Source: an optimization exercise on an open RTL-to-GDS flow (aim: small area). Production flows keep margins and buffers that such runs may drop.
RTL that was checked went through simulation tests only; none was proved equivalent to the original.
Not every run is shown, and edits may drop behaviour that the tests do not exercise.
Only the layout flow was run in runs 2 to 4; the RTL was not checked for function there.

==> design.v <==
`timescale 1ns / 1ps
`timescale 1ns / 1ps
`timescale 1ns / 1ps
module darkriscv
(
    input             CLK,    
    input             RES,    
    input             HLT,    
    input      [31:0] INSTR_DATA,  
    output     [31:0] INSTR_ADDR,  
    input      [31:0] DATA_INPUT,  
    output     [31:0] DATA_OUTPUT,  
    output     [31:0] DATA_ADDR,  
	output     [ 3:0] BYTE_EN,    
    output            WR_EN,     
    output            RD_EN,     
    output [3:0]  DEBUG       
);
    wire [31:0] ALL_ZEROES  = 0;
    wire [31:0] ALL_ONES  = -1;
    reg [31:0] REG_INSTR_DATA;
    reg IS_INSTR_LUI, IS_INSTR_AUIPC, IS_INSTR_JAL, IS_INSTR_JALR, IS_INSTR_BCC, IS_INSTR_LCC, IS_INSTR_SCC, IS_INSTR_MCC, IS_INSTR_RCC, IS_INSTR_MAC;  
    reg [31:0] sign_ext_imm;
    reg [31:0] unsign_ext_imm;
    always@(posedge CLK)
    begin        
        if(!HLT)
        begin
            REG_INSTR_DATA <=  INSTR_DATA;
            IS_INSTR_LUI   <=  INSTR_DATA[6:0]==7'b01101_11;
            IS_INSTR_AUIPC <=  INSTR_DATA[6:0]==7'b00101_11;
            IS_INSTR_JAL   <=  INSTR_DATA[6:0]==7'b11011_11;
            IS_INSTR_JALR  <=  INSTR_DATA[6:0]==7'b11001_11;        
            IS_INSTR_BCC   <=  INSTR_DATA[6:0]==7'b11000_11;
            IS_INSTR_LCC   <=  INSTR_DATA[6:0]==7'b00000_11;
            IS_INSTR_SCC   <=  INSTR_DATA[6:0]==7'b01000_11;
            IS_INSTR_MCC   <=  INSTR_DATA[6:0]==7'b00100_11;
            IS_INSTR_RCC   <=  INSTR_DATA[6:0]==7'b01100_11;
            IS_INSTR_MAC   <=  INSTR_DATA[6:0]==7'b11111_11;
            sign_ext_imm  <=  
                     INSTR_DATA[6:0]==7'b01000_11 ? { INSTR_DATA[31] ? ALL_ONES[31:12]:ALL_ZEROES[31:12], INSTR_DATA[31:25],INSTR_DATA[11:7] } :  
                     INSTR_DATA[6:0]==7'b11000_11 ? { INSTR_DATA[31] ? ALL_ONES[31:13]:ALL_ZEROES[31:13], INSTR_DATA[31],INSTR_DATA[7],INSTR_DATA[30:25],INSTR_DATA[11:8],ALL_ZEROES[0] } :  
                     INSTR_DATA[6:0]==7'b11011_11 ? { INSTR_DATA[31] ? ALL_ONES[31:21]:ALL_ZEROES[31:21], INSTR_DATA[31], INSTR_DATA[19:12], INSTR_DATA[20], INSTR_DATA[30:21], ALL_ZEROES[0] } :  
                     INSTR_DATA[6:0]==7'b01101_11||
                     INSTR_DATA[6:0]==7'b00101_11 ? { INSTR_DATA[31:12], ALL_ZEROES[11:0] } :  
											{ INSTR_DATA[31] ? ALL_ONES[31:12]:ALL_ZEROES[31:12], INSTR_DATA[31:20] };  
            unsign_ext_imm  <=  
                     INSTR_DATA[6:0]==7'b01000_11 ? { ALL_ZEROES[31:12], INSTR_DATA[31:25],INSTR_DATA[11:7] } :  
                     INSTR_DATA[6:0]==7'b11000_11 ? { ALL_ZEROES[31:13], INSTR_DATA[31],INSTR_DATA[7],INSTR_DATA[30:25],INSTR_DATA[11:8],ALL_ZEROES[0] } :  
                     INSTR_DATA[6:0]==7'b11011_11 ? { ALL_ZEROES[31:21], INSTR_DATA[31], INSTR_DATA[19:12], INSTR_DATA[20], INSTR_DATA[30:21], ALL_ZEROES[0] } :  
                     INSTR_DATA[6:0]==7'b01101_11||
                     INSTR_DATA[6:0]==7'b00101_11 ? { INSTR_DATA[31:12], ALL_ZEROES[11:0] } :  
											{ ALL_ZEROES[31:12], INSTR_DATA[31:20] };  
        end
    end
    reg [1:0] flush_instr_pipe;   
        reg [3:0] RESMODE;
        wire [3:0] DPTR   = RES ? RESMODE : REG_INSTR_DATA[10: 7];  
        wire [3:0] S1PTR  = REG_INSTR_DATA[18:15];
        wire [3:0] S2PTR  = REG_INSTR_DATA[23:20];
    wire [6:0] OPCODE = flush_instr_pipe ? 0 : REG_INSTR_DATA[6:0];
    wire [2:0] FCT3   = REG_INSTR_DATA[14:12];
    wire [6:0] FCT7   = REG_INSTR_DATA[31:25];
    wire    OPCODE_LUI = flush_instr_pipe ? 0 : IS_INSTR_LUI;    
    wire  OPCODE_AUIPC = flush_instr_pipe ? 0 : IS_INSTR_AUIPC;  
    wire    OPCODE_JAL = flush_instr_pipe ? 0 : IS_INSTR_JAL;    
    wire   OPCODE_JALR = flush_instr_pipe ? 0 : IS_INSTR_JALR;   
    wire    OPCODE_BCC = flush_instr_pipe ? 0 : IS_INSTR_BCC;  
    wire    OPCODE_LCC = flush_instr_pipe ? 0 : IS_INSTR_LCC;  
    wire    OPCODE_SCC = flush_instr_pipe ? 0 : IS_INSTR_SCC;  
    wire    OPCODE_MCC = flush_instr_pipe ? 0 : IS_INSTR_MCC;  
    wire    OPCODE_RCC = flush_instr_pipe ? 0 : IS_INSTR_RCC;  
    wire    OPCODE_MAC = flush_instr_pipe ? 0 : IS_INSTR_MAC;  
    reg [31:0] NXPC2;        
    reg [31:0] NXPC;         
    reg [31:0] PC;		     
		reg [31:0] RG [0:15];	 
    wire signed   [31:0] S1REG = RG[S1PTR];
	wire signed   [31:0] S2REG = RG[S2PTR];
    wire          [31:0] U1REG = RG[S1PTR];
	wire          [31:0] U2REG = RG[S2PTR];
    wire [31:0] LDATA = FCT3==0||FCT3==4 ? ( DATA_ADDR[1:0]==3 ? { FCT3==0&&DATA_INPUT[31] ? ALL_ONES[31: 8]:ALL_ZEROES[31: 8] , DATA_INPUT[31:24] } :
                                             DATA_ADDR[1:0]==2 ? { FCT3==0&&DATA_INPUT[23] ? ALL_ONES[31: 8]:ALL_ZEROES[31: 8] , DATA_INPUT[23:16] } :
                                             DATA_ADDR[1:0]==1 ? { FCT3==0&&DATA_INPUT[15] ? ALL_ONES[31: 8]:ALL_ZEROES[31: 8] , DATA_INPUT[15: 8] } :
                                                             { FCT3==0&&DATA_INPUT[ 7] ? ALL_ONES[31: 8]:ALL_ZEROES[31: 8] , DATA_INPUT[ 7: 0] } ):
                        FCT3==1||FCT3==5 ? ( DATA_ADDR[1]==1   ? { FCT3==1&&DATA_INPUT[31] ? ALL_ONES[31:16]:ALL_ZEROES[31:16] , DATA_INPUT[31:16] } :
                                                             { FCT3==1&&DATA_INPUT[15] ? ALL_ONES[31:16]:ALL_ZEROES[31:16] , DATA_INPUT[15: 0] } ) :
                                             DATA_INPUT;
    wire [31:0] SDATA = FCT3==0 ? ( DATA_ADDR[1:0]==3 ? { U2REG[ 7: 0], ALL_ZEROES [23:0] } : 
                                    DATA_ADDR[1:0]==2 ? { ALL_ZEROES [31:24], U2REG[ 7:0], ALL_ZEROES[15:0] } : 
                                    DATA_ADDR[1:0]==1 ? { ALL_ZEROES [31:16], U2REG[ 7:0], ALL_ZEROES[7:0] } :
                                                    { ALL_ZEROES [31: 8], U2REG[ 7:0] } ) :
                        FCT3==1 ? ( DATA_ADDR[1]==1   ? { U2REG[15: 0], ALL_ZEROES [15:0] } :
                                                    { ALL_ZEROES [31:16], U2REG[15:0] } ) :
                                    U2REG;
    wire [31:0] CDATA = 0;	 
    wire signed [31:0] S2REGX = IS_INSTR_MCC ? sign_ext_imm : S2REG;
    wire        [31:0] U2REGX = IS_INSTR_MCC ? unsign_ext_imm : U2REG;
    wire [31:0] RMDATA = FCT3==7 ? U1REG&S2REGX :
                         FCT3==6 ? U1REG|S2REGX :
                         FCT3==4 ? U1REG^S2REGX :
                         FCT3==3 ? U1REG<U2REGX?1:0 :  
                         FCT3==2 ? S1REG<S2REGX?1:0 :  
                         FCT3==0 ? (IS_INSTR_RCC&&FCT7[5] ? U1REG-U2REGX : U1REG+S2REGX) :
                         FCT3==1 ? U1REG<<U2REGX[4:0] :                         
                         FCT7[5] ? U1REG>>>U2REGX[4:0] : U1REG>>U2REGX[4:0];  
    wire signed [15:0] K1TMP = S1REG[15:0];
    wire signed [15:0] K2TMP = S2REG[15:0];
    wire signed [31:0] KDATA = K1TMP*K2TMP;
    wire BMUX       = OPCODE_BCC==1 && (
                          FCT3==4 ? S1REG< S2REG :  
                          FCT3==5 ? S1REG>=S2REG :  
                          FCT3==6 ? U1REG< U2REG :  
                          FCT3==7 ? U1REG>=U2REG :  
                          FCT3==0 ? U1REG==U2REG :  
                          FCT3==1 ? U1REG!=U2REG :  
                                    0);
    wire        JREQ = (OPCODE_JAL||OPCODE_JALR||BMUX);
    wire [31:0] JVAL = sign_ext_imm + (OPCODE_JALR ? U1REG : PC);
    always@(posedge CLK)
    begin
        RESMODE <= RESMODE +1;
	    flush_instr_pipe <= RES ? 2 : HLT ? flush_instr_pipe :         
	                       flush_instr_pipe ? flush_instr_pipe-1 :                           
	                       (OPCODE_JAL||OPCODE_JALR||BMUX) ? 2 : 0;   
        RG[DPTR] <=   RES ? (RESMODE[3:0]==2 ? 32'd8192 : 0)  :         
                       HLT ? RG[DPTR] :         
                     !DPTR ? 0 :                 
                     OPCODE_AUIPC ? PC+sign_ext_imm :
                      OPCODE_JAL||
                      OPCODE_JALR ? NXPC :
                       OPCODE_LUI ? sign_ext_imm :
                       OPCODE_LCC ? LDATA :
                  OPCODE_MCC||OPCODE_RCC ? RMDATA:
                       OPCODE_MAC ? RG[DPTR]+KDATA :
                             RG[DPTR];
        NXPC <=   HLT ? NXPC : NXPC2;
	    NXPC2 <=  RES ? 32'd0 : HLT ? NXPC2 :    
	                 JREQ ? JVAL :                     
	                        NXPC2+4;                    
        PC   <=   HLT ? PC : NXPC;  
    end
    assign DATA_OUTPUT = SDATA;  
    assign DATA_ADDR = U1REG + sign_ext_imm;  
    assign RD_EN = OPCODE_LCC;
    assign WR_EN = OPCODE_SCC;
    assign BYTE_EN = FCT3==0||FCT3==4 ? ( DATA_ADDR[1:0]==3 ? 4'b1000 :  
                                     DATA_ADDR[1:0]==2 ? 4'b0100 : 
                                     DATA_ADDR[1:0]==1 ? 4'b0010 :
                                                     4'b0001 ) :
                FCT3==1||FCT3==5 ? ( DATA_ADDR[1]==1   ? 4'b1100 :  
                                                     4'b0011 ) :
                                                     4'b1111;  
    assign INSTR_ADDR = NXPC2;
    assign DEBUG = { RES, |flush_instr_pipe, WR_EN, RD_EN };
endmodule
==> run.sh <==
#!/bin/bash
# synth_recipe.tcl (not shown) runs the flow's synth.tcl, then flattens the netlist and writes it again
# the make line also repeats each setting of config.mk as NAME=value (left out here)
make -C /OpenROAD-flow-scripts/flow DESIGN_CONFIG=/design/flow/config.mk WORK_HOME=/design/flow/orfs CLKGATE_MAP_FILE= SYNTH_SCRIPT=/design/flow/synth_recipe.tcl finish
==> config.mk <==
export PLATFORM = sky130hd
export DESIGN_NAME = darkriscv
export DESIGN_NICKNAME = darkriscv
export VERILOG_FILES = /design/flow/design.v
export SDC_FILE = /design/flow/constraint.sdc
export NUM_CORES = 4
export LEC_CHECK = 0
export CAP_MARGIN = 20
export CORE_MARGIN = 2
export CORE_UTILIZATION = 40
export SLEW_MARGIN = 20
==> constraint.sdc <==
create_clock -name core_clock -period 12.0 [get_ports {CLK}]
set_input_delay 2.4000 -clock core_clock [delete_from_list [all_inputs] [get_ports {CLK}]]
set_output_delay 2.4000 -clock core_clock [all_outputs]
set_load 0.01 [all_outputs]
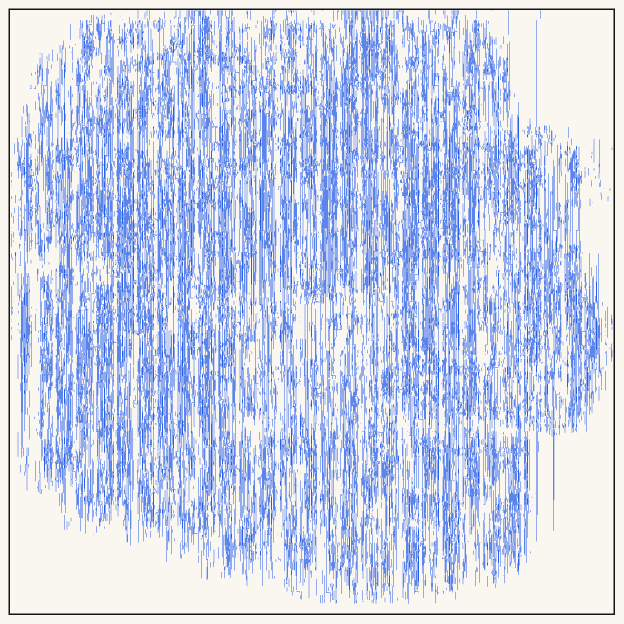
**Above:** run 1 (metal 2).
Scale: 1.5 px per um.
The wires run mostly vertical. The layer carries 122 mm of wire. The longest straight run is 185 um. The layer holds 41% of the routed length. 5718 nets have wire on it.

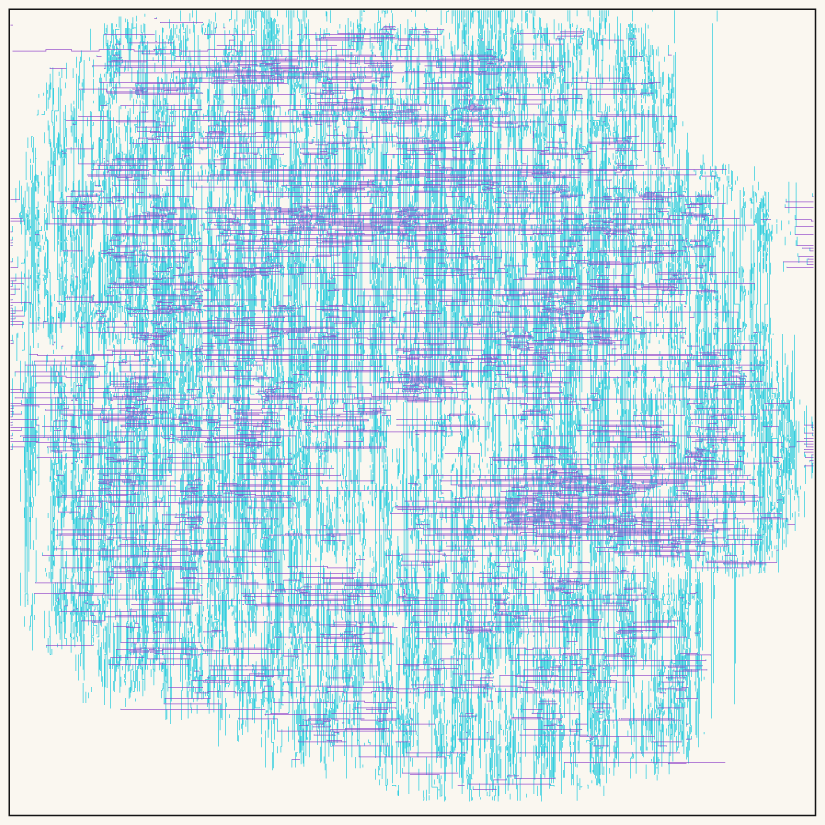
**Above:** run 1 (routed metal, one colour a layer).
Scale: 2 px per um. Only two layers are drawn.
Key: M2 = cyan [wire length 122 mm]; M3 = purple [wire length 40.0 mm]

==> results.txt, run 1 <==
clk slew on worst S/H paths -> 70 ps
starting DRC count in detailed routing -> 8747
multi-input combinational area share -> 55.8%
Ports -> 173
detailed-placement wirelength estimate -> 224000 um
die height -> 402 um
CTS tree -> built
num sequential -> 700
RSZ-0062 raised after global routing -> false
Seq area share -> 28.9%
Final Hold Viols -> 0
fin area -> 71200 um^2
status -> complete, no violations
Final ANT Viol Nets -> 0
clock network area share -> 3.80%
Layout Nets -> 6815
fillcell total -> 14604
Final Cycle Share -> 89.6%
most common cell after layout, fill and taps aside -> edfxtp_1
CTS Hold Bufs -> 0
Hold Path Depth -> 0
top-count cell post-synth -> edfxtp_1
Post-synth EDFFs -> 654
Tmin final -> 10760 ps
drt wl/cell -> 36.3 um
Multi-input comb cells -> 4369
CTS root buf -> clkbuf_16
FMAX -> 93.0 MHz
Max H-tree Level -> 3
Crit Path Category -> in -> reg
vias in the first global route -> 51890
FF+latch count, synth -> 700
r2r endpoint -> RG[1][30]$_DFFE_PP_
CP endpoint -> RG[1][30]$_DFFE_PP_
die footprint -> 162000 um^2
Cells after Synth -> 5964
largest reg by FF count -> RG
HP Class -> reg -> reg
Reg2Reg Depth -> 26
Synth area leaders -> edfxtp_1, mux4_2, fa_1, ha_1, nand2_1
Worst path slowest cell -> a32o_1
initial antenna violation count -> 30
Crit path depth -> 27
synthesized area -> 63500 um^2
Inserted Diodes -> 3
worst slew pin tran -> 1300 ps
Final Setup Violations -> 0
Max Buffers Root-to-Sink -> 3
synthesized area per cell -> 10.6 um^2
cell family with most CP delay -> compound AO/OA/AOI/OAI gates
Remaining DRCs -> 0
Total GRT Usage -> 36.3%
Post-CTS Setup Inserts -> 0
Plain + repair buffers -> 422
area delta synth->final -> 12.2%
std cell rows -> 146
inverter count -> 519
Req. time, crit path -> 12450 ps
commonest cells after routing, fill and taps aside -> edfxtp_1, nand2_1, inv_1
layout cells sized above 1 -> 15.5%
Die W -> 402 um
Avg Vias per Cell -> 6.65
worst skew pair latency -> 740 ps
Port Buf Inserts -> 172
CP max stage delay -> 660 ps
CP Data Arrival Time -> 11210 ps
total gr overflow -> 0
Multi-input gate area -> 39700 um^2
post-synth cell types -> 89
crit path launch type -> primary input
buffer share of cell area -> 5.15%
first-pass GRT wire length -> 412000 um
routed wire length -> 299000 um
Post-synth ARST share -> 0%
Max-area cell class -> multi-input gates
Setup crit end kind -> flip-flop
max reg flops -> 512
Core Region -> 158000 um^2
cts bufs inserted -> 80
Final Max Slew Viols -> 0
pin count of the biggest net entering global routing -> 77
cell mode on critical path -> fa_1
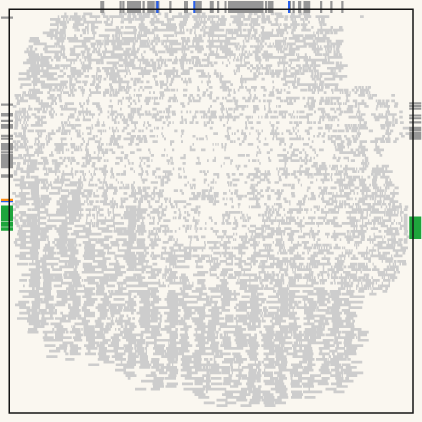
**Above:** run 1 (pin map).
Scale: 1 px per um. Pins as bars across the die edge, other pins in grey.
Key: DEBUG = blue [pins 4, direction output, edge 3 top, 1 left]; DATA_OUTPUT = green [pins 32, direction output, edge 16 right, 16 left]; RES = orange [pins 1, direction input, edge left]
All pins by edge: 97 top, 46 left, 30 right.

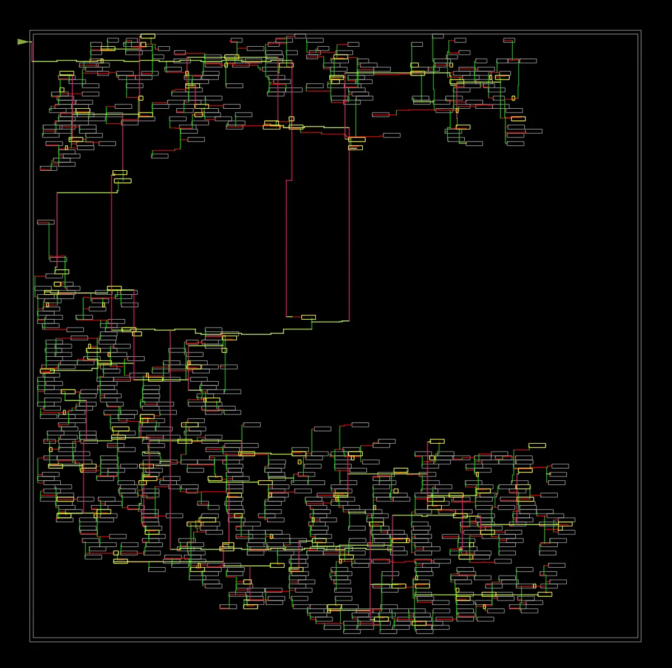
**Above:** run 1 (clock wiring as the flow saved it).
Sink Count: 700
Worst Skew: 62.3 ps

==> run 1: through the flow <==
stage / std cells / setup WS (ps)
floorplan: 5964 / 1690
global placement: 8082 / 665
detailed placement: 8082 / 611
CTS: 8229 / 1350
global route: 8229 / 904
finish: 8232 / 1240
==> run 1: routing by layer <==
metal / track usage (%) / up-vias / wire length [um]
li1: - / 22408 / -
met1: 50.7 / 27609 / 119000
met2: 50.5 / 3955 / 122000
met3: 11.3 / 764 / 40000
met4: 18.4 / 26 / 18200
met5: 0.595 / - / 288
==> run 1: cells by family after synthesis <==
| family | after synthesis | share of synthesized area [%] |
|---|---|---|
| mux | 665 | 19.1 |
| fa+ha+maj | 656 | 16.4 |
| simple gates | 1512 | 10.4 |
| flops | 700 | 32.4 |
| buf+inv | 895 | 5.69 |
| xor+xnor | 150 | 2.07 |
| compound gates | 1386 | 13.9 |
--- run 2 (changed files replaced; the others as in run 1) ---
==> design.v <==
`timescale 1ns / 1ps
`timescale 1ns / 1ps
`timescale 1ns / 1ps
module fa(input a, b, c, output s, co);
    assign {co, s} = a + b + c;
endmodule
module ha(input a, b, output s, co);
    assign {co, s} = a + b;
endmodule
module aoi222(input a, b, c, d, e, f, output y);
    assign y = ~((a & b) | (c & d) | (e & f));
endmodule
module nand5(input a, b, c, d, e, output y);
    assign y = ~(a & b & c & d & e);
endmodule
module rdbit(input [14:0] d, input [14:0] s, output y);
    wire [4:0] n;
    genvar i;
    generate for (i = 0; i < 5; i = i + 1) begin : g
        aoi222 u(.a(d[3*i]), .b(s[3*i]), .c(d[3*i+1]), .d(s[3*i+1]), .e(d[3*i+2]), .f(s[3*i+2]), .y(n[i]));
    end endgenerate
    nand5 u5(.a(n[0]), .b(n[1]), .c(n[2]), .d(n[3]), .e(n[4]), .y(y));
endmodule
module benc(input b2, b1, b0, output one, two, neg);
    assign one = b1 ^ b0;
    assign two = (b2 & ~b1 & ~b0) | (~b2 & b1 & b0);
    assign neg = b2 & ~(b1 & b0);
endmodule
module bpp(input x1, x0, one, two, neg, output p);
    assign p = ((one & x1) | (two & x0)) ^ neg;
endmodule
module add32(input [31:0] a, input [31:0] b, input ci, output [31:0] s, output co,
             output [31:0] g, output [31:0] t);
    assign g = a & b;
    assign t = a | b;
    wire [8:0] c;
    assign c[0] = ci;
    genvar k, i;
    generate for (k = 0; k < 8; k = k + 1) begin : blk
        wire [4:0] rc;
        assign rc[0] = c[k];
        for (i = 0; i < 4; i = i + 1) begin : bt
            fa u(.a(a[4*k+i]), .b(b[4*k+i]), .c(rc[i]), .s(s[4*k+i]), .co(rc[i+1]));
        end
        wire [3:0] gg = g[4*k +: 4];
        wire [3:0] tt = t[4*k +: 4];
        wire G = gg[3] | (tt[3] & gg[2]) | (tt[3] & tt[2] & gg[1]) | (tt[3] & tt[2] & tt[1] & gg[0]);
        wire T = &tt;
        assign c[k+1] = G | (T & c[k]);
    end endgenerate
    assign co = c[8];
endmodule
module darkriscv
(
    input             CLK,    
    input             RES,    
    input             HLT,    
    input      [31:0] INSTR_DATA,  
    output     [31:0] INSTR_ADDR,  
    input      [31:0] DATA_INPUT,  
    output     [31:0] DATA_OUTPUT,  
    output     [31:0] DATA_ADDR,  
    output     [ 3:0] BYTE_EN,    
    output            WR_EN,     
    output            RD_EN,     
    output [3:0]  DEBUG
);
    reg [31:7] IR;       
    reg [6:2]  OPC;      
    reg        OPV;      
    always @(posedge CLK)
        if (!HLT) begin
            IR  <= INSTR_DATA[31:7];
            OPC <= INSTR_DATA[6:2];
            OPV <= &INSTR_DATA[1:0];
        end
    reg [1:0]  FLUSH;    
    reg [3:0]  RESMODE;  
    reg [31:0] NXPC2;    
    wire RUN = ~|FLUSH;
    wire IS_LUI   = OPV && OPC == 5'b01101;
    wire IS_AUIPC = OPV && OPC == 5'b00101;
    wire IS_JAL   = OPV && OPC == 5'b11011;
    wire IS_JALR  = OPV && OPC == 5'b11001;
    wire IS_BCC   = OPV && OPC == 5'b11000;
    wire IS_LCC   = OPV && OPC == 5'b00000;
    wire IS_SCC   = OPV && OPC == 5'b01000;
    wire IS_MCC   = OPV && OPC == 5'b00100;
    wire IS_RCC   = OPV && OPC == 5'b01100;
    wire IS_MAC   = OPV && OPC == 5'b11111;
    wire [2:0] FCT3  = IR[14:12];
    wire       F7B5  = IR[30];
    wire [3:0] DPTR  = IR[10:7];
    wire [3:0] S1PTR = IR[18:15];
    wire [3:0] S2PTR = IR[23:20];
    wire [31:0] IMM =
        IS_SCC ? { {20{IR[31]}}, IR[31:25], IR[11:7] } :
        IS_BCC ? { {20{IR[31]}}, IR[7], IR[30:25], IR[11:8], 1'b0 } :
        IS_JAL ? { {12{IR[31]}}, IR[19:12], IR[20], IR[30:21], 1'b0 } :
        (IS_LUI || IS_AUIPC) ? { IR[31:12], 12'd0 } :
                 { {20{IR[31]}}, IR[31:20] };
    reg [31:0] RG [1:15];
    reg [14:0] SEL1, SEL2, SELD;
    integer r;
    always @* begin
        for (r = 1; r < 16; r = r + 1) begin
            SEL1[r-1] = S1PTR == r;
            SEL2[r-1] = S2PTR == r;
            SELD[r-1] = DPTR == r;
        end
    end
    wire [14:0] SEL1H = IS_MAC ? SELD : SEL1;
    wire [31:0] U1REG, U2REG;
    wire [15:0] UDLO;
    genvar b, k;
    generate for (b = 0; b < 32; b = b + 1) begin : rd
        wire [14:0] col;
        for (k = 1; k < 16; k = k + 1) begin : c
            assign col[k-1] = RG[k][b];
        end
        rdbit r1(.d(col), .s(b < 16 ? SEL1 : SEL1H), .y(U1REG[b]));
        rdbit r2(.d(col), .s(SEL2), .y(U2REG[b]));
        if (b < 16) begin : lo
            rdbit r3(.d(col), .s(SELD), .y(UDLO[b]));
        end
    end endgenerate
    wire [31:0] PC = NXPC2 - 32'd8;
    wire [31:0] MS, MC;
    mac16 mac(.a(U1REG[15:0]), .b(U2REG[15:0]), .c({U1REG[31:16], UDLO}), .S(MS), .C(MC));
    wire LINK = IS_JAL || IS_JALR;
    wire [31:0] BX = IS_MCC ? { {20{IR[31] & (FCT3 != 3)}}, IR[31:20] } : U2REG;
    wire SUB = !IS_MAC && !LINK && (IS_BCC || FCT3 == 2 || FCT3 == 3 || (IS_RCC && FCT3 == 0 && F7B5));
    wire [31:0] AA = IS_MAC ? MS : LINK ? PC : U1REG;
    wire [31:0] AB = IS_MAC ? MC : LINK ? 32'd4 : (BX ^ {32{SUB}});
    wire [31:0] ADD, AG, AT;
    wire        ACO;
    add32 alu(.a(AA), .b(AB), .ci(SUB), .s(ADD), .co(ACO), .g(AG), .t(AT));
    wire LTU = ~ACO;
    wire LTS = (U1REG[31] ^ BX[31]) ? U1REG[31] : ADD[31];
    wire EQ  = ~|ADD;
    wire [31:0] LOGIC = FCT3[0] ? AG : FCT3[1] ? AT : (AT & ~AG);
    function [31:0] rev(input [31:0] x);
        integer q;
        for (q = 0; q < 32; q = q + 1) rev[q] = x[31-q];
    endfunction
    wire        ALUOP = IS_MCC || IS_RCC;
    wire        SLL = ALUOP && FCT3 == 1;
    wire        LB  = IS_LCC && FCT3[1:0] == 2'b00;    
    wire        LH  = IS_LCC && FCT3[1:0] == 2'b01;    
    wire [1:0]  BA  = ASUM[1:0];
    wire [31:0] SHI = IS_LCC ? DATA_INPUT : SLL ? rev(U1REG) : U1REG;
    wire [4:0]  SHN = IS_LCC ? { (LB || LH) && BA[1], LB && BA[0], 3'd0 } : BX[4:0];
    wire [31:0] SHO = SHI >> SHN;
    wire        LSGN = !FCT3[2] && (LB ? SHO[7] : SHO[15]);
    wire [31:0] SHL = { (LB || LH) ? {16{LSGN}} : SHO[31:16],
                        LB ? {8{LSGN}} : SHO[15:8],
                        SHO[7:0] };
    wire BTAKEN = FCT3 == 4 ? LTS :
                  FCT3 == 5 ? ~LTS :
                  FCT3 == 6 ? LTU :
                  FCT3 == 7 ? ~LTU :
                  FCT3 == 0 ? EQ :
                  FCT3 == 1 ? ~EQ : 1'b0;
    wire JREQ = RUN && (IS_JAL || IS_JALR || (IS_BCC && BTAKEN));
    wire [31:0] ABASE = (IS_JAL || IS_BCC || IS_AUIPC) ? PC : IS_LUI ? 32'd0 : U1REG;
    wire [31:0] ASUM, DG, DT;
    wire        DCO;
    add32 aadd(.a(ABASE), .b(IMM), .ci(1'b0), .s(ASUM), .co(DCO), .g(DG), .t(DT));
    wire WRITE = RUN && (IS_AUIPC || IS_JAL || IS_JALR || IS_LUI || IS_LCC || IS_MCC || IS_RCC || IS_MAC);
    wire [31:0] WDATA = (IS_AUIPC || IS_LUI) ? ASUM :
                        SLL ? rev(SHO) :
                        (IS_LCC || (ALUOP && FCT3 == 5)) ? SHL :
                        (ALUOP && FCT3 == 2) ? {31'd0, LTS} :
                        (ALUOP && FCT3 == 3) ? {31'd0, LTU} :
                        (ALUOP && FCT3[2]) ? LOGIC :
                        ADD;
    wire [31:0] WD = RES ? {18'd0, RESMODE == 2, 13'd0} : WDATA;
    always @(posedge CLK) begin
        RESMODE <= RESMODE + 1;
        FLUSH <= RES ? 2 : HLT ? FLUSH : FLUSH ? FLUSH - 1 : JREQ ? 2 : 0;
        NXPC2 <= RES ? 0 : HLT ? NXPC2 : JREQ ? ASUM : NXPC2 + 4;
    end
    integer i;
    always @(posedge CLK)
        for (i = 1; i < 16; i = i + 1)
            if (RES ? (RESMODE == i) : (!HLT && WRITE && SELD[i-1]))
                RG[i] <= WD;
    assign DATA_ADDR = ASUM;
    assign DATA_OUTPUT = { FCT3 == 0 ? U2REG[7:0] : FCT3 == 1 ? U2REG[15:8] : U2REG[31:24],
                           FCT3 == 0 || FCT3 == 1 ? U2REG[7:0] : U2REG[23:16],
                           FCT3 == 0 ? U2REG[7:0] : U2REG[15:8],
                           U2REG[7:0] };
    assign RD_EN = RUN && IS_LCC;
    assign WR_EN = RUN && IS_SCC;
    assign BYTE_EN = FCT3 == 0 || FCT3 == 4 ? ( BA == 3 ? 4'b1000 :
                                                BA == 2 ? 4'b0100 :
                                                BA == 1 ? 4'b0010 :
                                                          4'b0001 ) :
                     FCT3 == 1 || FCT3 == 5 ? ( BA[1] ? 4'b1100 : 4'b0011 ) :
                                              4'b1111;
    assign INSTR_ADDR = NXPC2;
    assign DEBUG = { RES, |FLUSH, WR_EN, RD_EN };
endmodule
module mac16(input [15:0] a, input [15:0] b, input [31:0] c, output [31:0] S, output [31:0] C);
  wire [16:-1] x = {a[15], a, 1'b0};
  wire [16:-1] y = {b, 1'b0};
  wire one0, two0, neg0;
  benc e0(.b2(b[1]), .b1(b[0]), .b0(1'b0), .one(one0), .two(two0), .neg(neg0));
  wire [16:0] p0;
  genvar j0;
  generate for (j0 = 0; j0 < 17; j0 = j0 + 1) begin : g0
    bpp s(.x1(x[j0]), .x0(x[j0-1]), .one(one0), .two(two0), .neg(neg0), .p(p0[j0]));
  end endgenerate
  wire one1, two1, neg1;
  benc e1(.b2(b[3]), .b1(b[2]), .b0(b[1]), .one(one1), .two(two1), .neg(neg1));
  wire [16:0] p1;
  genvar j1;
  generate for (j1 = 0; j1 < 17; j1 = j1 + 1) begin : g1
    bpp s(.x1(x[j1]), .x0(x[j1-1]), .one(one1), .two(two1), .neg(neg1), .p(p1[j1]));
  end endgenerate
  wire one2, two2, neg2;
  benc e2(.b2(b[5]), .b1(b[4]), .b0(b[3]), .one(one2), .two(two2), .neg(neg2));
  wire [16:0] p2;
  genvar j2;
  generate for (j2 = 0; j2 < 17; j2 = j2 + 1) begin : g2
    bpp s(.x1(x[j2]), .x0(x[j2-1]), .one(one2), .two(two2), .neg(neg2), .p(p2[j2]));
  end endgenerate
  wire one3, two3, neg3;
  benc e3(.b2(b[7]), .b1(b[6]), .b0(b[5]), .one(one3), .two(two3), .neg(neg3));
  wire [16:0] p3;
  genvar j3;
  generate for (j3 = 0; j3 < 17; j3 = j3 + 1) begin : g3
    bpp s(.x1(x[j3]), .x0(x[j3-1]), .one(one3), .two(two3), .neg(neg3), .p(p3[j3]));
  end endgenerate
  wire one4, two4, neg4;
  benc e4(.b2(b[9]), .b1(b[8]), .b0(b[7]), .one(one4), .two(two4), .neg(neg4));
  wire [16:0] p4;
  genvar j4;
  generate for (j4 = 0; j4 < 17; j4 = j4 + 1) begin : g4
    bpp s(.x1(x[j4]), .x0(x[j4-1]), .one(one4), .two(two4), .neg(neg4), .p(p4[j4]));
  end endgenerate
  wire one5, two5, neg5;
  benc e5(.b2(b[11]), .b1(b[10]), .b0(b[9]), .one(one5), .two(two5), .neg(neg5));
  wire [16:0] p5;
  genvar j5;
  generate for (j5 = 0; j5 < 17; j5 = j5 + 1) begin : g5
    bpp s(.x1(x[j5]), .x0(x[j5-1]), .one(one5), .two(two5), .neg(neg5), .p(p5[j5]));
  end endgenerate
  wire one6, two6, neg6;
  benc e6(.b2(b[13]), .b1(b[12]), .b0(b[11]), .one(one6), .two(two6), .neg(neg6));
  wire [16:0] p6;
  genvar j6;
  generate for (j6 = 0; j6 < 17; j6 = j6 + 1) begin : g6
    bpp s(.x1(x[j6]), .x0(x[j6-1]), .one(one6), .two(two6), .neg(neg6), .p(p6[j6]));
  end endgenerate
  wire one7, two7, neg7;
  benc e7(.b2(b[15]), .b1(b[14]), .b0(b[13]), .one(one7), .two(two7), .neg(neg7));
  wire [16:0] p7;
  genvar j7;
  generate for (j7 = 0; j7 < 17; j7 = j7 + 1) begin : g7
    bpp s(.x1(x[j7]), .x0(x[j7-1]), .one(one7), .two(two7), .neg(neg7), .p(p7[j7]));
  end endgenerate
  wire t1, t2; ha ut1(.a(p0[14]), .b(p1[12]), .s(t1), .co(t2));
  wire t3, t4; ha ut3(.a(p0[15]), .b(p1[13]), .s(t3), .co(t4));
  wire t5, t6; ha ut5(.a(p0[16]), .b(p1[14]), .s(t5), .co(t6));
  wire t7, t8; ha ut7(.a(p0[16]), .b(p1[15]), .s(t7), .co(t8));
  wire t9, t10; ha ut9(.a(~p0[16]), .b(~p1[16]), .s(t9), .co(t10));
  wire t11, t12; ha ut11(.a(p0[8]), .b(p1[6]), .s(t11), .co(t12));
  wire t13, t14; ha ut13(.a(p0[9]), .b(p1[7]), .s(t13), .co(t14));
  wire t15, t16; fa ut15(.a(p0[10]), .b(p1[8]), .c(p2[6]), .s(t15), .co(t16));
  wire t17, t18; ha ut17(.a(p3[4]), .b(p4[2]), .s(t17), .co(t18));
  wire t19, t20; fa ut19(.a(p0[11]), .b(p1[9]), .c(p2[7]), .s(t19), .co(t20));
  wire t21, t22; ha ut21(.a(p3[5]), .b(p4[3]), .s(t21), .co(t22));
  wire t23, t24; fa ut23(.a(p0[12]), .b(p1[10]), .c(p2[8]), .s(t23), .co(t24));
  wire t25, t26; fa ut25(.a(p3[6]), .b(p4[4]), .c(p5[2]), .s(t25), .co(t26));
  wire t27, t28; ha ut27(.a(p6[0]), .b(neg6), .s(t27), .co(t28));
  wire t29, t30; fa ut29(.a(p0[13]), .b(p1[11]), .c(p2[9]), .s(t29), .co(t30));
  wire t31, t32; fa ut31(.a(p3[7]), .b(p4[5]), .c(p5[3]), .s(t31), .co(t32));
  wire t33, t34; ha ut33(.a(p6[1]), .b(c[13]), .s(t33), .co(t34));
  wire t35, t36; fa ut35(.a(t1), .b(p2[10]), .c(p3[8]), .s(t35), .co(t36));
  wire t37, t38; fa ut37(.a(p4[6]), .b(p5[4]), .c(p6[2]), .s(t37), .co(t38));
  wire t39, t40; fa ut39(.a(p7[0]), .b(neg7), .c(c[14]), .s(t39), .co(t40));
  wire t41, t42; fa ut41(.a(t3), .b(p2[11]), .c(p3[9]), .s(t41), .co(t42));
  wire t43, t44; fa ut43(.a(p4[7]), .b(p5[5]), .c(p6[3]), .s(t43), .co(t44));
  wire t45, t46; fa ut45(.a(p7[1]), .b(c[15]), .c(t2), .s(t45), .co(t46));
  wire t47, t48; fa ut47(.a(t5), .b(p2[12]), .c(p3[10]), .s(t47), .co(t48));
  wire t49, t50; fa ut49(.a(p4[8]), .b(p5[6]), .c(p6[4]), .s(t49), .co(t50));
  wire t51, t52; fa ut51(.a(p7[2]), .b(c[16]), .c(t4), .s(t51), .co(t52));
  wire t53, t54; fa ut53(.a(t7), .b(p2[13]), .c(p3[11]), .s(t53), .co(t54));
  wire t55, t56; fa ut55(.a(p4[9]), .b(p5[7]), .c(p6[5]), .s(t55), .co(t56));
  wire t57, t58; fa ut57(.a(p7[3]), .b(c[17]), .c(t6), .s(t57), .co(t58));
  wire t59, t60; fa ut59(.a(t9), .b(p2[14]), .c(p3[12]), .s(t59), .co(t60));
  wire t61, t62; fa ut61(.a(p4[10]), .b(p5[8]), .c(p6[6]), .s(t61), .co(t62));
  wire t63, t64; fa ut63(.a(p7[4]), .b(c[18]), .c(t8), .s(t63), .co(t64));
  wire t65, t66; fa ut65(.a(p3[13]), .b(p4[11]), .c(p5[9]), .s(t65), .co(t66));
  wire t67, t68; fa ut67(.a(p6[7]), .b(p7[5]), .c(c[19]), .s(t67), .co(t68));
  wire t69, t70; ha ut69(.a(~p2[15]), .b(t10), .s(t69), .co(t70));
  wire t71, t72; fa ut71(.a(~p2[16]), .b(p3[14]), .c(p4[12]), .s(t71), .co(t72));
  wire t73, t74; fa ut73(.a(p5[10]), .b(p6[8]), .c(p7[6]), .s(t73), .co(t74));
  wire t75, t76; ha ut75(.a(c[20]), .b(p2[15]), .s(t75), .co(t76));
  wire t77, t78; fa ut77(.a(p4[13]), .b(p5[11]), .c(p6[9]), .s(t77), .co(t78));
  wire t79, t80; ha ut79(.a(p7[7]), .b(c[21]), .s(t79), .co(t80));
  wire t81, t82; fa ut81(.a(~p3[16]), .b(p4[14]), .c(p5[12]), .s(t81), .co(t82));
  wire t83, t84; ha ut83(.a(p6[10]), .b(p7[8]), .s(t83), .co(t84));
  wire t85, t86; ha ut85(.a(p5[13]), .b(p6[11]), .s(t85), .co(t86));
  wire t87, t88; ha ut87(.a(~p4[16]), .b(p5[14]), .s(t87), .co(t88));
  wire t89, t90; ha ut89(.a(p0[4]), .b(p1[2]), .s(t89), .co(t90));
  wire t91, t92; ha ut91(.a(p0[5]), .b(p1[3]), .s(t91), .co(t92));
  wire t93, t94; fa ut93(.a(p0[6]), .b(p1[4]), .c(p2[2]), .s(t93), .co(t94));
  wire t95, t96; ha ut95(.a(p3[0]), .b(neg3), .s(t95), .co(t96));
  wire t97, t98; fa ut97(.a(p0[7]), .b(p1[5]), .c(p2[3]), .s(t97), .co(t98));
  wire t99, t100; ha ut99(.a(p3[1]), .b(c[7]), .s(t99), .co(t100));
  wire t101, t102; fa ut101(.a(t11), .b(p2[4]), .c(p3[2]), .s(t101), .co(t102));
  wire t103, t104; fa ut103(.a(p4[0]), .b(neg4), .c(c[8]), .s(t103), .co(t104));
  wire t105, t106; fa ut105(.a(t13), .b(p2[5]), .c(p3[3]), .s(t105), .co(t106));
  wire t107, t108; fa ut107(.a(p4[1]), .b(c[9]), .c(t12), .s(t107), .co(t108));
  wire t109, t110; fa ut109(.a(t15), .b(t17), .c(p5[0]), .s(t109), .co(t110));
  wire t111, t112; fa ut111(.a(neg5), .b(c[10]), .c(t14), .s(t111), .co(t112));
  wire t113, t114; fa ut113(.a(t19), .b(t21), .c(p5[1]), .s(t113), .co(t114));
  wire t115, t116; fa ut115(.a(c[11]), .b(t16), .c(t18), .s(t115), .co(t116));
  wire t117, t118; fa ut117(.a(t23), .b(t25), .c(t27), .s(t117), .co(t118));
  wire t119, t120; fa ut119(.a(c[12]), .b(t20), .c(t22), .s(t119), .co(t120));
  wire t121, t122; fa ut121(.a(t29), .b(t31), .c(t33), .s(t121), .co(t122));
  wire t123, t124; fa ut123(.a(t24), .b(t26), .c(t28), .s(t123), .co(t124));
  wire t125, t126; fa ut125(.a(t35), .b(t37), .c(t39), .s(t125), .co(t126));
  wire t127, t128; fa ut127(.a(t30), .b(t32), .c(t34), .s(t127), .co(t128));
  wire t129, t130; fa ut129(.a(t41), .b(t43), .c(t45), .s(t129), .co(t130));
  wire t131, t132; fa ut131(.a(t36), .b(t38), .c(t40), .s(t131), .co(t132));
  wire t133, t134; fa ut133(.a(t47), .b(t49), .c(t51), .s(t133), .co(t134));
  wire t135, t136; fa ut135(.a(t42), .b(t44), .c(t46), .s(t135), .co(t136));
  wire t137, t138; fa ut137(.a(t53), .b(t55), .c(t57), .s(t137), .co(t138));
  wire t139, t140; fa ut139(.a(t48), .b(t50), .c(t52), .s(t139), .co(t140));
  wire t141, t142; fa ut141(.a(t59), .b(t61), .c(t63), .s(t141), .co(t142));
  wire t143, t144; fa ut143(.a(t54), .b(t56), .c(t58), .s(t143), .co(t144));
  wire t145, t146; fa ut145(.a(t65), .b(t67), .c(t69), .s(t145), .co(t146));
  wire t147, t148; fa ut147(.a(t60), .b(t62), .c(t64), .s(t147), .co(t148));
  wire t149, t150; fa ut149(.a(t71), .b(t73), .c(t75), .s(t149), .co(t150));
  wire t151, t152; fa ut151(.a(t66), .b(t68), .c(t70), .s(t151), .co(t152));
  wire t153, t154; fa ut153(.a(t77), .b(t79), .c(~p3[15]), .s(t153), .co(t154));
  wire t155, t156; fa ut155(.a(t72), .b(t74), .c(t76), .s(t155), .co(t156));
  wire t157, t158; fa ut157(.a(t81), .b(t83), .c(c[22]), .s(t157), .co(t158));
  wire t159, t160; fa ut159(.a(p3[15]), .b(t78), .c(t80), .s(t159), .co(t160));
  wire t161, t162; fa ut161(.a(t85), .b(p7[9]), .c(c[23]), .s(t161), .co(t162));
  wire t163, t164; fa ut163(.a(~p4[15]), .b(t82), .c(t84), .s(t163), .co(t164));
  wire t165, t166; fa ut165(.a(t87), .b(p6[12]), .c(p7[10]), .s(t165), .co(t166));
  wire t167, t168; fa ut167(.a(c[24]), .b(p4[15]), .c(t86), .s(t167), .co(t168));
  wire t169, t170; fa ut169(.a(p6[13]), .b(p7[11]), .c(c[25]), .s(t169), .co(t170));
  wire t171, t172; ha ut171(.a(~p5[15]), .b(t88), .s(t171), .co(t172));
  wire t173, t174; fa ut173(.a(~p5[16]), .b(p6[14]), .c(p7[12]), .s(t173), .co(t174));
  wire t175, t176; ha ut175(.a(c[26]), .b(p5[15]), .s(t175), .co(t176));
  wire t177, t178; ha ut177(.a(p7[13]), .b(c[27]), .s(t177), .co(t178));
  wire t179, t180; ha ut179(.a(~p6[16]), .b(p7[14]), .s(t179), .co(t180));
  wire t181, t182; ha ut181(.a(p0[2]), .b(p1[0]), .s(t181), .co(t182));
  wire t183, t184; ha ut183(.a(p0[3]), .b(p1[1]), .s(t183), .co(t184));
  wire t185, t186; fa ut185(.a(t89), .b(p2[0]), .c(neg2), .s(t185), .co(t186));
  wire t187, t188; fa ut187(.a(t91), .b(p2[1]), .c(c[5]), .s(t187), .co(t188));
  wire t189, t190; fa ut189(.a(t93), .b(t95), .c(c[6]), .s(t189), .co(t190));
  wire t191, t192; fa ut191(.a(t97), .b(t99), .c(t94), .s(t191), .co(t192));
  wire t193, t194; fa ut193(.a(t101), .b(t103), .c(t98), .s(t193), .co(t194));
  wire t195, t196; fa ut195(.a(t105), .b(t107), .c(t102), .s(t195), .co(t196));
  wire t197, t198; fa ut197(.a(t109), .b(t111), .c(t106), .s(t197), .co(t198));
  wire t199, t200; fa ut199(.a(t113), .b(t115), .c(t110), .s(t199), .co(t200));
  wire t201, t202; fa ut201(.a(t117), .b(t119), .c(t114), .s(t201), .co(t202));
  wire t203, t204; fa ut203(.a(t121), .b(t123), .c(t118), .s(t203), .co(t204));
  wire t205, t206; fa ut205(.a(t125), .b(t127), .c(t122), .s(t205), .co(t206));
  wire t207, t208; fa ut207(.a(t129), .b(t131), .c(t126), .s(t207), .co(t208));
  wire t209, t210; fa ut209(.a(t133), .b(t135), .c(t130), .s(t209), .co(t210));
  wire t211, t212; fa ut211(.a(t137), .b(t139), .c(t134), .s(t211), .co(t212));
  wire t213, t214; fa ut213(.a(t141), .b(t143), .c(t138), .s(t213), .co(t214));
  wire t215, t216; fa ut215(.a(t145), .b(t147), .c(t142), .s(t215), .co(t216));
  wire t217, t218; fa ut217(.a(t149), .b(t151), .c(t146), .s(t217), .co(t218));
  wire t219, t220; fa ut219(.a(t153), .b(t155), .c(t150), .s(t219), .co(t220));
  wire t221, t222; fa ut221(.a(t157), .b(t159), .c(t154), .s(t221), .co(t222));
  wire t223, t224; fa ut223(.a(t161), .b(t163), .c(t158), .s(t223), .co(t224));
  wire t225, t226; fa ut225(.a(t165), .b(t167), .c(t162), .s(t225), .co(t226));
  wire t227, t228; fa ut227(.a(t169), .b(t171), .c(t166), .s(t227), .co(t228));
  wire t229, t230; fa ut229(.a(t173), .b(t175), .c(t170), .s(t229), .co(t230));
  wire t231, t232; fa ut231(.a(t177), .b(~p6[15]), .c(t174), .s(t231), .co(t232));
  wire t233, t234; fa ut233(.a(t179), .b(c[28]), .c(p6[15]), .s(t233), .co(t234));
  wire t235, t236; ha ut235(.a(c[29]), .b(~p7[15]), .s(t235), .co(t236));
  wire t237, t238; ha ut237(.a(~p7[16]), .b(c[30]), .s(t237), .co(t238));
  wire t239, t240; ha ut239(.a(p0[0]), .b(neg0), .s(t239), .co(t240));
  wire t241, t242; ha ut241(.a(p0[1]), .b(c[1]), .s(t241), .co(t242));
  wire t243, t244; fa ut243(.a(t181), .b(neg1), .c(c[2]), .s(t243), .co(t244));
  wire t245, t246; fa ut245(.a(t183), .b(c[3]), .c(t182), .s(t245), .co(t246));
  wire t247, t248; fa ut247(.a(t185), .b(c[4]), .c(t184), .s(t247), .co(t248));
  wire t249, t250; fa ut249(.a(t187), .b(t90), .c(t186), .s(t249), .co(t250));
  wire t251, t252; fa ut251(.a(t189), .b(t92), .c(t188), .s(t251), .co(t252));
  wire t253, t254; fa ut253(.a(t191), .b(t96), .c(t190), .s(t253), .co(t254));
  wire t255, t256; fa ut255(.a(t193), .b(t100), .c(t192), .s(t255), .co(t256));
  wire t257, t258; fa ut257(.a(t195), .b(t104), .c(t194), .s(t257), .co(t258));
  wire t259, t260; fa ut259(.a(t197), .b(t108), .c(t196), .s(t259), .co(t260));
  wire t261, t262; fa ut261(.a(t199), .b(t112), .c(t198), .s(t261), .co(t262));
  wire t263, t264; fa ut263(.a(t201), .b(t116), .c(t200), .s(t263), .co(t264));
  wire t265, t266; fa ut265(.a(t203), .b(t120), .c(t202), .s(t265), .co(t266));
  wire t267, t268; fa ut267(.a(t205), .b(t124), .c(t204), .s(t267), .co(t268));
  wire t269, t270; fa ut269(.a(t207), .b(t128), .c(t206), .s(t269), .co(t270));
  wire t271, t272; fa ut271(.a(t209), .b(t132), .c(t208), .s(t271), .co(t272));
  wire t273, t274; fa ut273(.a(t211), .b(t136), .c(t210), .s(t273), .co(t274));
  wire t275, t276; fa ut275(.a(t213), .b(t140), .c(t212), .s(t275), .co(t276));
  wire t277, t278; fa ut277(.a(t215), .b(t144), .c(t214), .s(t277), .co(t278));
  wire t279, t280; fa ut279(.a(t217), .b(t148), .c(t216), .s(t279), .co(t280));
  wire t281, t282; fa ut281(.a(t219), .b(t152), .c(t218), .s(t281), .co(t282));
  wire t283, t284; fa ut283(.a(t221), .b(t156), .c(t220), .s(t283), .co(t284));
  wire t285, t286; fa ut285(.a(t223), .b(t160), .c(t222), .s(t285), .co(t286));
  wire t287, t288; fa ut287(.a(t225), .b(t164), .c(t224), .s(t287), .co(t288));
  wire t289, t290; fa ut289(.a(t227), .b(t168), .c(t226), .s(t289), .co(t290));
  wire t291, t292; fa ut291(.a(t229), .b(t172), .c(t228), .s(t291), .co(t292));
  wire t293, t294; fa ut293(.a(t231), .b(t176), .c(t230), .s(t293), .co(t294));
  wire t295, t296; fa ut295(.a(t233), .b(t178), .c(t232), .s(t295), .co(t296));
  wire t297, t298; fa ut297(.a(t235), .b(t180), .c(t234), .s(t297), .co(t298));
  wire t299, t300; fa ut299(.a(t237), .b(p7[15]), .c(t236), .s(t299), .co(t300));
  wire t301, t302; ha ut301(.a(~c[31]), .b(t238), .s(t301), .co(t302));
  assign S[0] = t239;
  assign C[0] = c[0];
  assign S[1] = t241;
  assign C[1] = t240;
  assign S[2] = t243;
  assign C[2] = t242;
  assign S[3] = t245;
  assign C[3] = t244;
  assign S[4] = t247;
  assign C[4] = t246;
  assign S[5] = t249;
  assign C[5] = t248;
  assign S[6] = t251;
  assign C[6] = t250;
  assign S[7] = t253;
  assign C[7] = t252;
  assign S[8] = t255;
  assign C[8] = t254;
  assign S[9] = t257;
  assign C[9] = t256;
  assign S[10] = t259;
  assign C[10] = t258;
  assign S[11] = t261;
  assign C[11] = t260;
  assign S[12] = t263;
  assign C[12] = t262;
  assign S[13] = t265;
  assign C[13] = t264;
  assign S[14] = t267;
  assign C[14] = t266;
  assign S[15] = t269;
  assign C[15] = t268;
  assign S[16] = t271;
  assign C[16] = t270;
  assign S[17] = t273;
  assign C[17] = t272;
  assign S[18] = t275;
  assign C[18] = t274;
  assign S[19] = t277;
  assign C[19] = t276;
  assign S[20] = t279;
  assign C[20] = t278;
  assign S[21] = t281;
  assign C[21] = t280;
  assign S[22] = t283;
  assign C[22] = t282;
  assign S[23] = t285;
  assign C[23] = t284;
  assign S[24] = t287;
  assign C[24] = t286;
  assign S[25] = t289;
  assign C[25] = t288;
  assign S[26] = t291;
  assign C[26] = t290;
  assign S[27] = t293;
  assign C[27] = t292;
  assign S[28] = t295;
  assign C[28] = t294;
  assign S[29] = t297;
  assign C[29] = t296;
  assign S[30] = t299;
  assign C[30] = t298;
  assign S[31] = t301;
  assign C[31] = t300;
endmodule
==> config.mk <==
export PLATFORM = sky130hd
export DESIGN_NAME = darkriscv
export DESIGN_NICKNAME = darkriscv
export VERILOG_FILES = /design/flow/design.v
export SDC_FILE = /design/flow/constraint.sdc
export NUM_CORES = 4
export LEC_CHECK = 0
export CAP_MARGIN = 20
export CORE_MARGIN = 2
export CORE_UTILIZATION = 40
export CTS_BUF_LIST = sky130_fd_sc_hd__clkbuf_4
export SLEW_MARGIN = 20
export SYNTH_HIERARCHICAL = 1
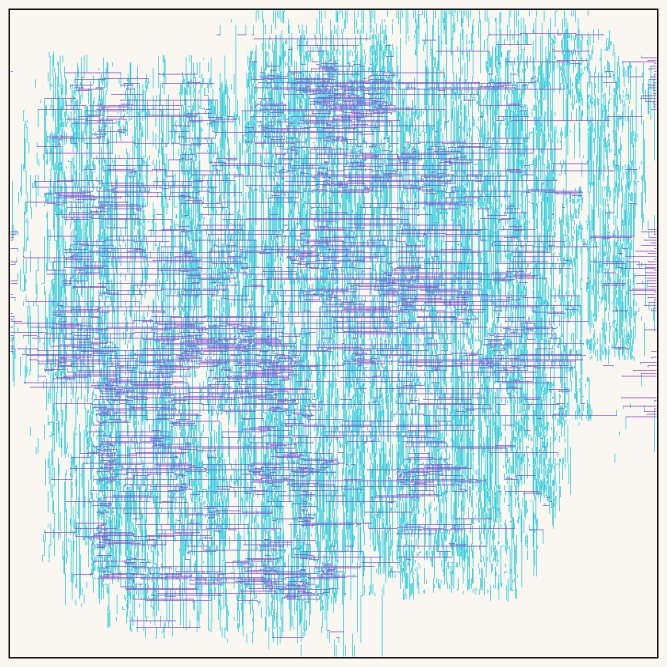
**Above:** run 2 (routed metal, one colour a layer).
Scale: 2 px per um. Only two layers are drawn.
Key: M3 = purple [wire length 26.2 mm]; M2 = cyan [wire length 82.3 mm]

==> results.txt, run 2 <==
status -> complete, no violations (unchanged)
total gr overflow -> 0 (unchanged)
met1 WL -> 74100 um (was 119000 um)
met2 WL -> 82300 um (was 122000 um)
CTS Hold Bufs -> 0 (unchanged)
Reg2Reg Depth -> 36 (was 26)
first-pass GRT wire length -> 272000 um (was 412000 um)
Multi-input gate area -> 23600 um^2 (was 39700 um^2)
routed wire length on met3 -> 26200 um (was 40000 um)
layout cells sized above 1 -> 20.1% (was 15.5%)
std cell rows -> 117 (was 146)
commonest cells after routing, fill and taps aside -> edfxtp_1, a222oi_1, buf_4 (was edfxtp_1, nand2_1, inv_1)
Sink Count -> 549 (was 700)
RSZ-0062 raised after global routing -> false (unchanged)
Port Buf Inserts -> 172 (unchanged)
Layout Nets -> 4331 (was 6815)
Max Buffers Root-to-Sink -> 3 (unchanged)
grt met1 use -> 48.5% (was 50.7%)
cts bufs inserted -> 147 (was 80)
detailed-placement wirelength estimate -> 141000 um (was 224000 um)
starting DRC count in detailed routing -> 8783 (was 8747)
Tmin final -> 11550 ps (was 10760 ps)
Die W -> 323 um (was 402 um)
start point of the critical path -> IR[22]$_DFFE_PN_ (was RES)
die height -> 323 um (was 402 um)
Max H-tree Level -> 4 (was 3)
Worst Skew -> 192 ps (was 62.3 ps)
Setup crit end kind -> flip-flop (unchanged)
FMAX -> 86.6 MHz (was 93.0 MHz)
r2r endpoint -> NXPC2[10]$_SDFFE_PP0N_ (was RG[1][30]$_DFFE_PP_)
area delta synth->final -> 15.7% (was 12.2%)
Final Setup Violations -> 0 (unchanged)
Crit Path Category -> reg -> reg (was in -> reg)
Cells after Synth -> 3693 (was 5964)
CP endpoint -> NXPC2[10]$_SDFFE_PP0N_ (was RG[1][30]$_DFFE_PP_)
CTS tree -> built (unchanged)
worst slew pin tran -> 1380 ps (was 1300 ps)
synthesized area -> 40800 um^2 (was 63500 um^2)
clk slew on worst S/H paths -> 70 ps (about the same)
cell total after placement -> 5238 (was 8082)
GR met2 Demand/Resource -> 53.4% (was 50.5%)
cell mode on critical path -> fa_1 (unchanged)
Ports -> 173 (unchanged)
cell family with most CP delay -> adder cells (was compound AO/OA/AOI/OAI gates)
Final Hold Viols -> 0 (unchanged)
max layer used -> met5 (unchanged)
Final Cycle Share -> 96.2% (was 89.6%)
Worst path slowest cell -> fa_1 (was a32o_1)
initial antenna violation count -> 13 (was 30)
GR peak layer -> met2 (was met1)
synthesized area per cell -> 11.1 um^2 (was 10.6 um^2)
Req. time, crit path -> 12900 ps (was 12450 ps)
drt wl/cell -> 35.4 um (was 36.3 um)
Remaining DRCs -> 0 (unchanged)
met3 Use GR -> 10.9% (was 11.3%)
CP max stage delay -> 630 ps (was 660 ps)
Final ANT Viol Nets -> 0 (unchanged)
routed wire length -> 195000 um (was 299000 um)
Total GRT Usage -> 36.4% (was 36.3%)
die footprint -> 105000 um^2 (was 162000 um^2)
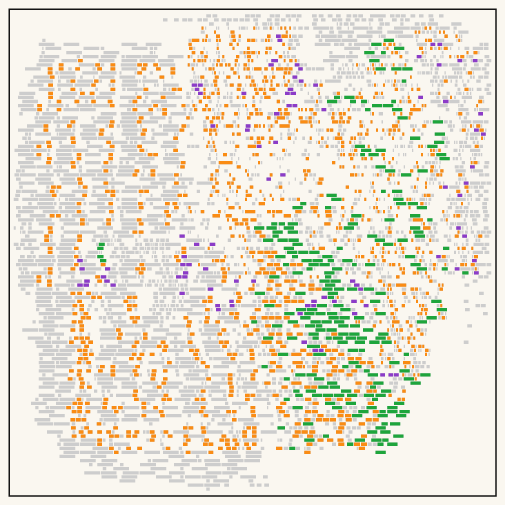
**Above:** run 2 (gate-type map).
Scale: 1.5 px per um.
Key: aoi and oai cells = orange [cells 1202, most used a222oi_1, where widely spread]; mux cells = purple [cells 94, most used mux2i_1]; fa/ha/maj cells = green [cells 239, most used fa_1]

[run 2: per-stage QoR]
stage          hold slack, ps  cell area (um^2)  setup WS, ps  utilization [%]
3_5_place_dp              468             45100           400             44.5
2_1_floorplan             432             40900          42.5                -
3_3_place_gp              448             45100           634             44.5
4_1_cts                   477             47000           352             46.3
5_1_grt                   496             47200          20.3             46.6
6_report                  476             47300           452             46.6
[run 2: how the worst min path moves through the flow]
| stage | to | cells past startpoint |
|---|---|---|
| final | FLUSH[0]$_SDFFE_PP0N_ | 2 |
| after global routing | FLUSH[0]$_SDFFE_PP0N_ | 2 |
| after CTS | FLUSH[0]$_SDFFE_PP0N_ | 2 |
| after detailed placement | FLUSH[0]$_SDFFE_PP0N_ | 2 |
| after global placement | FLUSH[0]$_SDFFE_PP0N_ | 2 |
| after floorplan | RESMODE[0]$_DFF_P_ | 1 |
[run 2: layout make-up]
class,count,share of cell area [%]
clock inverter,42,0.683
inverter,103,0.818
timing repair buffer,420,7.67
sequential,549,34.1
clock buffer,203,3.22
tap,1368,3.62
antenna,10,0.0530
multi-input combinational,2813,49.9
[run 2: tightest hold or removal path: stages, from the launching register on]
cell and delay [ps]:
dfxtp_1 320, nand2_1 60, a21oi_1 50
==> run 3: changes to the inputs <==
--- a/design.v
+++ b/design.v
@@ -150,4 +150,8 @@
     wire [1:0]  BA  = ASUM[1:0];
-    wire [31:0] SHI = IS_LCC ? DATA_INPUT : SLL ? rev(U1REG) : U1REG;
-    wire [4:0]  SHN = IS_LCC ? { (LB || LH) && BA[1], LB && BA[0], 3'd0 } : BX[4:0];
+    wire        SB  = IS_SCC && FCT3 == 0;             
+    wire        SH  = IS_SCC && FCT3 == 1;             
+    wire        BSH = LB || SB;                        
+    wire        HSH = LH || SH;                        
+    wire [31:0] SHI = IS_LCC ? DATA_INPUT : SLL ? rev(U1REG) : IS_SCC ? rev(U2REG) : U1REG;
+    wire [4:0]  SHN = (IS_LCC || IS_SCC) ? { (BSH || HSH) && BA[1], BSH && BA[0], 3'd0 } : BX[4:0];
     wire [31:0] SHO = SHI >> SHN;
@@ -188,6 +192,3 @@
     assign DATA_ADDR = ASUM;
-    assign DATA_OUTPUT = { FCT3 == 0 ? U2REG[7:0] : FCT3 == 1 ? U2REG[15:8] : U2REG[31:24],
-                           FCT3 == 0 || FCT3 == 1 ? U2REG[7:0] : U2REG[23:16],
-                           FCT3 == 0 ? U2REG[7:0] : U2REG[15:8],
-                           U2REG[7:0] };
+    assign DATA_OUTPUT = rev(SHO);
     assign RD_EN = RUN && IS_LCC;
==> flow/run.sh (new file) <==
#!/bin/bash
# Own layout flow: the standard ORFS layout (standard.sh, with its
# synthesis unchanged) with these changes.
#  - The port buffers that global placement inserts are buf_1 cells.
#  - CTS uses clkbuf_4 and inserts no dummy loads.
#  - After global routing, cells on paths with slack are downsized
#    (ORFS RECOVER_POWER).
# make's full output goes to make.log here; each ORFS step logs to orfs/logs.
set -euo pipefail
WORK=$(pwd)
bash "$WORK/standard.sh" \
    "BUFFER_PORTS_ARGS=-buffer_cell sky130_fd_sc_hd__buf_1" \
    "CTS_ARGS=-sink_clustering_enable -repair_clock_nets -dont_use_dummy_load -buf_list sky130_fd_sc_hd__clkbuf_4" \
    RECOVER_POWER=100 \
    finish > "$WORK/make.log" 2>&1
==> standard.sh (new file) <==
#!/bin/bash
# synth_recipe.tcl (not shown) runs the flow's synth.tcl, then flattens the netlist and writes it again
# the make line also repeats each setting of config.mk as NAME=value (left out here)
make -C /OpenROAD-flow-scripts/flow DESIGN_CONFIG=/design/flow/config.mk WORK_HOME=/design/flow/orfs CLKGATE_MAP_FILE= SYNTH_SCRIPT=/design/flow/synth_recipe.tcl "${@:-finish}"
--- a/config.mk
+++ b/config.mk
@@ -10,3 +10,2 @@
 export CORE_UTILIZATION = 40
-export CTS_BUF_LIST = sky130_fd_sc_hd__clkbuf_4
 export SLEW_MARGIN = 20
removed: run.sh
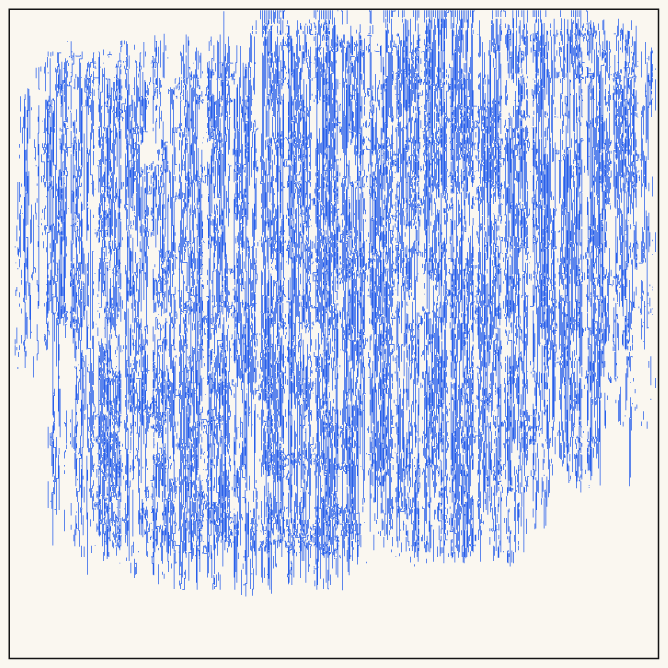
**Above:** run 3 (metal 2).
Scale: 2 px per um.
The layer carries 79.5 mm of wire. 3787 nets have wire on it.

==> results.txt, run 3 <==
starting DRC count in detailed routing -> 8822 (was 8783)
CTS Hold Bufs -> 0 (unchanged)
CTS resizes -> 0 (unchanged)
Final Hold Viols -> 0 (unchanged)
Layout Nets -> 4345 (was 4331)
Req. time, crit path -> 12320 ps (was 12900 ps)
Port Buf Inserts -> 172 (unchanged)
Core Region -> 102000 um^2 (was 101000 um^2)
Avg Vias per Cell -> 7.18 (was 7.08)
most common cell after layout, fill and taps aside -> edfxtp_1 (unchanged)
met3 Use GR -> 11.9% (was 10.9%)
worst setup margin -> 357 ps (was 452 ps)
synthesized area -> 40900 um^2 (was 40800 um^2)
Tmin final -> 11640 ps (was 11550 ps)
die height -> 324 um (was 323 um)
max layer used -> met5 (unchanged)
worst skew pair latency -> 1060 ps (was 1160 ps)
total gr overflow -> 0 (unchanged)
SO Viols -> max-capacitance violations, max-slew violations
GR met2 Demand/Resource -> 51.0% (was 53.4%)
Sink Count -> 549 (unchanged)
Max H-tree Level -> 4 (unchanged)
DRT Pass-1 Iters -> 17 (was 13)
synthesized area per cell -> 11.0 um^2 (was 11.1 um^2)
pin count of the biggest net entering global routing -> 46 (was 61)
cell mode on critical path -> fa_1 (unchanged)
Setup crit end kind -> flip-flop (unchanged)
Final Setup Violations -> 0 (unchanged)
RSZ-0062 raised after global routing -> false (unchanged)
pre-CTS WS -> 6.16 ps (was 400 ps)
Ports -> 173 (unchanged)
Max Buffers Root-to-Sink -> 3 (unchanged)
Die W -> 324 um (was 323 um)
routed wire length on met3 -> 27300 um (was 26200 um)
max-cap violation count -> 25 (was 0)
initial antenna violation count -> 16 (was 13)
Final ANT Viol Nets -> 0 (unchanged)
CTS tree -> built (unchanged)
cell total after placement -> 5259 (was 5238)
Remaining DRCs -> 0 (unchanged)
HP Class -> reg -> reg (unchanged)
Worst path slowest cell -> a211oi_1 (was fa_1)
CP max FO -> 16 (was 55)
die footprint -> 105000 um^2 (about the same)
FF-to-FF setup slack -> 360 ps (was 450 ps)
Multi-input gate area -> 23600 um^2 (about the same)
share of the core filled with cells -> 44.6% (was 46.6%)
fin area -> 45300 um^2 (was 47300 um^2)
Total GRT Usage -> 35.1% (was 36.4%)
via count -> 38965 (was 39018)
Hold Slack -> 475 ps (was 476 ps)
CP Data Arrival Time -> 11970 ps (was 12440 ps)
cts bufs inserted -> 143 (was 147)
fin cells -> 5427 (was 5508)
Worst Skew -> 112 ps (was 192 ps)
Crit Path Category -> reg -> reg (unchanged)
met1 WL -> 70000 um (was 74100 um)
GR peak layer -> met2 (unchanged)
Cells after Synth -> 3719 (was 3693)
Max-slew headroom -> -123% (was 7.95%)
status -> failed layout checks (was complete, no violations)
area delta synth->final -> 10.7% (was 15.7%)
grt met1 use -> 45.7% (was 48.5%)
FMAX -> 85.9 MHz (was 86.6 MHz)
detailed-placement wirelength estimate -> 137000 um (was 141000 um)
std cell rows -> 117 (unchanged)
GPL Wtd Cong -> 1.07 (was 1.04)
first-pass GRT wire length -> 265000 um (was 272000 um)
vias in the first global route -> 35880 (was 35842)
worst slew pin tran -> 3330 ps (was 1380 ps)
Yosys warnings -> 8 (unchanged)
routed wire length -> 190000 um (was 195000 um)
CTS root buf -> clkbuf_4 (unchanged)
CP max stage delay -> 2370 ps (was 630 ps)
Final Max Slew Viols -> 721 (was 0)
final setup TNS -> 0 ps (unchanged)
Post-CTS Setup Inserts -> 0 (unchanged)
placed cell area -> 44300 um^2 (was 45100 um^2)
layout cells sized above 1 -> 16.8% (was 20.1%)
fillcell total -> 9779 (was 9399)
met2 WL -> 79500 um (was 82300 um)
commonest cells after routing, fill and taps aside -> edfxtp_1, a222oi_1, nand2_1, buf_4, o21ai_0 (was edfxtp_1, a222oi_1, buf_4)
Seq. cell area -> 16100 um^2 (unchanged)
Final Cycle Share -> 97.0% (was 96.2%)
max reg flops -> 480 (unchanged)
clk slew on worst S/H paths -> 60 ps (was 70 ps)
largest registers -> RG: 480 flops, NXPC2: 32 flops, IR: 25 flops (unchanged)
largest reg by FF count -> RG (unchanged)
starting density of the core -> 40.3% (was 40.2%)
drt wl/cell -> 35.0 um (was 35.4 um)
crit path launch type -> flip-flop (unchanged)
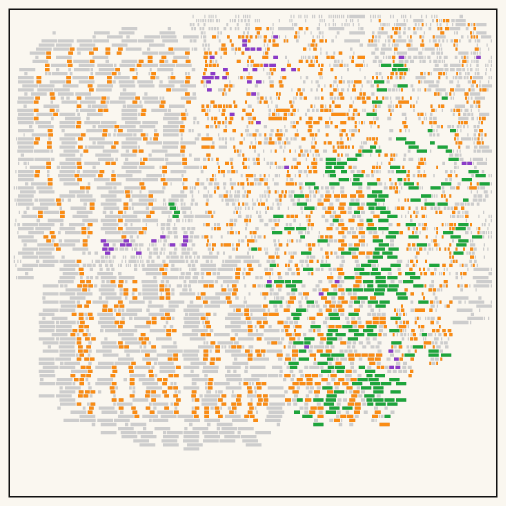
**Above:** run 3 (gate-type map).
Scale: 1.5 px per um.
Key: aoi and oai cells = orange [cells 1244, most used a222oi_1, where widely spread]; fa/ha/maj cells = green [cells 238, most used fa_1]; mux cells = purple [cells 54, most used mux2i_1]

## run 3: worst max-delay path: cells and delay by family (launching register included)
| kind | cells | cell delay (ps) |
|---|---|---|
| adder cells (fa/ha/maj) | 4 | 2070 |
| buffers and inverters | 4 | 1480 |
| AO/OA/AOI/OAI | 10 | 4980 |
| AND/OR/NAND/NOR | 6 | 1650 |
| flip-flops | 1 | 550 |
| XOR/XNOR | 1 | 220 |
## run 3: layout make-up
class	instances	share of cell area, %
multi-input combinational	2833	52.1
sequential	549	35.5
timing repair buffer	418	5.33
tap	1368	3.78
clock buffer	143	2.37
inverter	103	0.853
antenna	13	0.0717
## run 3: worst paths after layout
check                                             to  depth (start not counted)          startpoint
worst max-delay path            RG[15][12]$_DFFE_PP_                         25    IR[16]$_DFFE_PN_
worst max register to register  RG[15][12]$_DFFE_PP_                         25    IR[16]$_DFFE_PN_
worst min register to register    RESMODE[0]$_DFF_P_                          1  RESMODE[0]$_DFF_P_
worst min-delay path              RESMODE[0]$_DFF_P_                          1  RESMODE[0]$_DFF_P_
==> run 4: changes to the inputs <==
--- a/flow/run.sh
+++ b/flow/run.sh
@@ -1,4 +1,6 @@
 #!/bin/bash
-# Own layout flow: the standard ORFS layout (standard.sh, with its
-# synthesis unchanged) with these changes.
+# Own layout flow: the standard ORFS layout (standard.sh) with these changes.
+#  - Synthesis maps the logic with an area-oriented ABC script (strash; dch;
+#    map -a) instead of the speed script; the rest of synthesis, and so every
+#    register, is unchanged. OpenROAD's repair steps fix timing afterwards.
 #  - The port buffers that global placement inserts are buf_1 cells.
@@ -10,3 +12,6 @@
 WORK=$(pwd)
-bash "$WORK/standard.sh" \
+rm -rf "$WORK/scripts"
+cp -r "$FLOW_HOME/scripts" "$WORK/scripts"
+cp "$WORK/flow/abc_area.script" "$WORK/scripts/abc_speed.script"
+bash "$WORK/standard.sh" SCRIPTS_DIR="$WORK/scripts" \
     "BUFFER_PORTS_ARGS=-buffer_cell sky130_fd_sc_hd__buf_1" \
==> flow/abc_area.script (new file) <==
strash
dch -f
map -a
topo
stime -c
--- a/config.mk
+++ b/config.mk
@@ -11,2 +11 @@
 export SLEW_MARGIN = 20
-export SYNTH_HIERARCHICAL = 1
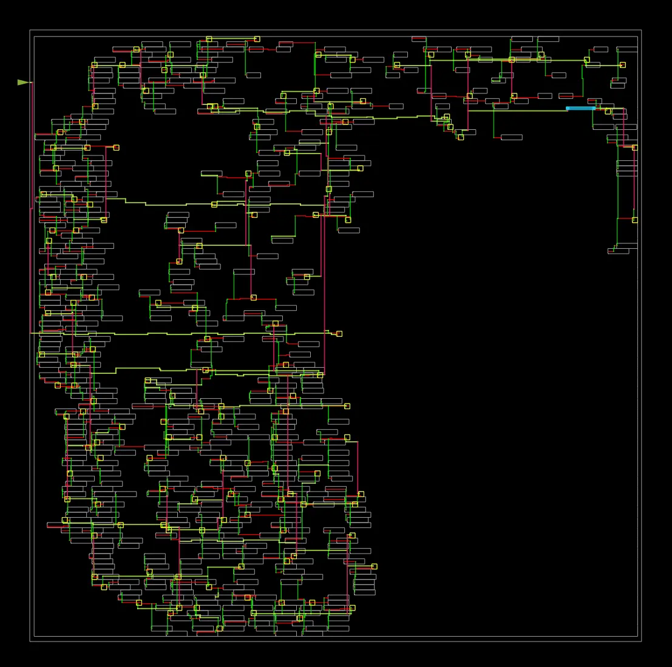
**Above:** run 4 (clock wiring as the flow saved it).
Worst Skew: 147 ps
cts bufs inserted: 149

==> results.txt, run 4 <==
CP Data Arrival Time -> 12410 ps (was 11970 ps)
max layer used -> met5 (unchanged)
FF-to-FF setup slack -> 560 ps (was 360 ps)
Final Cycle Share -> 95.4% (was 97.0%)
Yosys warnings -> 2 (was 8)
Post-synth EDFFs -> 511
Ports -> 173 (unchanged)
max-cap violation count -> 29 (was 25)
total gr overflow -> 0 (unchanged)
CP endpoint -> NXPC2[0]$_SDFFE_PP0P_ (was RG[15][12]$_DFFE_PP_)
CTS tree -> built (unchanged)
CTS root buf -> clkbuf_4 (unchanged)
status -> failed layout checks (unchanged)
r2r endpoint -> NXPC2[0]$_SDFFE_PP0P_ (was RG[15][12]$_DFFE_PP_)
synthesized area -> 40400 um^2 (was 40900 um^2)
met3 Use GR -> 15.0% (was 11.9%)
Max-slew headroom -> -144% (was -123%)
start point of the critical path -> IR[16]$_DFFE_PN_ (unchanged)
FF+latch count, synth -> 549
placed cell area -> 45600 um^2 (was 44300 um^2)
largest reg by FF count -> RG (unchanged)
Worst R2R Start -> IR[16]$_DFFE_PN_ (unchanged)
vias in the first global route -> 40427 (was 35880)
Req. time, crit path -> 12970 ps (was 12320 ps)
Die W -> 322 um (was 324 um)
std cell rows -> 116 (was 117)
Multi-input gate area -> 21600 um^2 (was 23600 um^2)
post-synth cell types -> 49
via count -> 43315 (was 38965)
share of the core filled with cells -> 46.5% (was 44.6%)
die footprint -> 104000 um^2 (was 105000 um^2)
worst slew pin tran -> 3660 ps (was 3330 ps)
synthesized area per cell -> 8.98 um^2 (was 11.0 um^2)
GPL Wtd Cong -> 1.10 (was 1.07)
Max H-tree Level -> 4 (unchanged)
most common cell after layout, fill and taps aside -> clkinv_1 (was edfxtp_1)
HP Class -> reg -> reg (unchanged)
routed wire length -> 228000 um (was 190000 um)
DRT Pass-1 Iters -> 8 (was 17)
Reg2Reg Depth -> 49 (was 25)
SO Viols -> max-capacitance violations, max-slew violations (unchanged)
Final Hold Viols -> 0 (unchanged)
Worst path slowest cell -> o21ai_0 (was a211oi_1)
clk slew on worst S/H paths -> 70 ps (was 60 ps)
initial antenna violation count -> 20 (was 16)
Hold Path Depth -> 2 (was 1)
GR met2 Demand/Resource -> 62.5% (was 51.0%)
worst skew pair latency -> 1140 ps (was 1060 ps)
Post-CTS Setup Inserts -> 0 (unchanged)
met2 WL -> 93300 um (was 79500 um)
starting density of the core -> 40.3% (about the same)
Total GRT Usage -> 43.1% (was 35.1%)
first-pass GRT wire length -> 311000 um (was 265000 um)
die height -> 322 um (was 324 um)
pre-CTS WS -> 285 ps (was 6.16 ps)
WHS Endpoint -> FLUSH[0]$_SDFFE_PP0N_ (was RESMODE[0]$_DFF_P_)
starting DRC count in detailed routing -> 7934 (was 8822)
Core Region -> 100000 um^2 (was 102000 um^2)
GR peak layer -> met2 (unchanged)
cell family with most CP delay -> adder cells (was compound AO/OA/AOI/OAI gates)
routed wire length on met3 -> 31400 um (was 27300 um)
fillcell total -> 9973 (was 9779)
Layout Nets -> 5507 (was 4345)
Synth area leaders -> edfxtp_1, fa_1, clkinv_1, o21ai_0, o22ai_1
largest registers -> RG: 480 flops, NXPC2: 32 flops, IR: 25 flops (unchanged)
CP max FO -> 7 (was 16)
worst setup margin -> 557 ps (was 357 ps)
fin area -> 46600 um^2 (was 45300 um^2)
Crit path depth -> 49 (was 25)
Avg Vias per Cell -> 6.69 (was 7.18)
CTS Hold Bufs -> 0 (unchanged)
Final ANT Viol Nets -> 0 (unchanged)
max reg flops -> 480 (unchanged)
CTS resizes -> 0 (unchanged)
pin count of the biggest net entering global routing -> 79 (was 46)
area delta synth->final -> 15.4% (was 10.7%)
Sink Count -> 549 (unchanged)
layout cells sized above 1 -> 11.0% (was 16.8%)
commonest cells after routing, fill and taps aside -> clkinv_1, nand2_1, edfxtp_1 (was edfxtp_1, a222oi_1, nand2_1, buf_4, o21ai_0)
Final Setup Violations -> 0 (unchanged)
crit path launch type -> flip-flop (unchanged)
Tmin final -> 11440 ps (was 11640 ps)
cell total after placement -> 6288 (was 5259)
Port Buf Inserts -> 172 (unchanged)
Remaining DRCs -> 0 (unchanged)
Crit Path Category -> reg -> reg (unchanged)
Seq. cell area -> 16100 um^2 (unchanged)
Post-synth ARST share -> 0%
CP max stage delay -> 750 ps (was 2370 ps)
Setup crit end kind -> flip-flop (unchanged)
met1 WL -> 81300 um (was 70000 um)
Hold Startpoint -> FLUSH[1]$_SDFFE_PP1N_ (was RESMODE[0]$_DFF_P_)
Max Buffers Root-to-Sink -> 3 (unchanged)
detailed-placement wirelength estimate -> 167000 um (was 137000 um)
FMAX -> 87.4 MHz (was 85.9 MHz)
Final Max Slew Viols -> 627 (was 721)
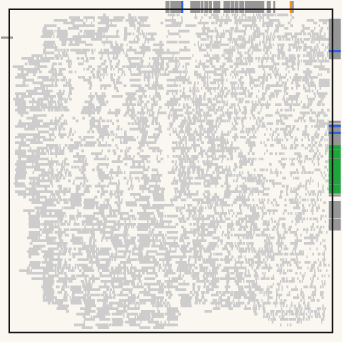
**Above:** run 4 (pin map).
Scale: 1 px per um. Pins as bars across the die edge, other pins in grey.
Key: RES = orange [pins 1, direction input, edge top]; DEBUG = blue [pins 4, direction output, edge 3 right, 1 top]; DATA_OUTPUT = green [pins 32, direction output, edge right]

run 4: cell families (layout without fill, tap and decap cells):
kind of cell,count (synthesis),after routing,share of synthesized area (%)
AOI/OAI and AO/OA,1568,1568,25.0
and+or+nand+nor,1134,1134,11.6
buffers and inverters,757,1426,7.36
DFF,549,549,39.9
adders and majority gates,272,272,11.5
xor gates and xnor gates,214,214,4.64
muxes,4,4,0.0992
other,0,14,0
run 4: area by class of cell:
class | count | area share, %
Inverter | 722 | 5.96
Tap cell | 1298 | 3.48
Sequential cell | 549 | 34.6
Multi-Input combinational cell | 3192 | 46.4
Antenna cell | 14 | 0.0752
Clock buffer | 149 | 2.40
Timing Repair Buffer | 555 | 7.12
run 4: worst reg2reg max path, delay by kind of cell, from the launching register on:
| family | cells | cell delay [ps] |
|---|---|---|
| compound gates | 12 | 2710 |
| fa+ha+maj | 8 | 3390 |
| buf+inv | 11 | 2390 |
| flops | 1 | 520 |
| simple gates | 18 | 2380 |
==> run 5: changes to the inputs <==
--- a/design.v
+++ b/design.v
@@ -145,18 +145,5 @@
     endfunction
-    wire        ALUOP = IS_MCC || IS_RCC;
-    wire        SLL = ALUOP && FCT3 == 1;
-    wire        LB  = IS_LCC && FCT3[1:0] == 2'b00;    
-    wire        LH  = IS_LCC && FCT3[1:0] == 2'b01;    
-    wire [1:0]  BA  = ASUM[1:0];
-    wire        SB  = IS_SCC && FCT3 == 0;             
-    wire        SH  = IS_SCC && FCT3 == 1;             
-    wire        BSH = LB || SB;                        
-    wire        HSH = LH || SH;                        
-    wire [31:0] SHI = IS_LCC ? DATA_INPUT : SLL ? rev(U1REG) : IS_SCC ? rev(U2REG) : U1REG;
-    wire [4:0]  SHN = (IS_LCC || IS_SCC) ? { (BSH || HSH) && BA[1], BSH && BA[0], 3'd0 } : BX[4:0];
-    wire [31:0] SHO = SHI >> SHN;
-    wire        LSGN = !FCT3[2] && (LB ? SHO[7] : SHO[15]);
-    wire [31:0] SHL = { (LB || LH) ? {16{LSGN}} : SHO[31:16],
-                        LB ? {8{LSGN}} : SHO[15:8],
-                        SHO[7:0] };
+    wire        SHL = !FCT3[2];
+    wire [31:0] SHI = SHL ? rev(U1REG) : U1REG;
+    wire [31:0] SHO = SHI >> BX[4:0];
     wire BTAKEN = FCT3 == 4 ? LTS :
@@ -172,6 +159,18 @@
     add32 aadd(.a(ABASE), .b(IMM), .ci(1'b0), .s(ASUM), .co(DCO), .g(DG), .t(DT));
+    wire [1:0] BA = ASUM[1:0];
+    wire [31:0] LDATA = FCT3 == 0 || FCT3 == 4 ?
+                            ( BA == 3 ? { {24{FCT3 == 0 && DATA_INPUT[31]}}, DATA_INPUT[31:24] } :
+                              BA == 2 ? { {24{FCT3 == 0 && DATA_INPUT[23]}}, DATA_INPUT[23:16] } :
+                              BA == 1 ? { {24{FCT3 == 0 && DATA_INPUT[15]}}, DATA_INPUT[15: 8] } :
+                                        { {24{FCT3 == 0 && DATA_INPUT[ 7]}}, DATA_INPUT[ 7: 0] } ) :
+                        FCT3 == 1 || FCT3 == 5 ?
+                            ( BA[1] ? { {16{FCT3 == 1 && DATA_INPUT[31]}}, DATA_INPUT[31:16] } :
+                                      { {16{FCT3 == 1 && DATA_INPUT[15]}}, DATA_INPUT[15: 0] } ) :
+                        DATA_INPUT;
     wire WRITE = RUN && (IS_AUIPC || IS_JAL || IS_JALR || IS_LUI || IS_LCC || IS_MCC || IS_RCC || IS_MAC);
+    wire ALUOP = IS_MCC || IS_RCC;
     wire [31:0] WDATA = (IS_AUIPC || IS_LUI) ? ASUM :
-                        SLL ? rev(SHO) :
-                        (IS_LCC || (ALUOP && FCT3 == 5)) ? SHL :
+                        IS_LCC ? LDATA :
+                        (ALUOP && FCT3 == 1) ? rev(SHO) :
+                        (ALUOP && FCT3 == 5) ? SHO :
                         (ALUOP && FCT3 == 2) ? {31'd0, LTS} :
@@ -180,3 +179,2 @@
                         ADD;
-    wire [31:0] WD = RES ? {18'd0, RESMODE == 2, 13'd0} : WDATA;
     always @(posedge CLK) begin
@@ -190,5 +188,8 @@
             if (RES ? (RESMODE == i) : (!HLT && WRITE && SELD[i-1]))
-                RG[i] <= WD;
+                RG[i] <= RES ? (i == 2 ? 32'd8192 : 32'd0) : WDATA;
     assign DATA_ADDR = ASUM;
-    assign DATA_OUTPUT = rev(SHO);
+    assign DATA_OUTPUT = { FCT3 == 0 ? U2REG[7:0] : FCT3 == 1 ? U2REG[15:8] : U2REG[31:24],
+                           FCT3 == 0 || FCT3 == 1 ? U2REG[7:0] : U2REG[23:16],
+                           FCT3 == 0 ? U2REG[7:0] : U2REG[15:8],
+                           U2REG[7:0] };
     assign RD_EN = RUN && IS_LCC;
==> run.sh (new file) <==
#!/bin/bash
# synth_recipe.tcl (not shown) runs the flow's synth.tcl, then flattens the netlist and writes it again
# the make line also repeats each setting of config.mk as NAME=value (left out here)
make -C /OpenROAD-flow-scripts/flow DESIGN_CONFIG=/design/flow/config.mk WORK_HOME=/design/flow/orfs CLKGATE_MAP_FILE= SYNTH_SCRIPT=/design/flow/synth_recipe.tcl finish
--- a/config.mk
+++ b/config.mk
@@ -11 +11,2 @@
 export SLEW_MARGIN = 20
+export SYNTH_HIERARCHICAL = 1
removed: flow/run.sh
removed: flow/abc_area.script
removed: standard.sh
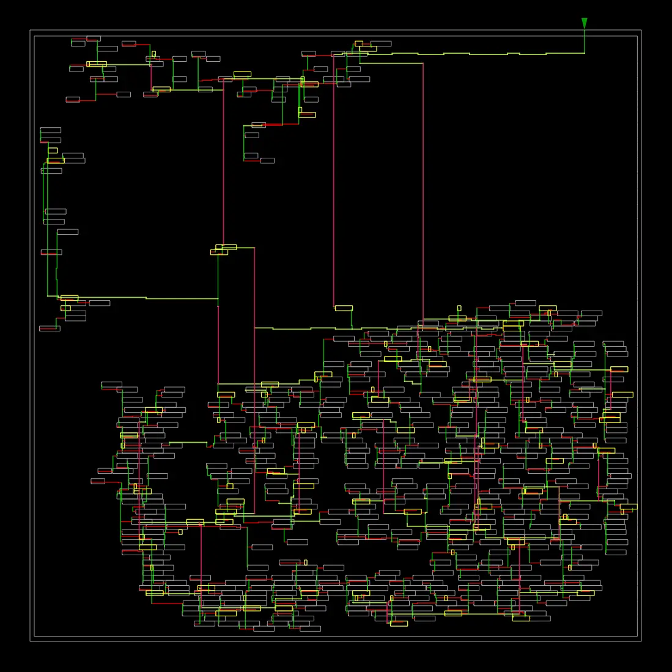
**Above:** run 5 (clock wiring as the flow saved it).
num sequential: 549
clock buffer count: 80

==> results.txt, run 5 <==
CTS root buf -> clkbuf_16 (was clkbuf_4)
CP max FO -> 29 (was 7)
worst setup margin -> 413 ps (was 557 ps)
CTS resizes -> 0 (unchanged)
vias in the first global route -> 36941 (was 40427)
Die W -> 327 um (was 322 um)
met3 Use GR -> 13.6% (was 15.0%)
Final Setup Violations -> 0 (unchanged)
Final ANT Viol Nets -> 0 (unchanged)
largest reg by FF count -> RG (unchanged)
grt met1 use -> 49.7% (was 52.3%)
GR peak layer -> met2 (unchanged)
Setup crit end kind -> flip-flop (unchanged)
final setup TNS -> 0 ps (unchanged)
placed cell area -> 46200 um^2 (was 45600 um^2)
Core Region -> 103000 um^2 (was 100000 um^2)
pre-CTS WS -> 607 ps (was 285 ps)
r2r endpoint -> NXPC2[31]$_SDFFE_PP0N_ (was NXPC2[0]$_SDFFE_PP0P_)
starting DRC count in detailed routing -> 8504 (was 7934)
drt wl/cell -> 37.6 um (was 35.2 um)
clk slew on worst S/H paths -> 60 ps (was 70 ps)
pin count of the biggest net entering global routing -> 64 (was 79)
max reg flops -> 480 (unchanged)
Max Buffers Root-to-Sink -> 3 (unchanged)
total gr overflow -> 0 (unchanged)
synthesized area -> 41700 um^2 (was 40400 um^2)
first-pass GRT wire length -> 287000 um (was 311000 um)
most common cell after layout, fill and taps aside -> edfxtp_1 (was clkinv_1)
Sink Count -> 549 (unchanged)
FF-to-FF setup slack -> 410 ps (was 560 ps)
synthesized area per cell -> 10.9 um^2 (was 8.98 um^2)
cell mode on critical path -> fa_1
met1 WL -> 77000 um (was 81300 um)
routed wire length -> 206000 um (was 228000 um)
Final Cycle Share -> 96.6% (was 95.4%)
worst skew pair latency -> 720 ps (was 1140 ps)
GPL Wtd Cong -> 1.05 (was 1.10)
CTS tree -> built (unchanged)
Worst path slowest cell -> ha_1 (was o21ai_0)
status -> complete, no violations (was failed layout checks)
fin cells -> 5487 (was 6479)
Port Buf Inserts -> 172 (unchanged)
largest registers -> RG: 480 flops, NXPC2: 32 flops, IR: 25 flops (unchanged)
Hold Slack -> 482 ps (was 476 ps)
HP Class -> reg -> reg (unchanged)
Total GRT Usage -> 37.5% (was 43.1%)
Remaining DRCs -> 0 (unchanged)
Ports -> 173 (unchanged)
initial antenna violation count -> 16 (was 20)
Req. time, crit path -> 12580 ps (was 12970 ps)
Tmin final -> 11590 ps (was 11440 ps)
FMAX -> 86.3 MHz (was 87.4 MHz)
detailed-placement wirelength estimate -> 155000 um (was 167000 um)
max-cap violation count -> 0 (was 29)
Final Max Slew Viols -> 0 (was 627)
fillcell total -> 9556 (was 9973)
CP max stage delay -> 910 ps (was 750 ps)
area delta synth->final -> 15.5% (was 15.4%)
worst slew pin tran -> 1180 ps (was 3660 ps)
Final Hold Viols -> 0 (unchanged)
starting density of the core -> 40.3% (about the same)
die footprint -> 107000 um^2 (was 104000 um^2)
start point of the critical path -> IR[20]$_DFFE_PN_ (was IR[16]$_DFFE_PN_)
Max H-tree Level -> 2 (was 4)
crit path launch type -> flip-flop (unchanged)
Post-CTS Setup Inserts -> 0 (unchanged)
Reg2Reg Depth -> 35 (was 49)
Avg Vias per Cell -> 7.28 (was 6.69)
commonest cells after routing, fill and taps aside -> edfxtp_1, a222oi_1, nand2_1 (was clkinv_1, nand2_1, edfxtp_1)
GR met2 Demand/Resource -> 52.7% (was 62.5%)
cell total after placement -> 5370 (was 6288)
Layout Nets -> 4350 (was 5507)
die height -> 327 um (was 322 um)
Worst Skew -> 49.4 ps (was 147 ps)
layout cells sized above 1 -> 17.1% (was 11.0%)
Worst R2R Start -> IR[20]$_DFFE_PN_ (was IR[16]$_DFFE_PN_)
CP endpoint -> NXPC2[31]$_SDFFE_PP0N_ (was NXPC2[0]$_SDFFE_PP0P_)
Multi-input gate area -> 24500 um^2 (was 21600 um^2)
fin area -> 48200 um^2 (was 46600 um^2)
met2 WL -> 84000 um (was 93300 um)
Cells after Synth -> 3816 (was 4498)
via count -> 39919 (was 43315)
routed wire length on met3 -> 30800 um (was 31400 um)
DRT Pass-1 Iters -> 17 (was 8)
Max-slew headroom -> 20.5% (was -144%)
share of the core filled with cells -> 46.6% (was 46.5%)
Seq. cell area -> 16100 um^2 (unchanged)
std cell rows -> 118 (was 116)
Crit Path Category -> reg -> reg (unchanged)
max layer used -> met5 (unchanged)
Yosys warnings -> 8 (was 2)
CTS Hold Bufs -> 0 (unchanged)
RSZ-0062 raised after global routing -> false
CP Data Arrival Time -> 12170 ps (was 12410 ps)
cts bufs inserted -> 61 (was 149)
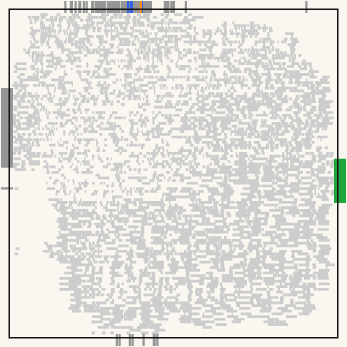
**Above:** run 5 (pin map).
Scale: 1 px per um. Pins as bars across the die edge, other pins in grey.
Key: DATA_OUTPUT = green [pins 32, direction output, edge right]; RES = orange [pins 1, direction input, edge top]; DEBUG = blue [pins 4, direction output, edge top]
All pins by edge: 74 top, 59 left, 32 right, 8 bottom.

run 5: layout make-up:
cell class                 count  share of cell area (%)
multi-input combinational   2953                    50.9
sequential                   549                    33.4
timing repair buffer         426                    7.57
tap                         1380                    3.58
clock buffer                  80                    3.36
clock inverter                30                   0.683
inverter                      62                   0.483
antenna                        7                  0.0363
run 5: how the worst min path moves through the flow:
stage	from	endpoint	cells after the start
after global routing	FLUSH[1]$_SDFFE_PP1N_	FLUSH[0]$_SDFFE_PP0N_	2
after global placement	RESMODE[0]$_DFF_P_	RESMODE[0]$_DFF_P_	1
final	RESMODE[0]$_DFF_P_	RESMODE[0]$_DFF_P_	1
after CTS	RESMODE[0]$_DFF_P_	RESMODE[0]$_DFF_P_	1
after detailed placement	RESMODE[0]$_DFF_P_	RESMODE[0]$_DFF_P_	1
after floorplan	RESMODE[0]$_DFF_P_	RESMODE[0]$_DFF_P_	1
run 5: critical path: cells and delay by family, from the launching register on:
family / cells / cell delay [ps]
XOR/XNOR: 1 / 260
adder cells (fa/ha/maj): 9 / 4580
buffers and inverters: 5 / 1170
AO/OA/AOI/OAI: 11 / 2370
flip-flops: 1 / 570
AND/OR/NAND/NOR: 9 / 2500
==> run 6: changes to the inputs <==
--- a/design.v
+++ b/design.v
@@ -28,4 +28,7 @@
 endmodule
-module bpp(input x1, x0, one, two, neg, output p);
-    assign p = ((one & x1) | (two & x0)) ^ neg;
+module bpp(input q1, q0, one, two, output p);
+    assign p = (one & q1) | (two & q0);
+endmodule
+module xor2(input a, b, output y);
+    assign y = a ^ b;
 endmodule
@@ -145,5 +148,18 @@
     endfunction
-    wire        SHL = !FCT3[2];
-    wire [31:0] SHI = SHL ? rev(U1REG) : U1REG;
-    wire [31:0] SHO = SHI >> BX[4:0];
+    wire        ALUOP = IS_MCC || IS_RCC;
+    wire        SLL = ALUOP && FCT3 == 1;
+    wire        LB  = IS_LCC && FCT3[1:0] == 2'b00;    
+    wire        LH  = IS_LCC && FCT3[1:0] == 2'b01;    
+    wire [1:0]  BA  = ASUM[1:0];
+    wire        SB  = IS_SCC && FCT3 == 0;             
+    wire        SH  = IS_SCC && FCT3 == 1;             
+    wire        BSH = LB || SB;                        
+    wire        HSH = LH || SH;                        
+    wire [31:0] SHI = IS_LCC ? DATA_INPUT : SLL ? rev(U1REG) : IS_SCC ? rev(U2REG) : U1REG;
+    wire [4:0]  SHN = (IS_LCC || IS_SCC) ? { (BSH || HSH) && BA[1], BSH && BA[0], 3'd0 } : BX[4:0];
+    wire [31:0] SHO = SHI >> SHN;
+    wire        LSGN = !FCT3[2] && (LB ? SHO[7] : SHO[15]);
+    wire [31:0] SHL = { (LB || LH) ? {16{LSGN}} : SHO[31:16],
+                        LB ? {8{LSGN}} : SHO[15:8],
+                        SHO[7:0] };
     wire BTAKEN = FCT3 == 4 ? LTS :
@@ -159,18 +175,6 @@
     add32 aadd(.a(ABASE), .b(IMM), .ci(1'b0), .s(ASUM), .co(DCO), .g(DG), .t(DT));
-    wire [1:0] BA = ASUM[1:0];
-    wire [31:0] LDATA = FCT3 == 0 || FCT3 == 4 ?
-                            ( BA == 3 ? { {24{FCT3 == 0 && DATA_INPUT[31]}}, DATA_INPUT[31:24] } :
-                              BA == 2 ? { {24{FCT3 == 0 && DATA_INPUT[23]}}, DATA_INPUT[23:16] } :
-                              BA == 1 ? { {24{FCT3 == 0 && DATA_INPUT[15]}}, DATA_INPUT[15: 8] } :
-                                        { {24{FCT3 == 0 && DATA_INPUT[ 7]}}, DATA_INPUT[ 7: 0] } ) :
-                        FCT3 == 1 || FCT3 == 5 ?
-                            ( BA[1] ? { {16{FCT3 == 1 && DATA_INPUT[31]}}, DATA_INPUT[31:16] } :
-                                      { {16{FCT3 == 1 && DATA_INPUT[15]}}, DATA_INPUT[15: 0] } ) :
-                        DATA_INPUT;
     wire WRITE = RUN && (IS_AUIPC || IS_JAL || IS_JALR || IS_LUI || IS_LCC || IS_MCC || IS_RCC || IS_MAC);
-    wire ALUOP = IS_MCC || IS_RCC;
     wire [31:0] WDATA = (IS_AUIPC || IS_LUI) ? ASUM :
-                        IS_LCC ? LDATA :
-                        (ALUOP && FCT3 == 1) ? rev(SHO) :
-                        (ALUOP && FCT3 == 5) ? SHO :
+                        SLL ? rev(SHO) :
+                        (IS_LCC || (ALUOP && FCT3 == 5)) ? SHL :
                         (ALUOP && FCT3 == 2) ? {31'd0, LTS} :
@@ -179,2 +183,3 @@
                         ADD;
+    wire [31:0] WD = RES ? {18'd0, RESMODE == 2, 13'd0} : WDATA;
     always @(posedge CLK) begin
@@ -188,8 +193,5 @@
             if (RES ? (RESMODE == i) : (!HLT && WRITE && SELD[i-1]))
-                RG[i] <= RES ? (i == 2 ? 32'd8192 : 32'd0) : WDATA;
+                RG[i] <= WD;
     assign DATA_ADDR = ASUM;
-    assign DATA_OUTPUT = { FCT3 == 0 ? U2REG[7:0] : FCT3 == 1 ? U2REG[15:8] : U2REG[31:24],
-                           FCT3 == 0 || FCT3 == 1 ? U2REG[7:0] : U2REG[23:16],
-                           FCT3 == 0 ? U2REG[7:0] : U2REG[15:8],
-                           U2REG[7:0] };
+    assign DATA_OUTPUT = rev(SHO);
     assign RD_EN = RUN && IS_LCC;
@@ -211,5 +213,11 @@
   wire [16:0] p0;
+  wire [16:-1] q0;
+  assign q0[-1] = neg0;
+  assign q0[16] = q0[15];
   genvar j0;
+  generate for (j0 = 0; j0 < 16; j0 = j0 + 1) begin : x0
+    xor2 s(.a(x[j0]), .b(neg0), .y(q0[j0]));
+  end endgenerate
   generate for (j0 = 0; j0 < 17; j0 = j0 + 1) begin : g0
-    bpp s(.x1(x[j0]), .x0(x[j0-1]), .one(one0), .two(two0), .neg(neg0), .p(p0[j0]));
+    bpp s(.q1(q0[j0]), .q0(q0[j0-1]), .one(one0), .two(two0), .p(p0[j0]));
   end endgenerate
@@ -218,5 +226,11 @@
   wire [16:0] p1;
+  wire [16:-1] q1;
+  assign q1[-1] = neg1;
+  assign q1[16] = q1[15];
   genvar j1;
+  generate for (j1 = 0; j1 < 16; j1 = j1 + 1) begin : x1
+    xor2 s(.a(x[j1]), .b(neg1), .y(q1[j1]));
+  end endgenerate
   generate for (j1 = 0; j1 < 17; j1 = j1 + 1) begin : g1
-    bpp s(.x1(x[j1]), .x0(x[j1-1]), .one(one1), .two(two1), .neg(neg1), .p(p1[j1]));
+    bpp s(.q1(q1[j1]), .q0(q1[j1-1]), .one(one1), .two(two1), .p(p1[j1]));
   end endgenerate
@@ -225,5 +239,11 @@
   wire [16:0] p2;
+  wire [16:-1] q2;
+  assign q2[-1] = neg2;
+  assign q2[16] = q2[15];
   genvar j2;
+  generate for (j2 = 0; j2 < 16; j2 = j2 + 1) begin : x2
+    xor2 s(.a(x[j2]), .b(neg2), .y(q2[j2]));
+  end endgenerate
   generate for (j2 = 0; j2 < 17; j2 = j2 + 1) begin : g2
-    bpp s(.x1(x[j2]), .x0(x[j2-1]), .one(one2), .two(two2), .neg(neg2), .p(p2[j2]));
+    bpp s(.q1(q2[j2]), .q0(q2[j2-1]), .one(one2), .two(two2), .p(p2[j2]));
   end endgenerate
@@ -232,5 +252,11 @@
   wire [16:0] p3;
+  wire [16:-1] q3;
+  assign q3[-1] = neg3;
+  assign q3[16] = q3[15];
   genvar j3;
+  generate for (j3 = 0; j3 < 16; j3 = j3 + 1) begin : x3
+    xor2 s(.a(x[j3]), .b(neg3), .y(q3[j3]));
+  end endgenerate
   generate for (j3 = 0; j3 < 17; j3 = j3 + 1) begin : g3
-    bpp s(.x1(x[j3]), .x0(x[j3-1]), .one(one3), .two(two3), .neg(neg3), .p(p3[j3]));
+    bpp s(.q1(q3[j3]), .q0(q3[j3-1]), .one(one3), .two(two3), .p(p3[j3]));
   end endgenerate
@@ -239,5 +265,11 @@
   wire [16:0] p4;
+  wire [16:-1] q4;
+  assign q4[-1] = neg4;
+  assign q4[16] = q4[15];
   genvar j4;
+  generate for (j4 = 0; j4 < 16; j4 = j4 + 1) begin : x4
+    xor2 s(.a(x[j4]), .b(neg4), .y(q4[j4]));
+  end endgenerate
   generate for (j4 = 0; j4 < 17; j4 = j4 + 1) begin : g4
-    bpp s(.x1(x[j4]), .x0(x[j4-1]), .one(one4), .two(two4), .neg(neg4), .p(p4[j4]));
+    bpp s(.q1(q4[j4]), .q0(q4[j4-1]), .one(one4), .two(two4), .p(p4[j4]));
   end endgenerate
@@ -246,5 +278,11 @@
   wire [16:0] p5;
+  wire [16:-1] q5;
+  assign q5[-1] = neg5;
+  assign q5[16] = q5[15];
   genvar j5;
+  generate for (j5 = 0; j5 < 16; j5 = j5 + 1) begin : x5
+    xor2 s(.a(x[j5]), .b(neg5), .y(q5[j5]));
+  end endgenerate
   generate for (j5 = 0; j5 < 17; j5 = j5 + 1) begin : g5
-    bpp s(.x1(x[j5]), .x0(x[j5-1]), .one(one5), .two(two5), .neg(neg5), .p(p5[j5]));
+    bpp s(.q1(q5[j5]), .q0(q5[j5-1]), .one(one5), .two(two5), .p(p5[j5]));
   end endgenerate
@@ -253,5 +291,11 @@
   wire [16:0] p6;
+  wire [16:-1] q6;
+  assign q6[-1] = neg6;
+  assign q6[16] = q6[15];
   genvar j6;
+  generate for (j6 = 0; j6 < 16; j6 = j6 + 1) begin : x6
+    xor2 s(.a(x[j6]), .b(neg6), .y(q6[j6]));
+  end endgenerate
   generate for (j6 = 0; j6 < 17; j6 = j6 + 1) begin : g6
-    bpp s(.x1(x[j6]), .x0(x[j6-1]), .one(one6), .two(two6), .neg(neg6), .p(p6[j6]));
+    bpp s(.q1(q6[j6]), .q0(q6[j6-1]), .one(one6), .two(two6), .p(p6[j6]));
   end endgenerate
@@ -260,5 +304,11 @@
   wire [16:0] p7;
+  wire [16:-1] q7;
+  assign q7[-1] = neg7;
+  assign q7[16] = q7[15];
   genvar j7;
+  generate for (j7 = 0; j7 < 16; j7 = j7 + 1) begin : x7
+    xor2 s(.a(x[j7]), .b(neg7), .y(q7[j7]));
+  end endgenerate
   generate for (j7 = 0; j7 < 17; j7 = j7 + 1) begin : g7
-    bpp s(.x1(x[j7]), .x0(x[j7-1]), .one(one7), .two(two7), .neg(neg7), .p(p7[j7]));
+    bpp s(.q1(q7[j7]), .q0(q7[j7-1]), .one(one7), .two(two7), .p(p7[j7]));
   end endgenerate
==> flow/run.sh (new file) <==
#!/bin/bash
# Own layout flow: the standard ORFS layout (standard.sh, with its
# synthesis unchanged) with two changes.
#  - The port buffers that global placement inserts are buf_1 cells.
#  - CTS uses clkbuf_4 and inserts no dummy loads.
# make's full output goes to make.log here; each ORFS step logs to orfs/logs.
set -euo pipefail
WORK=$(pwd)
bash "$WORK/standard.sh" \
    "BUFFER_PORTS_ARGS=-buffer_cell sky130_fd_sc_hd__buf_1" \
    "CTS_ARGS=-sink_clustering_enable -repair_clock_nets -dont_use_dummy_load -buf_list sky130_fd_sc_hd__clkbuf_4" \
    finish > "$WORK/make.log" 2>&1
==> standard.sh (new file) <==
#!/bin/bash
# synth_recipe.tcl (not shown) runs the flow's synth.tcl, then flattens the netlist and writes it again
# the make line also repeats each setting of config.mk as NAME=value (left out here)
make -C /OpenROAD-flow-scripts/flow DESIGN_CONFIG=/design/flow/config.mk WORK_HOME=/design/flow/orfs CLKGATE_MAP_FILE= SYNTH_SCRIPT=/design/flow/synth_recipe.tcl "${@:-finish}"
removed: run.sh
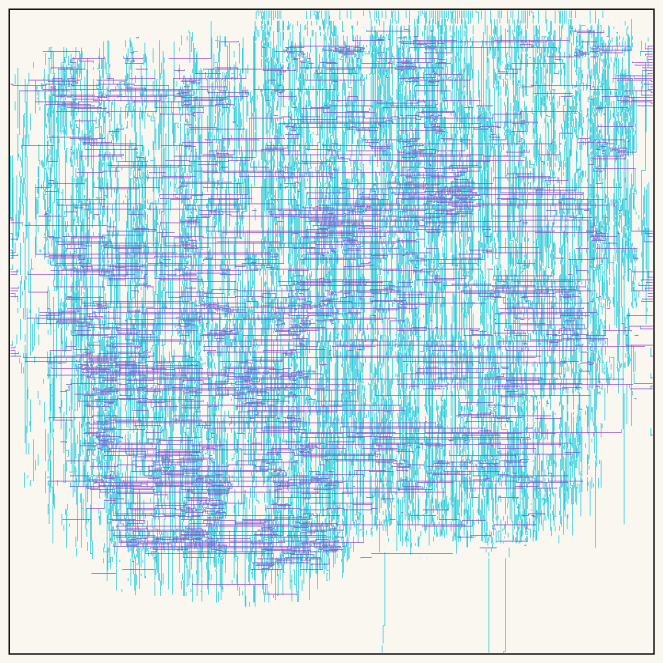
**Above:** run 6 (routed metal, one colour a layer).
Scale: 2 px per um. Only two layers are drawn.
Key: M3 = purple [wire length 26.4 mm]; M2 = cyan [wire length 81.0 mm]

==> results.txt, run 6 <==
pre-CTS WS -> 352 ps (was 607 ps)
Max H-tree Level -> 4 (was 2)
Worst path slowest cell -> nor2_1 (was ha_1)
largest reg by FF count -> RG (unchanged)
Req. time, crit path -> 12940 ps (was 12580 ps)
drt wl/cell -> 35.7 um (was 37.6 um)
die height -> 322 um (was 327 um)
CTS root buf -> clkbuf_4 (was clkbuf_16)
Crit path depth -> 36 (was 35)
GR peak layer -> met2 (unchanged)
met1 WL -> 70700 um (was 77000 um)
std cell rows -> 116 (was 118)
first-pass GRT wire length -> 267000 um (was 287000 um)
grt met1 use -> 46.6% (was 49.7%)
worst setup margin -> 378 ps (was 413 ps)
starting DRC count in detailed routing -> 8544 (was 8504)
Setup crit end kind -> flip-flop (unchanged)
GPL Wtd Cong -> 1.08 (was 1.05)
RSZ-0062 raised after global routing -> false (unchanged)
Crit Path Category -> reg -> reg (unchanged)
most common cell after layout, fill and taps aside -> edfxtp_1 (unchanged)
final setup TNS -> 0 ps (unchanged)
vias in the first global route -> 36096 (was 36941)
clk slew on worst S/H paths -> 60 ps (about the same)
CP endpoint -> NXPC2[19]$_SDFFE_PP0N_ (was NXPC2[31]$_SDFFE_PP0N_)
Remaining DRCs -> 0 (unchanged)
routed wire length on met3 -> 26400 um (was 30800 um)
CP Data Arrival Time -> 12560 ps (was 12170 ps)
met3 Use GR -> 11.5% (was 13.6%)
start point of the critical path -> IR[15]$_DFFE_PN_ (was IR[20]$_DFFE_PN_)
FMAX -> 86.0 MHz (was 86.3 MHz)
detailed-placement wirelength estimate -> 140000 um (was 155000 um)
Final Hold Viols -> 0 (unchanged)
Cells after Synth -> 3711 (was 3816)
CP max FO -> 17 (was 29)
Max-slew headroom -> 11.6% (was 20.5%)
starting density of the core -> 40.4% (was 40.3%)
Worst Skew -> 135 ps (was 49.4 ps)
largest registers -> RG: 480 flops, NXPC2: 32 flops, IR: 25 flops (unchanged)
Buf+Inv Stages, Crit Path -> 5 (unchanged)
layout cells sized above 1 -> 14.7% (was 17.1%)
Yosys warnings -> 8 (unchanged)
initial antenna violation count -> 22 (was 16)
FF-to-FF setup slack -> 380 ps (was 410 ps)
max-cap violation count -> 0 (unchanged)
synthesized area per cell -> 10.9 um^2 (about the same)
Avg Vias per Cell -> 7.30 (was 7.28)
worst skew pair latency -> 1090 ps (was 720 ps)
crit path launch type -> flip-flop (unchanged)
Reg2Reg Depth -> 36 (was 35)
Hold Path Depth -> 1 (unchanged)
cell family with most CP delay -> adder cells (unchanged)
Worst R2R Start -> IR[15]$_DFFE_PN_ (was IR[20]$_DFFE_PN_)
Core Region -> 100000 um^2 (was 103000 um^2)
Final Cycle Share -> 96.9% (was 96.6%)
commonest cells after routing, fill and taps aside -> edfxtp_1, a222oi_1, buf_4 (was edfxtp_1, a222oi_1, nand2_1)
Tmin final -> 11620 ps (was 11590 ps)
status -> complete, no violations (unchanged)
HP Class -> reg -> reg (unchanged)
die footprint -> 103000 um^2 (was 107000 um^2)
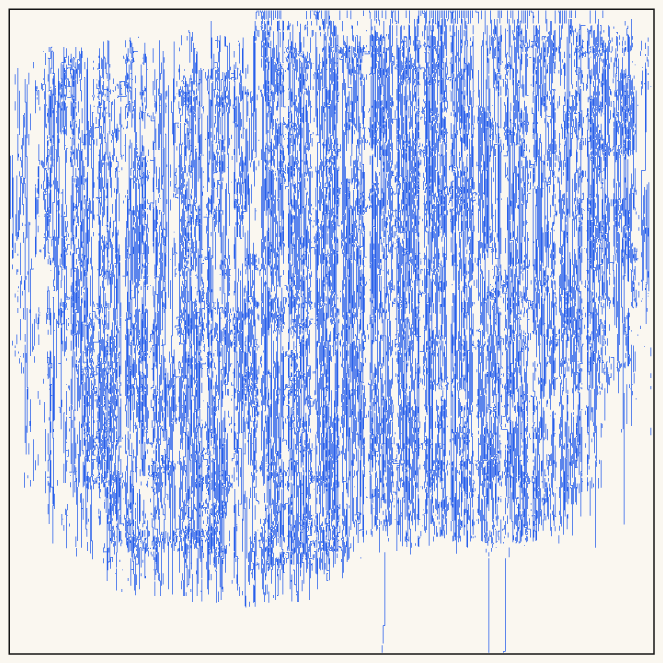
**Above:** run 6 (metal 2).
Scale: 2 px per um.
3800 nets have wire on it. The longest straight run is 190 um.

run 6: cell types whose count changed in the layout (fill, tap and decap cells not counted), sizes merged, moves of 40 or more:
cell,delta
clkdlybuf4s50,-170
buf,+140
xnor2,-136
a22o,+135
xor2,+127
a22oi,-126
nand3,+68
nand2,-66
clkbuf,+65
inv,+42
mux2i,-40
run 6: cell type report:
| class | count | area, um^2 |
|---|---|---|
| Fill cell | 9508 | 55300 |
| Antenna cell | 15 | 37.5 |
| Timing Repair Buffer | 397 | 2350 |
| Multi-Input combinational cell | 2817 | 23200 |
| Inverter | 103 | 387 |
| Sequential cell | 549 | 16100 |
| Clock buffer | 144 | 1080 |
| Tap cell | 1298 | 1620 |
run 6: per-stage QoR:
step           cell area [um^2]  cells  hold WS, ps  util, %
2_1_floorplan             40400   3715          432        -
3_3_place_gp              43500   5157          452     43.5
3_5_place_dp              43500   5157          461     43.5
4_1_cts                   44600   5301          475     44.6
5_1_grt                   44700   5312          501     44.7
6_report                  44700   5323          478     44.7
run 6: timing repair:
item / in CTS / in global routing
gates resized for setup: 0 / 14
setup endpoints to repair: 0 / 32
buffers inserted: 0 / 6
==> run 7: changes to the inputs <==
--- a/design.v
+++ b/design.v
@@ -183,3 +183,3 @@
                         ADD;
-    wire [31:0] WD = RES ? {18'd0, RESMODE == 2, 13'd0} : WDATA;
+    wire [31:0] WD = (WDATA & {32{!RES}}) | {18'd0, RES && RESMODE == 2, 13'd0};
     always @(posedge CLK) begin
==> flow/run.sh (replaced) <==
#!/bin/bash
# Own layout flow: the standard ORFS layout (standard.sh, with its
# synthesis unchanged) with two changes.
#  - The port buffers that global placement inserts are buf_1 cells.
#  - CTS uses clkbuf_8 in clusters of at most 12 sinks within 80 um, and
#    inserts no dummy loads.
# make's full output goes to make.log here; each ORFS step logs to orfs/logs.
set -euo pipefail
WORK=$(pwd)
bash "$WORK/standard.sh" \
    "BUFFER_PORTS_ARGS=-buffer_cell sky130_fd_sc_hd__buf_1" \
    "CTS_ARGS=-sink_clustering_enable -repair_clock_nets -dont_use_dummy_load -buf_list sky130_fd_sc_hd__clkbuf_8 -sink_clustering_size 12 -sink_clustering_max_diameter 80" \
    finish > "$WORK/make.log" 2>&1
--- a/config.mk
+++ b/config.mk
@@ -9,3 +9,3 @@
 export CORE_MARGIN = 2
-export CORE_UTILIZATION = 40
+export CORE_UTILIZATION = 60
 export SLEW_MARGIN = 20
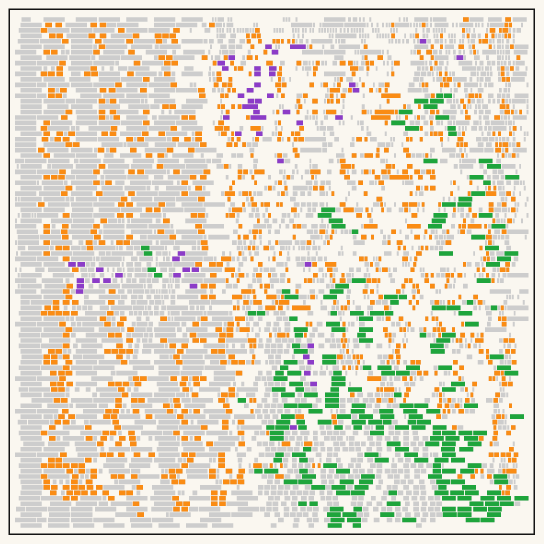
**Above:** run 7 (gate-type map).
Scale: 2 px per um.
Key: fa/ha/maj cells = green [cells 238, most used fa_1]; aoi and oai cells = orange [cells 1039, most used a222oi_1, where widely spread]; mux cells = purple [cells 52, most used mux2i_1]

==> results.txt, run 7 <==
cell mode on critical path -> fa_1 (unchanged)
Final Max Slew Viols -> 0 (unchanged)
detailed-placement wirelength estimate -> 132000 um (was 140000 um)
FMAX -> 85.7 MHz (was 86.0 MHz)
synthesized area -> 39900 um^2 (was 40400 um^2)
starting density of the core -> 60.7% (was 40.4%)
CP max stage delay -> 740 ps (was 810 ps)
status -> complete, no violations (unchanged)
Final ANT Viol Nets -> 0 (unchanged)
Worst path slowest cell -> edfxtp_1 (was nor2_1)
CTS tree -> built (unchanged)
Final Setup Violations -> 0 (unchanged)
via count -> 39625 (was 38842)
worst slew pin tran -> 1240 ps (was 1320 ps)
commonest cells after routing, fill and taps aside -> edfxtp_1, a222oi_1, nand2_1 (was edfxtp_1, a222oi_1, buf_4)
CP Data Arrival Time -> 12230 ps (was 12560 ps)
first-pass GRT wire length -> 256000 um (was 267000 um)
fillcell total -> 5077 (was 9508)
Crit Path Category -> reg -> reg (unchanged)
Hold Slack -> 501 ps (was 478 ps)
fin area -> 43200 um^2 (was 44700 um^2)
Final Hold Viols -> 0 (unchanged)
drt wl/cell -> 38.7 um (was 35.7 um)
die footprint -> 68500 um^2 (was 103000 um^2)
Tmin final -> 11660 ps (was 11620 ps)
final setup TNS -> 0 ps (unchanged)
clk slew on worst S/H paths -> 90 ps (was 60 ps)
largest registers -> RG: 480 flops, NXPC2: 32 flops, IR: 25 flops (unchanged)
met3 Use GR -> 22.5% (was 11.5%)
initial antenna violation count -> 15 (was 22)
Yosys warnings -> 8 (unchanged)
routed wire length on met3 -> 32200 um (was 26400 um)
pin count of the biggest net entering global routing -> 65 (was 68)
Final Cycle Share -> 97.2% (was 96.9%)
grt met1 use -> 62.9% (was 46.6%)
share of the core filled with cells -> 65.6% (was 44.7%)
pre-CTS WS -> 148 ps (was 352 ps)
Total GRT Usage -> 51.8% (was 35.9%)
FF-to-FF setup slack -> 340 ps (was 380 ps)
crit path launch type -> flip-flop (unchanged)
layout cells sized above 1 -> 12.0% (was 14.7%)
max-cap violation count -> 0 (unchanged)
Port Buf Inserts -> 172 (unchanged)
cell family with most CP delay -> adder cells (unchanged)
Req. time, crit path -> 12570 ps (was 12940 ps)
max reg flops -> 480 (unchanged)
most common cell after layout, fill and taps aside -> edfxtp_1 (unchanged)
vias in the first global route -> 36629 (was 36096)
GR met2 Demand/Resource -> 74.0% (was 52.7%)
Layout Nets -> 4138 (was 4309)
GR peak layer -> met2 (unchanged)
cell total after placement -> 4647 (was 5157)
routed wire length -> 182000 um (was 190000 um)
CP max FO -> 32 (was 17)
Core Region -> 65700 um^2 (was 100000 um^2)
largest reg by FF count -> RG (unchanged)
fin cells -> 4713 (was 5323)
Sink Count -> 549 (unchanged)
DRT Pass-1 Iters -> 23 (was 15)
Remaining DRCs -> 0 (unchanged)
starting DRC count in detailed routing -> 10186 (was 8544)
RSZ-0062 raised after global routing -> false (unchanged)
total gr overflow -> 0 (unchanged)
Avg Vias per Cell -> 8.41 (was 7.30)
Worst Skew -> 141 ps (was 135 ps)
placed cell area -> 42200 um^2 (was 43500 um^2)
Ports -> 173 (unchanged)
Setup crit end kind -> flip-flop (unchanged)
max layer used -> met5 (unchanged)
HP Class -> reg -> reg (unchanged)
Die W -> 262 um (was 322 um)
Max Buffers Root-to-Sink -> 3 (unchanged)
Max H-tree Level -> 2 (was 4)
met2 WL -> 74400 um (was 81000 um)
area delta synth->final -> 8.20% (was 10.9%)
worst setup margin -> 337 ps (was 378 ps)
worst skew pair latency -> 770 ps (was 1090 ps)
GPL Wtd Cong -> 1.12 (was 1.08)
met1 WL -> 57900 um (was 70700 um)
cts bufs inserted -> 52 (was 144)
std cell rows -> 94 (was 116)
CTS root buf -> clkbuf_8 (was clkbuf_4)
Max-slew headroom -> 17.2% (was 11.6%)
Cells after Synth -> 3656 (was 3711)
Buf+Inv Stages, Crit Path -> 3 (was 5)
synthesized area per cell -> 10.9 um^2 (about the same)
die height -> 262 um (was 322 um)
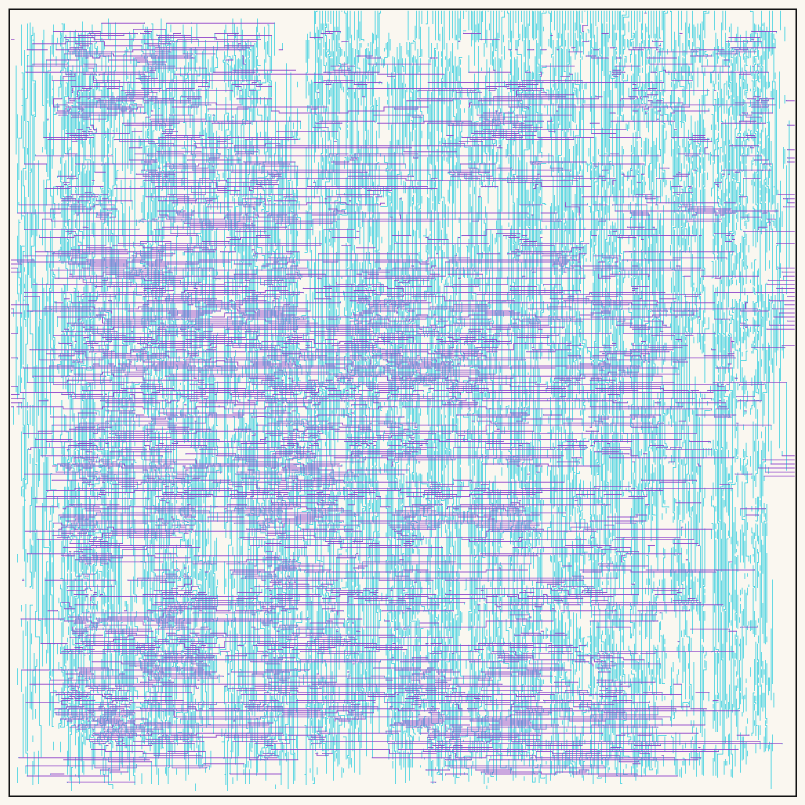
**Above:** run 7 (routed metal, one colour a layer).
Scale: 3 px per um. Only two layers are drawn.
Key: M3 = purple [wire length 32.2 mm]; M2 = cyan [wire length 74.4 mm]

[run 7: final timing paths]
path                                         start                endpoint  cells past startpoint
worst min-delay path            RESMODE[0]$_DFF_P_      RESMODE[0]$_DFF_P_                      1
worst max register to register    IR[17]$_DFFE_PN_  NXPC2[29]$_SDFFE_PP0N_                     36
worst max-delay path              IR[17]$_DFFE_PN_  NXPC2[29]$_SDFFE_PP0N_                     36
worst min register to register  RESMODE[0]$_DFF_P_      RESMODE[0]$_DFF_P_                      1
[run 7: final cells by class]
class	instances	area (um^2)	area share (%)
Multi-Input combinational cell	2762	22700	52.5
Sequential cell	549	16100	37.3
Timing Repair Buffer	374	2180	5.05
Tap cell	864	1080	2.51
Clock buffer	52	716	1.66
Inverter	102	383	0.887
Antenna cell	10	25.0	0.0580
[run 7: repair_timing]
action	CTS	global route
buffers inserted	0	2
resized for setup	0	11
hold buffers	0	0
setup endpoints to repair	0	32
==> run 8: changes to the inputs <==
--- a/design.v
+++ b/design.v
@@ -23,2 +23,29 @@
 endmodule
+module mx2n(input a, b, s, output y);
+    assign y = ~(s ? b : a);
+endmodule
+module nr2(input a, b, output y);
+    assign y = ~(a | b);
+endmodule
+module nd2(input a, b, output y);
+    assign y = ~(a & b);
+endmodule
+module shr32(input [31:0] xn, input [4:0] n, output [31:0] y);
+    wire [31:0] s [0:5];
+    wire [4:0] nn = ~n;
+    assign s[0] = xn;
+    genvar k, i;
+    generate for (k = 0; k < 5; k = k + 1) begin : st
+        for (i = 0; i < 32; i = i + 1) begin : b
+            if (i + (1 << k) < 32) begin : m
+                mx2n u(.a(s[k][i]), .b(s[k][i + (1 << k)]), .s(n[k]), .y(s[k+1][i]));
+            end else if (k % 2 == 0) begin : z0
+                nr2 u(.a(s[k][i]), .b(n[k]), .y(s[k+1][i]));
+            end else begin : z1
+                nd2 u(.a(s[k][i]), .b(nn[k]), .y(s[k+1][i]));
+            end
+        end
+    end endgenerate
+    assign y = s[5];
+endmodule
 module benc(input b2, b1, b0, output one, two, neg);
@@ -80,3 +107,2 @@
     reg [1:0]  FLUSH;    
-    reg [3:0]  RESMODE;  
     reg [31:0] NXPC2;    
@@ -159,3 +185,4 @@
     wire [4:0]  SHN = (IS_LCC || IS_SCC) ? { (BSH || HSH) && BA[1], BSH && BA[0], 3'd0 } : BX[4:0];
-    wire [31:0] SHO = SHI >> SHN;
+    wire [31:0] SHO;
+    shr32 shifter(.xn(~SHI), .n(SHN), .y(SHO));
     wire        LSGN = !FCT3[2] && (LB ? SHO[7] : SHO[15]);
@@ -183,5 +210,4 @@
                         ADD;
-    wire [31:0] WD = (WDATA & {32{!RES}}) | {18'd0, RES && RESMODE == 2, 13'd0};
+    wire [31:0] WD = WDATA & {32{!RES}};
     always @(posedge CLK) begin
-        RESMODE <= RESMODE + 1;
         FLUSH <= RES ? 2 : HLT ? FLUSH : FLUSH ? FLUSH - 1 : JREQ ? 2 : 0;
@@ -192,4 +218,4 @@
         for (i = 1; i < 16; i = i + 1)
-            if (RES ? (RESMODE == i) : (!HLT && WRITE && SELD[i-1]))
-                RG[i] <= WD;
+            if (RES || (!HLT && WRITE && SELD[i-1]))
+                RG[i] <= (i == 2) ? (WD | {18'd0, RES, 13'd0}) : WD;
     assign DATA_ADDR = ASUM;
--- a/config.mk
+++ b/config.mk
@@ -10,2 +10,3 @@
 export CORE_UTILIZATION = 60
+export SETUP_SLACK_MARGIN = 0.1
 export SLEW_MARGIN = 20
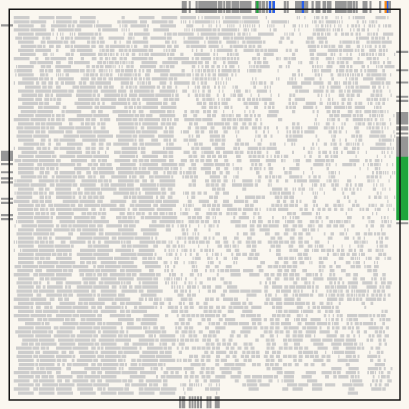
**Above:** run 8 (pin map).
Scale: 1.5 px per um. Pins as bars across the die edge, other pins in grey.
Key: DATA_OUTPUT = green [pins 32, direction output, edge 31 right, 1 top]; RES = orange [pins 1, direction input, edge top]; DEBUG = blue [pins 4, direction output, edge top]
All pins by edge: 90 top, 56 right, 14 left, 13 bottom.

==> results.txt, run 8 <==
CP max FO -> 15 (was 32)
first-pass GRT wire length -> 243000 um (was 256000 um)
final setup TNS -> 0 ps (unchanged)
via count -> 37465 (was 39625)
drt wl/cell -> 37.7 um (was 38.7 um)
placed cell area -> 41800 um^2 (was 42200 um^2)
Max H-tree Level -> 2 (unchanged)
WHS Endpoint -> FLUSH[0]$_SDFFE_PP0N_ (was RESMODE[0]$_DFF_P_)
die footprint -> 67300 um^2 (was 68500 um^2)
fin area -> 42600 um^2 (was 43200 um^2)
Layout Nets -> 4019 (was 4138)
vias in the first global route -> 34874 (was 36629)
worst setup margin -> 406 ps (was 337 ps)
Final Max Slew Viols -> 0 (unchanged)
die height -> 259 um (was 262 um)
Final Setup Violations -> 0 (unchanged)
Total GRT Usage -> 50.0% (was 51.8%)
max-cap violation count -> 0 (unchanged)
worst skew pair latency -> 700 ps (was 770 ps)
synthesized area per cell -> 11.2 um^2 (was 10.9 um^2)
Hold Startpoint -> FLUSH[1]$_SDFFE_PP1N_ (was RESMODE[0]$_DFF_P_)
fin cells -> 4583 (was 4713)
FF-to-FF setup slack -> 410 ps (was 340 ps)
Ports -> 173 (unchanged)
detailed-placement wirelength estimate -> 126000 um (was 132000 um)
commonest cells after routing, fill and taps aside -> edfxtp_1, a222oi_1, nand2_1 (unchanged)
HP Class -> reg -> reg (unchanged)
Tmin final -> 11590 ps (was 11660 ps)
area delta synth->final -> 8.78% (was 8.20%)
Core Region -> 64500 um^2 (was 65700 um^2)
CP max stage delay -> 660 ps (was 740 ps)
CTS resizes -> 0 (unchanged)
pre-CTS WS -> 415 ps (was 148 ps)
total gr overflow -> 0 (unchanged)
Yosys warnings -> 9 (was 8)
starting DRC count in detailed routing -> 9842 (was 10186)
RSZ-0062 raised after global routing -> false (unchanged)
CTS Hold Bufs -> 0 (unchanged)
Worst R2R Start -> IR[20]$_DFFE_PN_ (was IR[17]$_DFFE_PN_)
Remaining DRCs -> 0 (unchanged)
routed wire length -> 173000 um (was 182000 um)
pin count of the biggest net entering global routing -> 67 (was 65)
Crit Path Category -> reg -> reg (unchanged)
largest registers -> RG: 480 flops, NXPC2: 32 flops, IR: 25 flops (unchanged)
Setup crit end kind -> flip-flop (unchanged)
CTS root buf -> clkbuf_8 (unchanged)
share of the core filled with cells -> 66.1% (was 65.6%)
Final Cycle Share -> 96.6% (was 97.2%)
cell total after placement -> 4522 (was 4647)
r2r endpoint -> RG[15][0]$_DFFE_PP_ (was NXPC2[29]$_SDFFE_PP0N_)
crit path launch type -> flip-flop (unchanged)
Cells after Synth -> 3492 (was 3656)
Hold Slack -> 485 ps (was 501 ps)
clk slew on worst S/H paths -> 100 ps (was 90 ps)
Worst path slowest cell -> nor2_2 (was edfxtp_1)
status -> complete, no violations (unchanged)
cell family with most CP delay -> adder cells (unchanged)
Port Buf Inserts -> 172 (unchanged)
Avg Vias per Cell -> 8.17 (was 8.41)
Buf+Inv Stages, Crit Path -> 5 (was 3)
starting density of the core -> 60.7% (about the same)
GPL Wtd Cong -> 1.11 (was 1.12)
cts bufs inserted -> 51 (was 52)
most common cell after layout, fill and taps aside -> edfxtp_1 (unchanged)
DRT Pass-1 Iters -> 19 (was 23)
CTS tree -> built (unchanged)
Hold Path Depth -> 2 (was 1)
Reg2Reg Depth -> 36 (unchanged)
Max Buffers Root-to-Sink -> 3 (unchanged)
largest reg by FF count -> RG (unchanged)
FMAX -> 86.3 MHz (was 85.7 MHz)
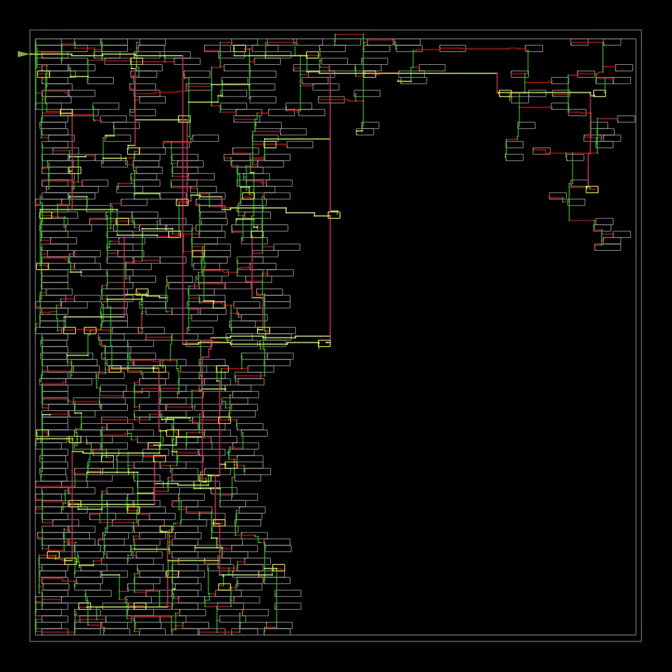
**Above:** run 8 (clock wiring as the flow saved it).
clock buffer count: 51
Sink Count: 545
num sequential: 545
Worst Skew: 110 ps

[run 8: area by class of cell]
| class | instances | area (um^2) |
|---|---|---|
| Tap cell | 855 | 1070 |
| Inverter | 59 | 221 |
| Clock buffer | 51 | 702 |
| Multi-Input combinational cell | 2668 | 22100 |
| Sequential cell | 545 | 16000 |
| Antenna cell | 4 | 10.0 |
| Timing Repair Buffer | 401 | 2420 |
| Fill cell | 4944 | 21900 |
[run 8: how the worst max path moves through the flow]
stage	start	end	depth (start not counted)
global placement	IR[23]$_DFFE_PN_	NXPC2[15]$_SDFFE_PP0N_	37
CTS	IR[23]$_DFFE_PN_	NXPC2[15]$_SDFFE_PP0N_	35
global route	IR[20]$_DFFE_PN_	NXPC2[7]$_SDFFE_PP0N_	39
finish	IR[20]$_DFFE_PN_	RG[15][0]$_DFFE_PP_	36
detailed placement	IR[23]$_DFFE_PN_	NXPC2[15]$_SDFFE_PP0N_	34
floorplan	IR[21]$_DFFE_PN_	NXPC2[26]$_SDFFE_PP0N_	36
[run 8: routing by layer]
layer  track usage [%]  vias to the layer above  wire length [um]
li1                  -                    14763                 -
met1              62.7                    17816             56700
met2              72.8                     3923             71300
met3              18.4                      961             28700
met4              32.8                        2             15800
met5                 0                        -                36

re-timing with driven ports:
In the flow no input, the clock included, has a driving cell. The finished layouts below were timed again as built, in two steps. Step 1 sets driving cells, clkbuf_16 on the clock port and buf_2 on the other inputs (assumed; they add their load-dependent delay and slew). Step 2 also shifts input and output timing later by t, the mid clock arrival at the registers, as if the neighbouring blocks saw the same clock. a / b / c = ideal / step 1 / step 2; a / b = the first two.
run | shift t [ns] | slack for setup (ns) | clock arrival spread, ns
run 1 | 0.802 | 1.245 / 1.295 / 0.506 | 0.063 / 0.062
run 2 | 1.127 | 0.452 / 0.452 / 0.452 | 0.192 / 0.192
run 3 | 1.076 | 0.357 / 0.357 / 0.357 | 0.112 / 0.112
run 4 | 1.131 | 0.557 / 0.503 / 0.557 | 0.147 / 0.147
run 5 | 0.766 | 0.413 / 0.413 / 0.413 | 0.049 / 0.049
run 6 | 1.086 | 0.378 / 0.378 / 0.378 | 0.136 / 0.136
run 7 | 0.763 | 0.337 / 0.337 / 0.337 | 0.140 / 0.141
run 8 | 0.716 | 0.406 / 0.406 / 0.406 | 0.110 / 0.110
For run 1, which loses most, drivers alone change the setup slack by +0.050 ns; drivers and shift together by -0.739 ns.
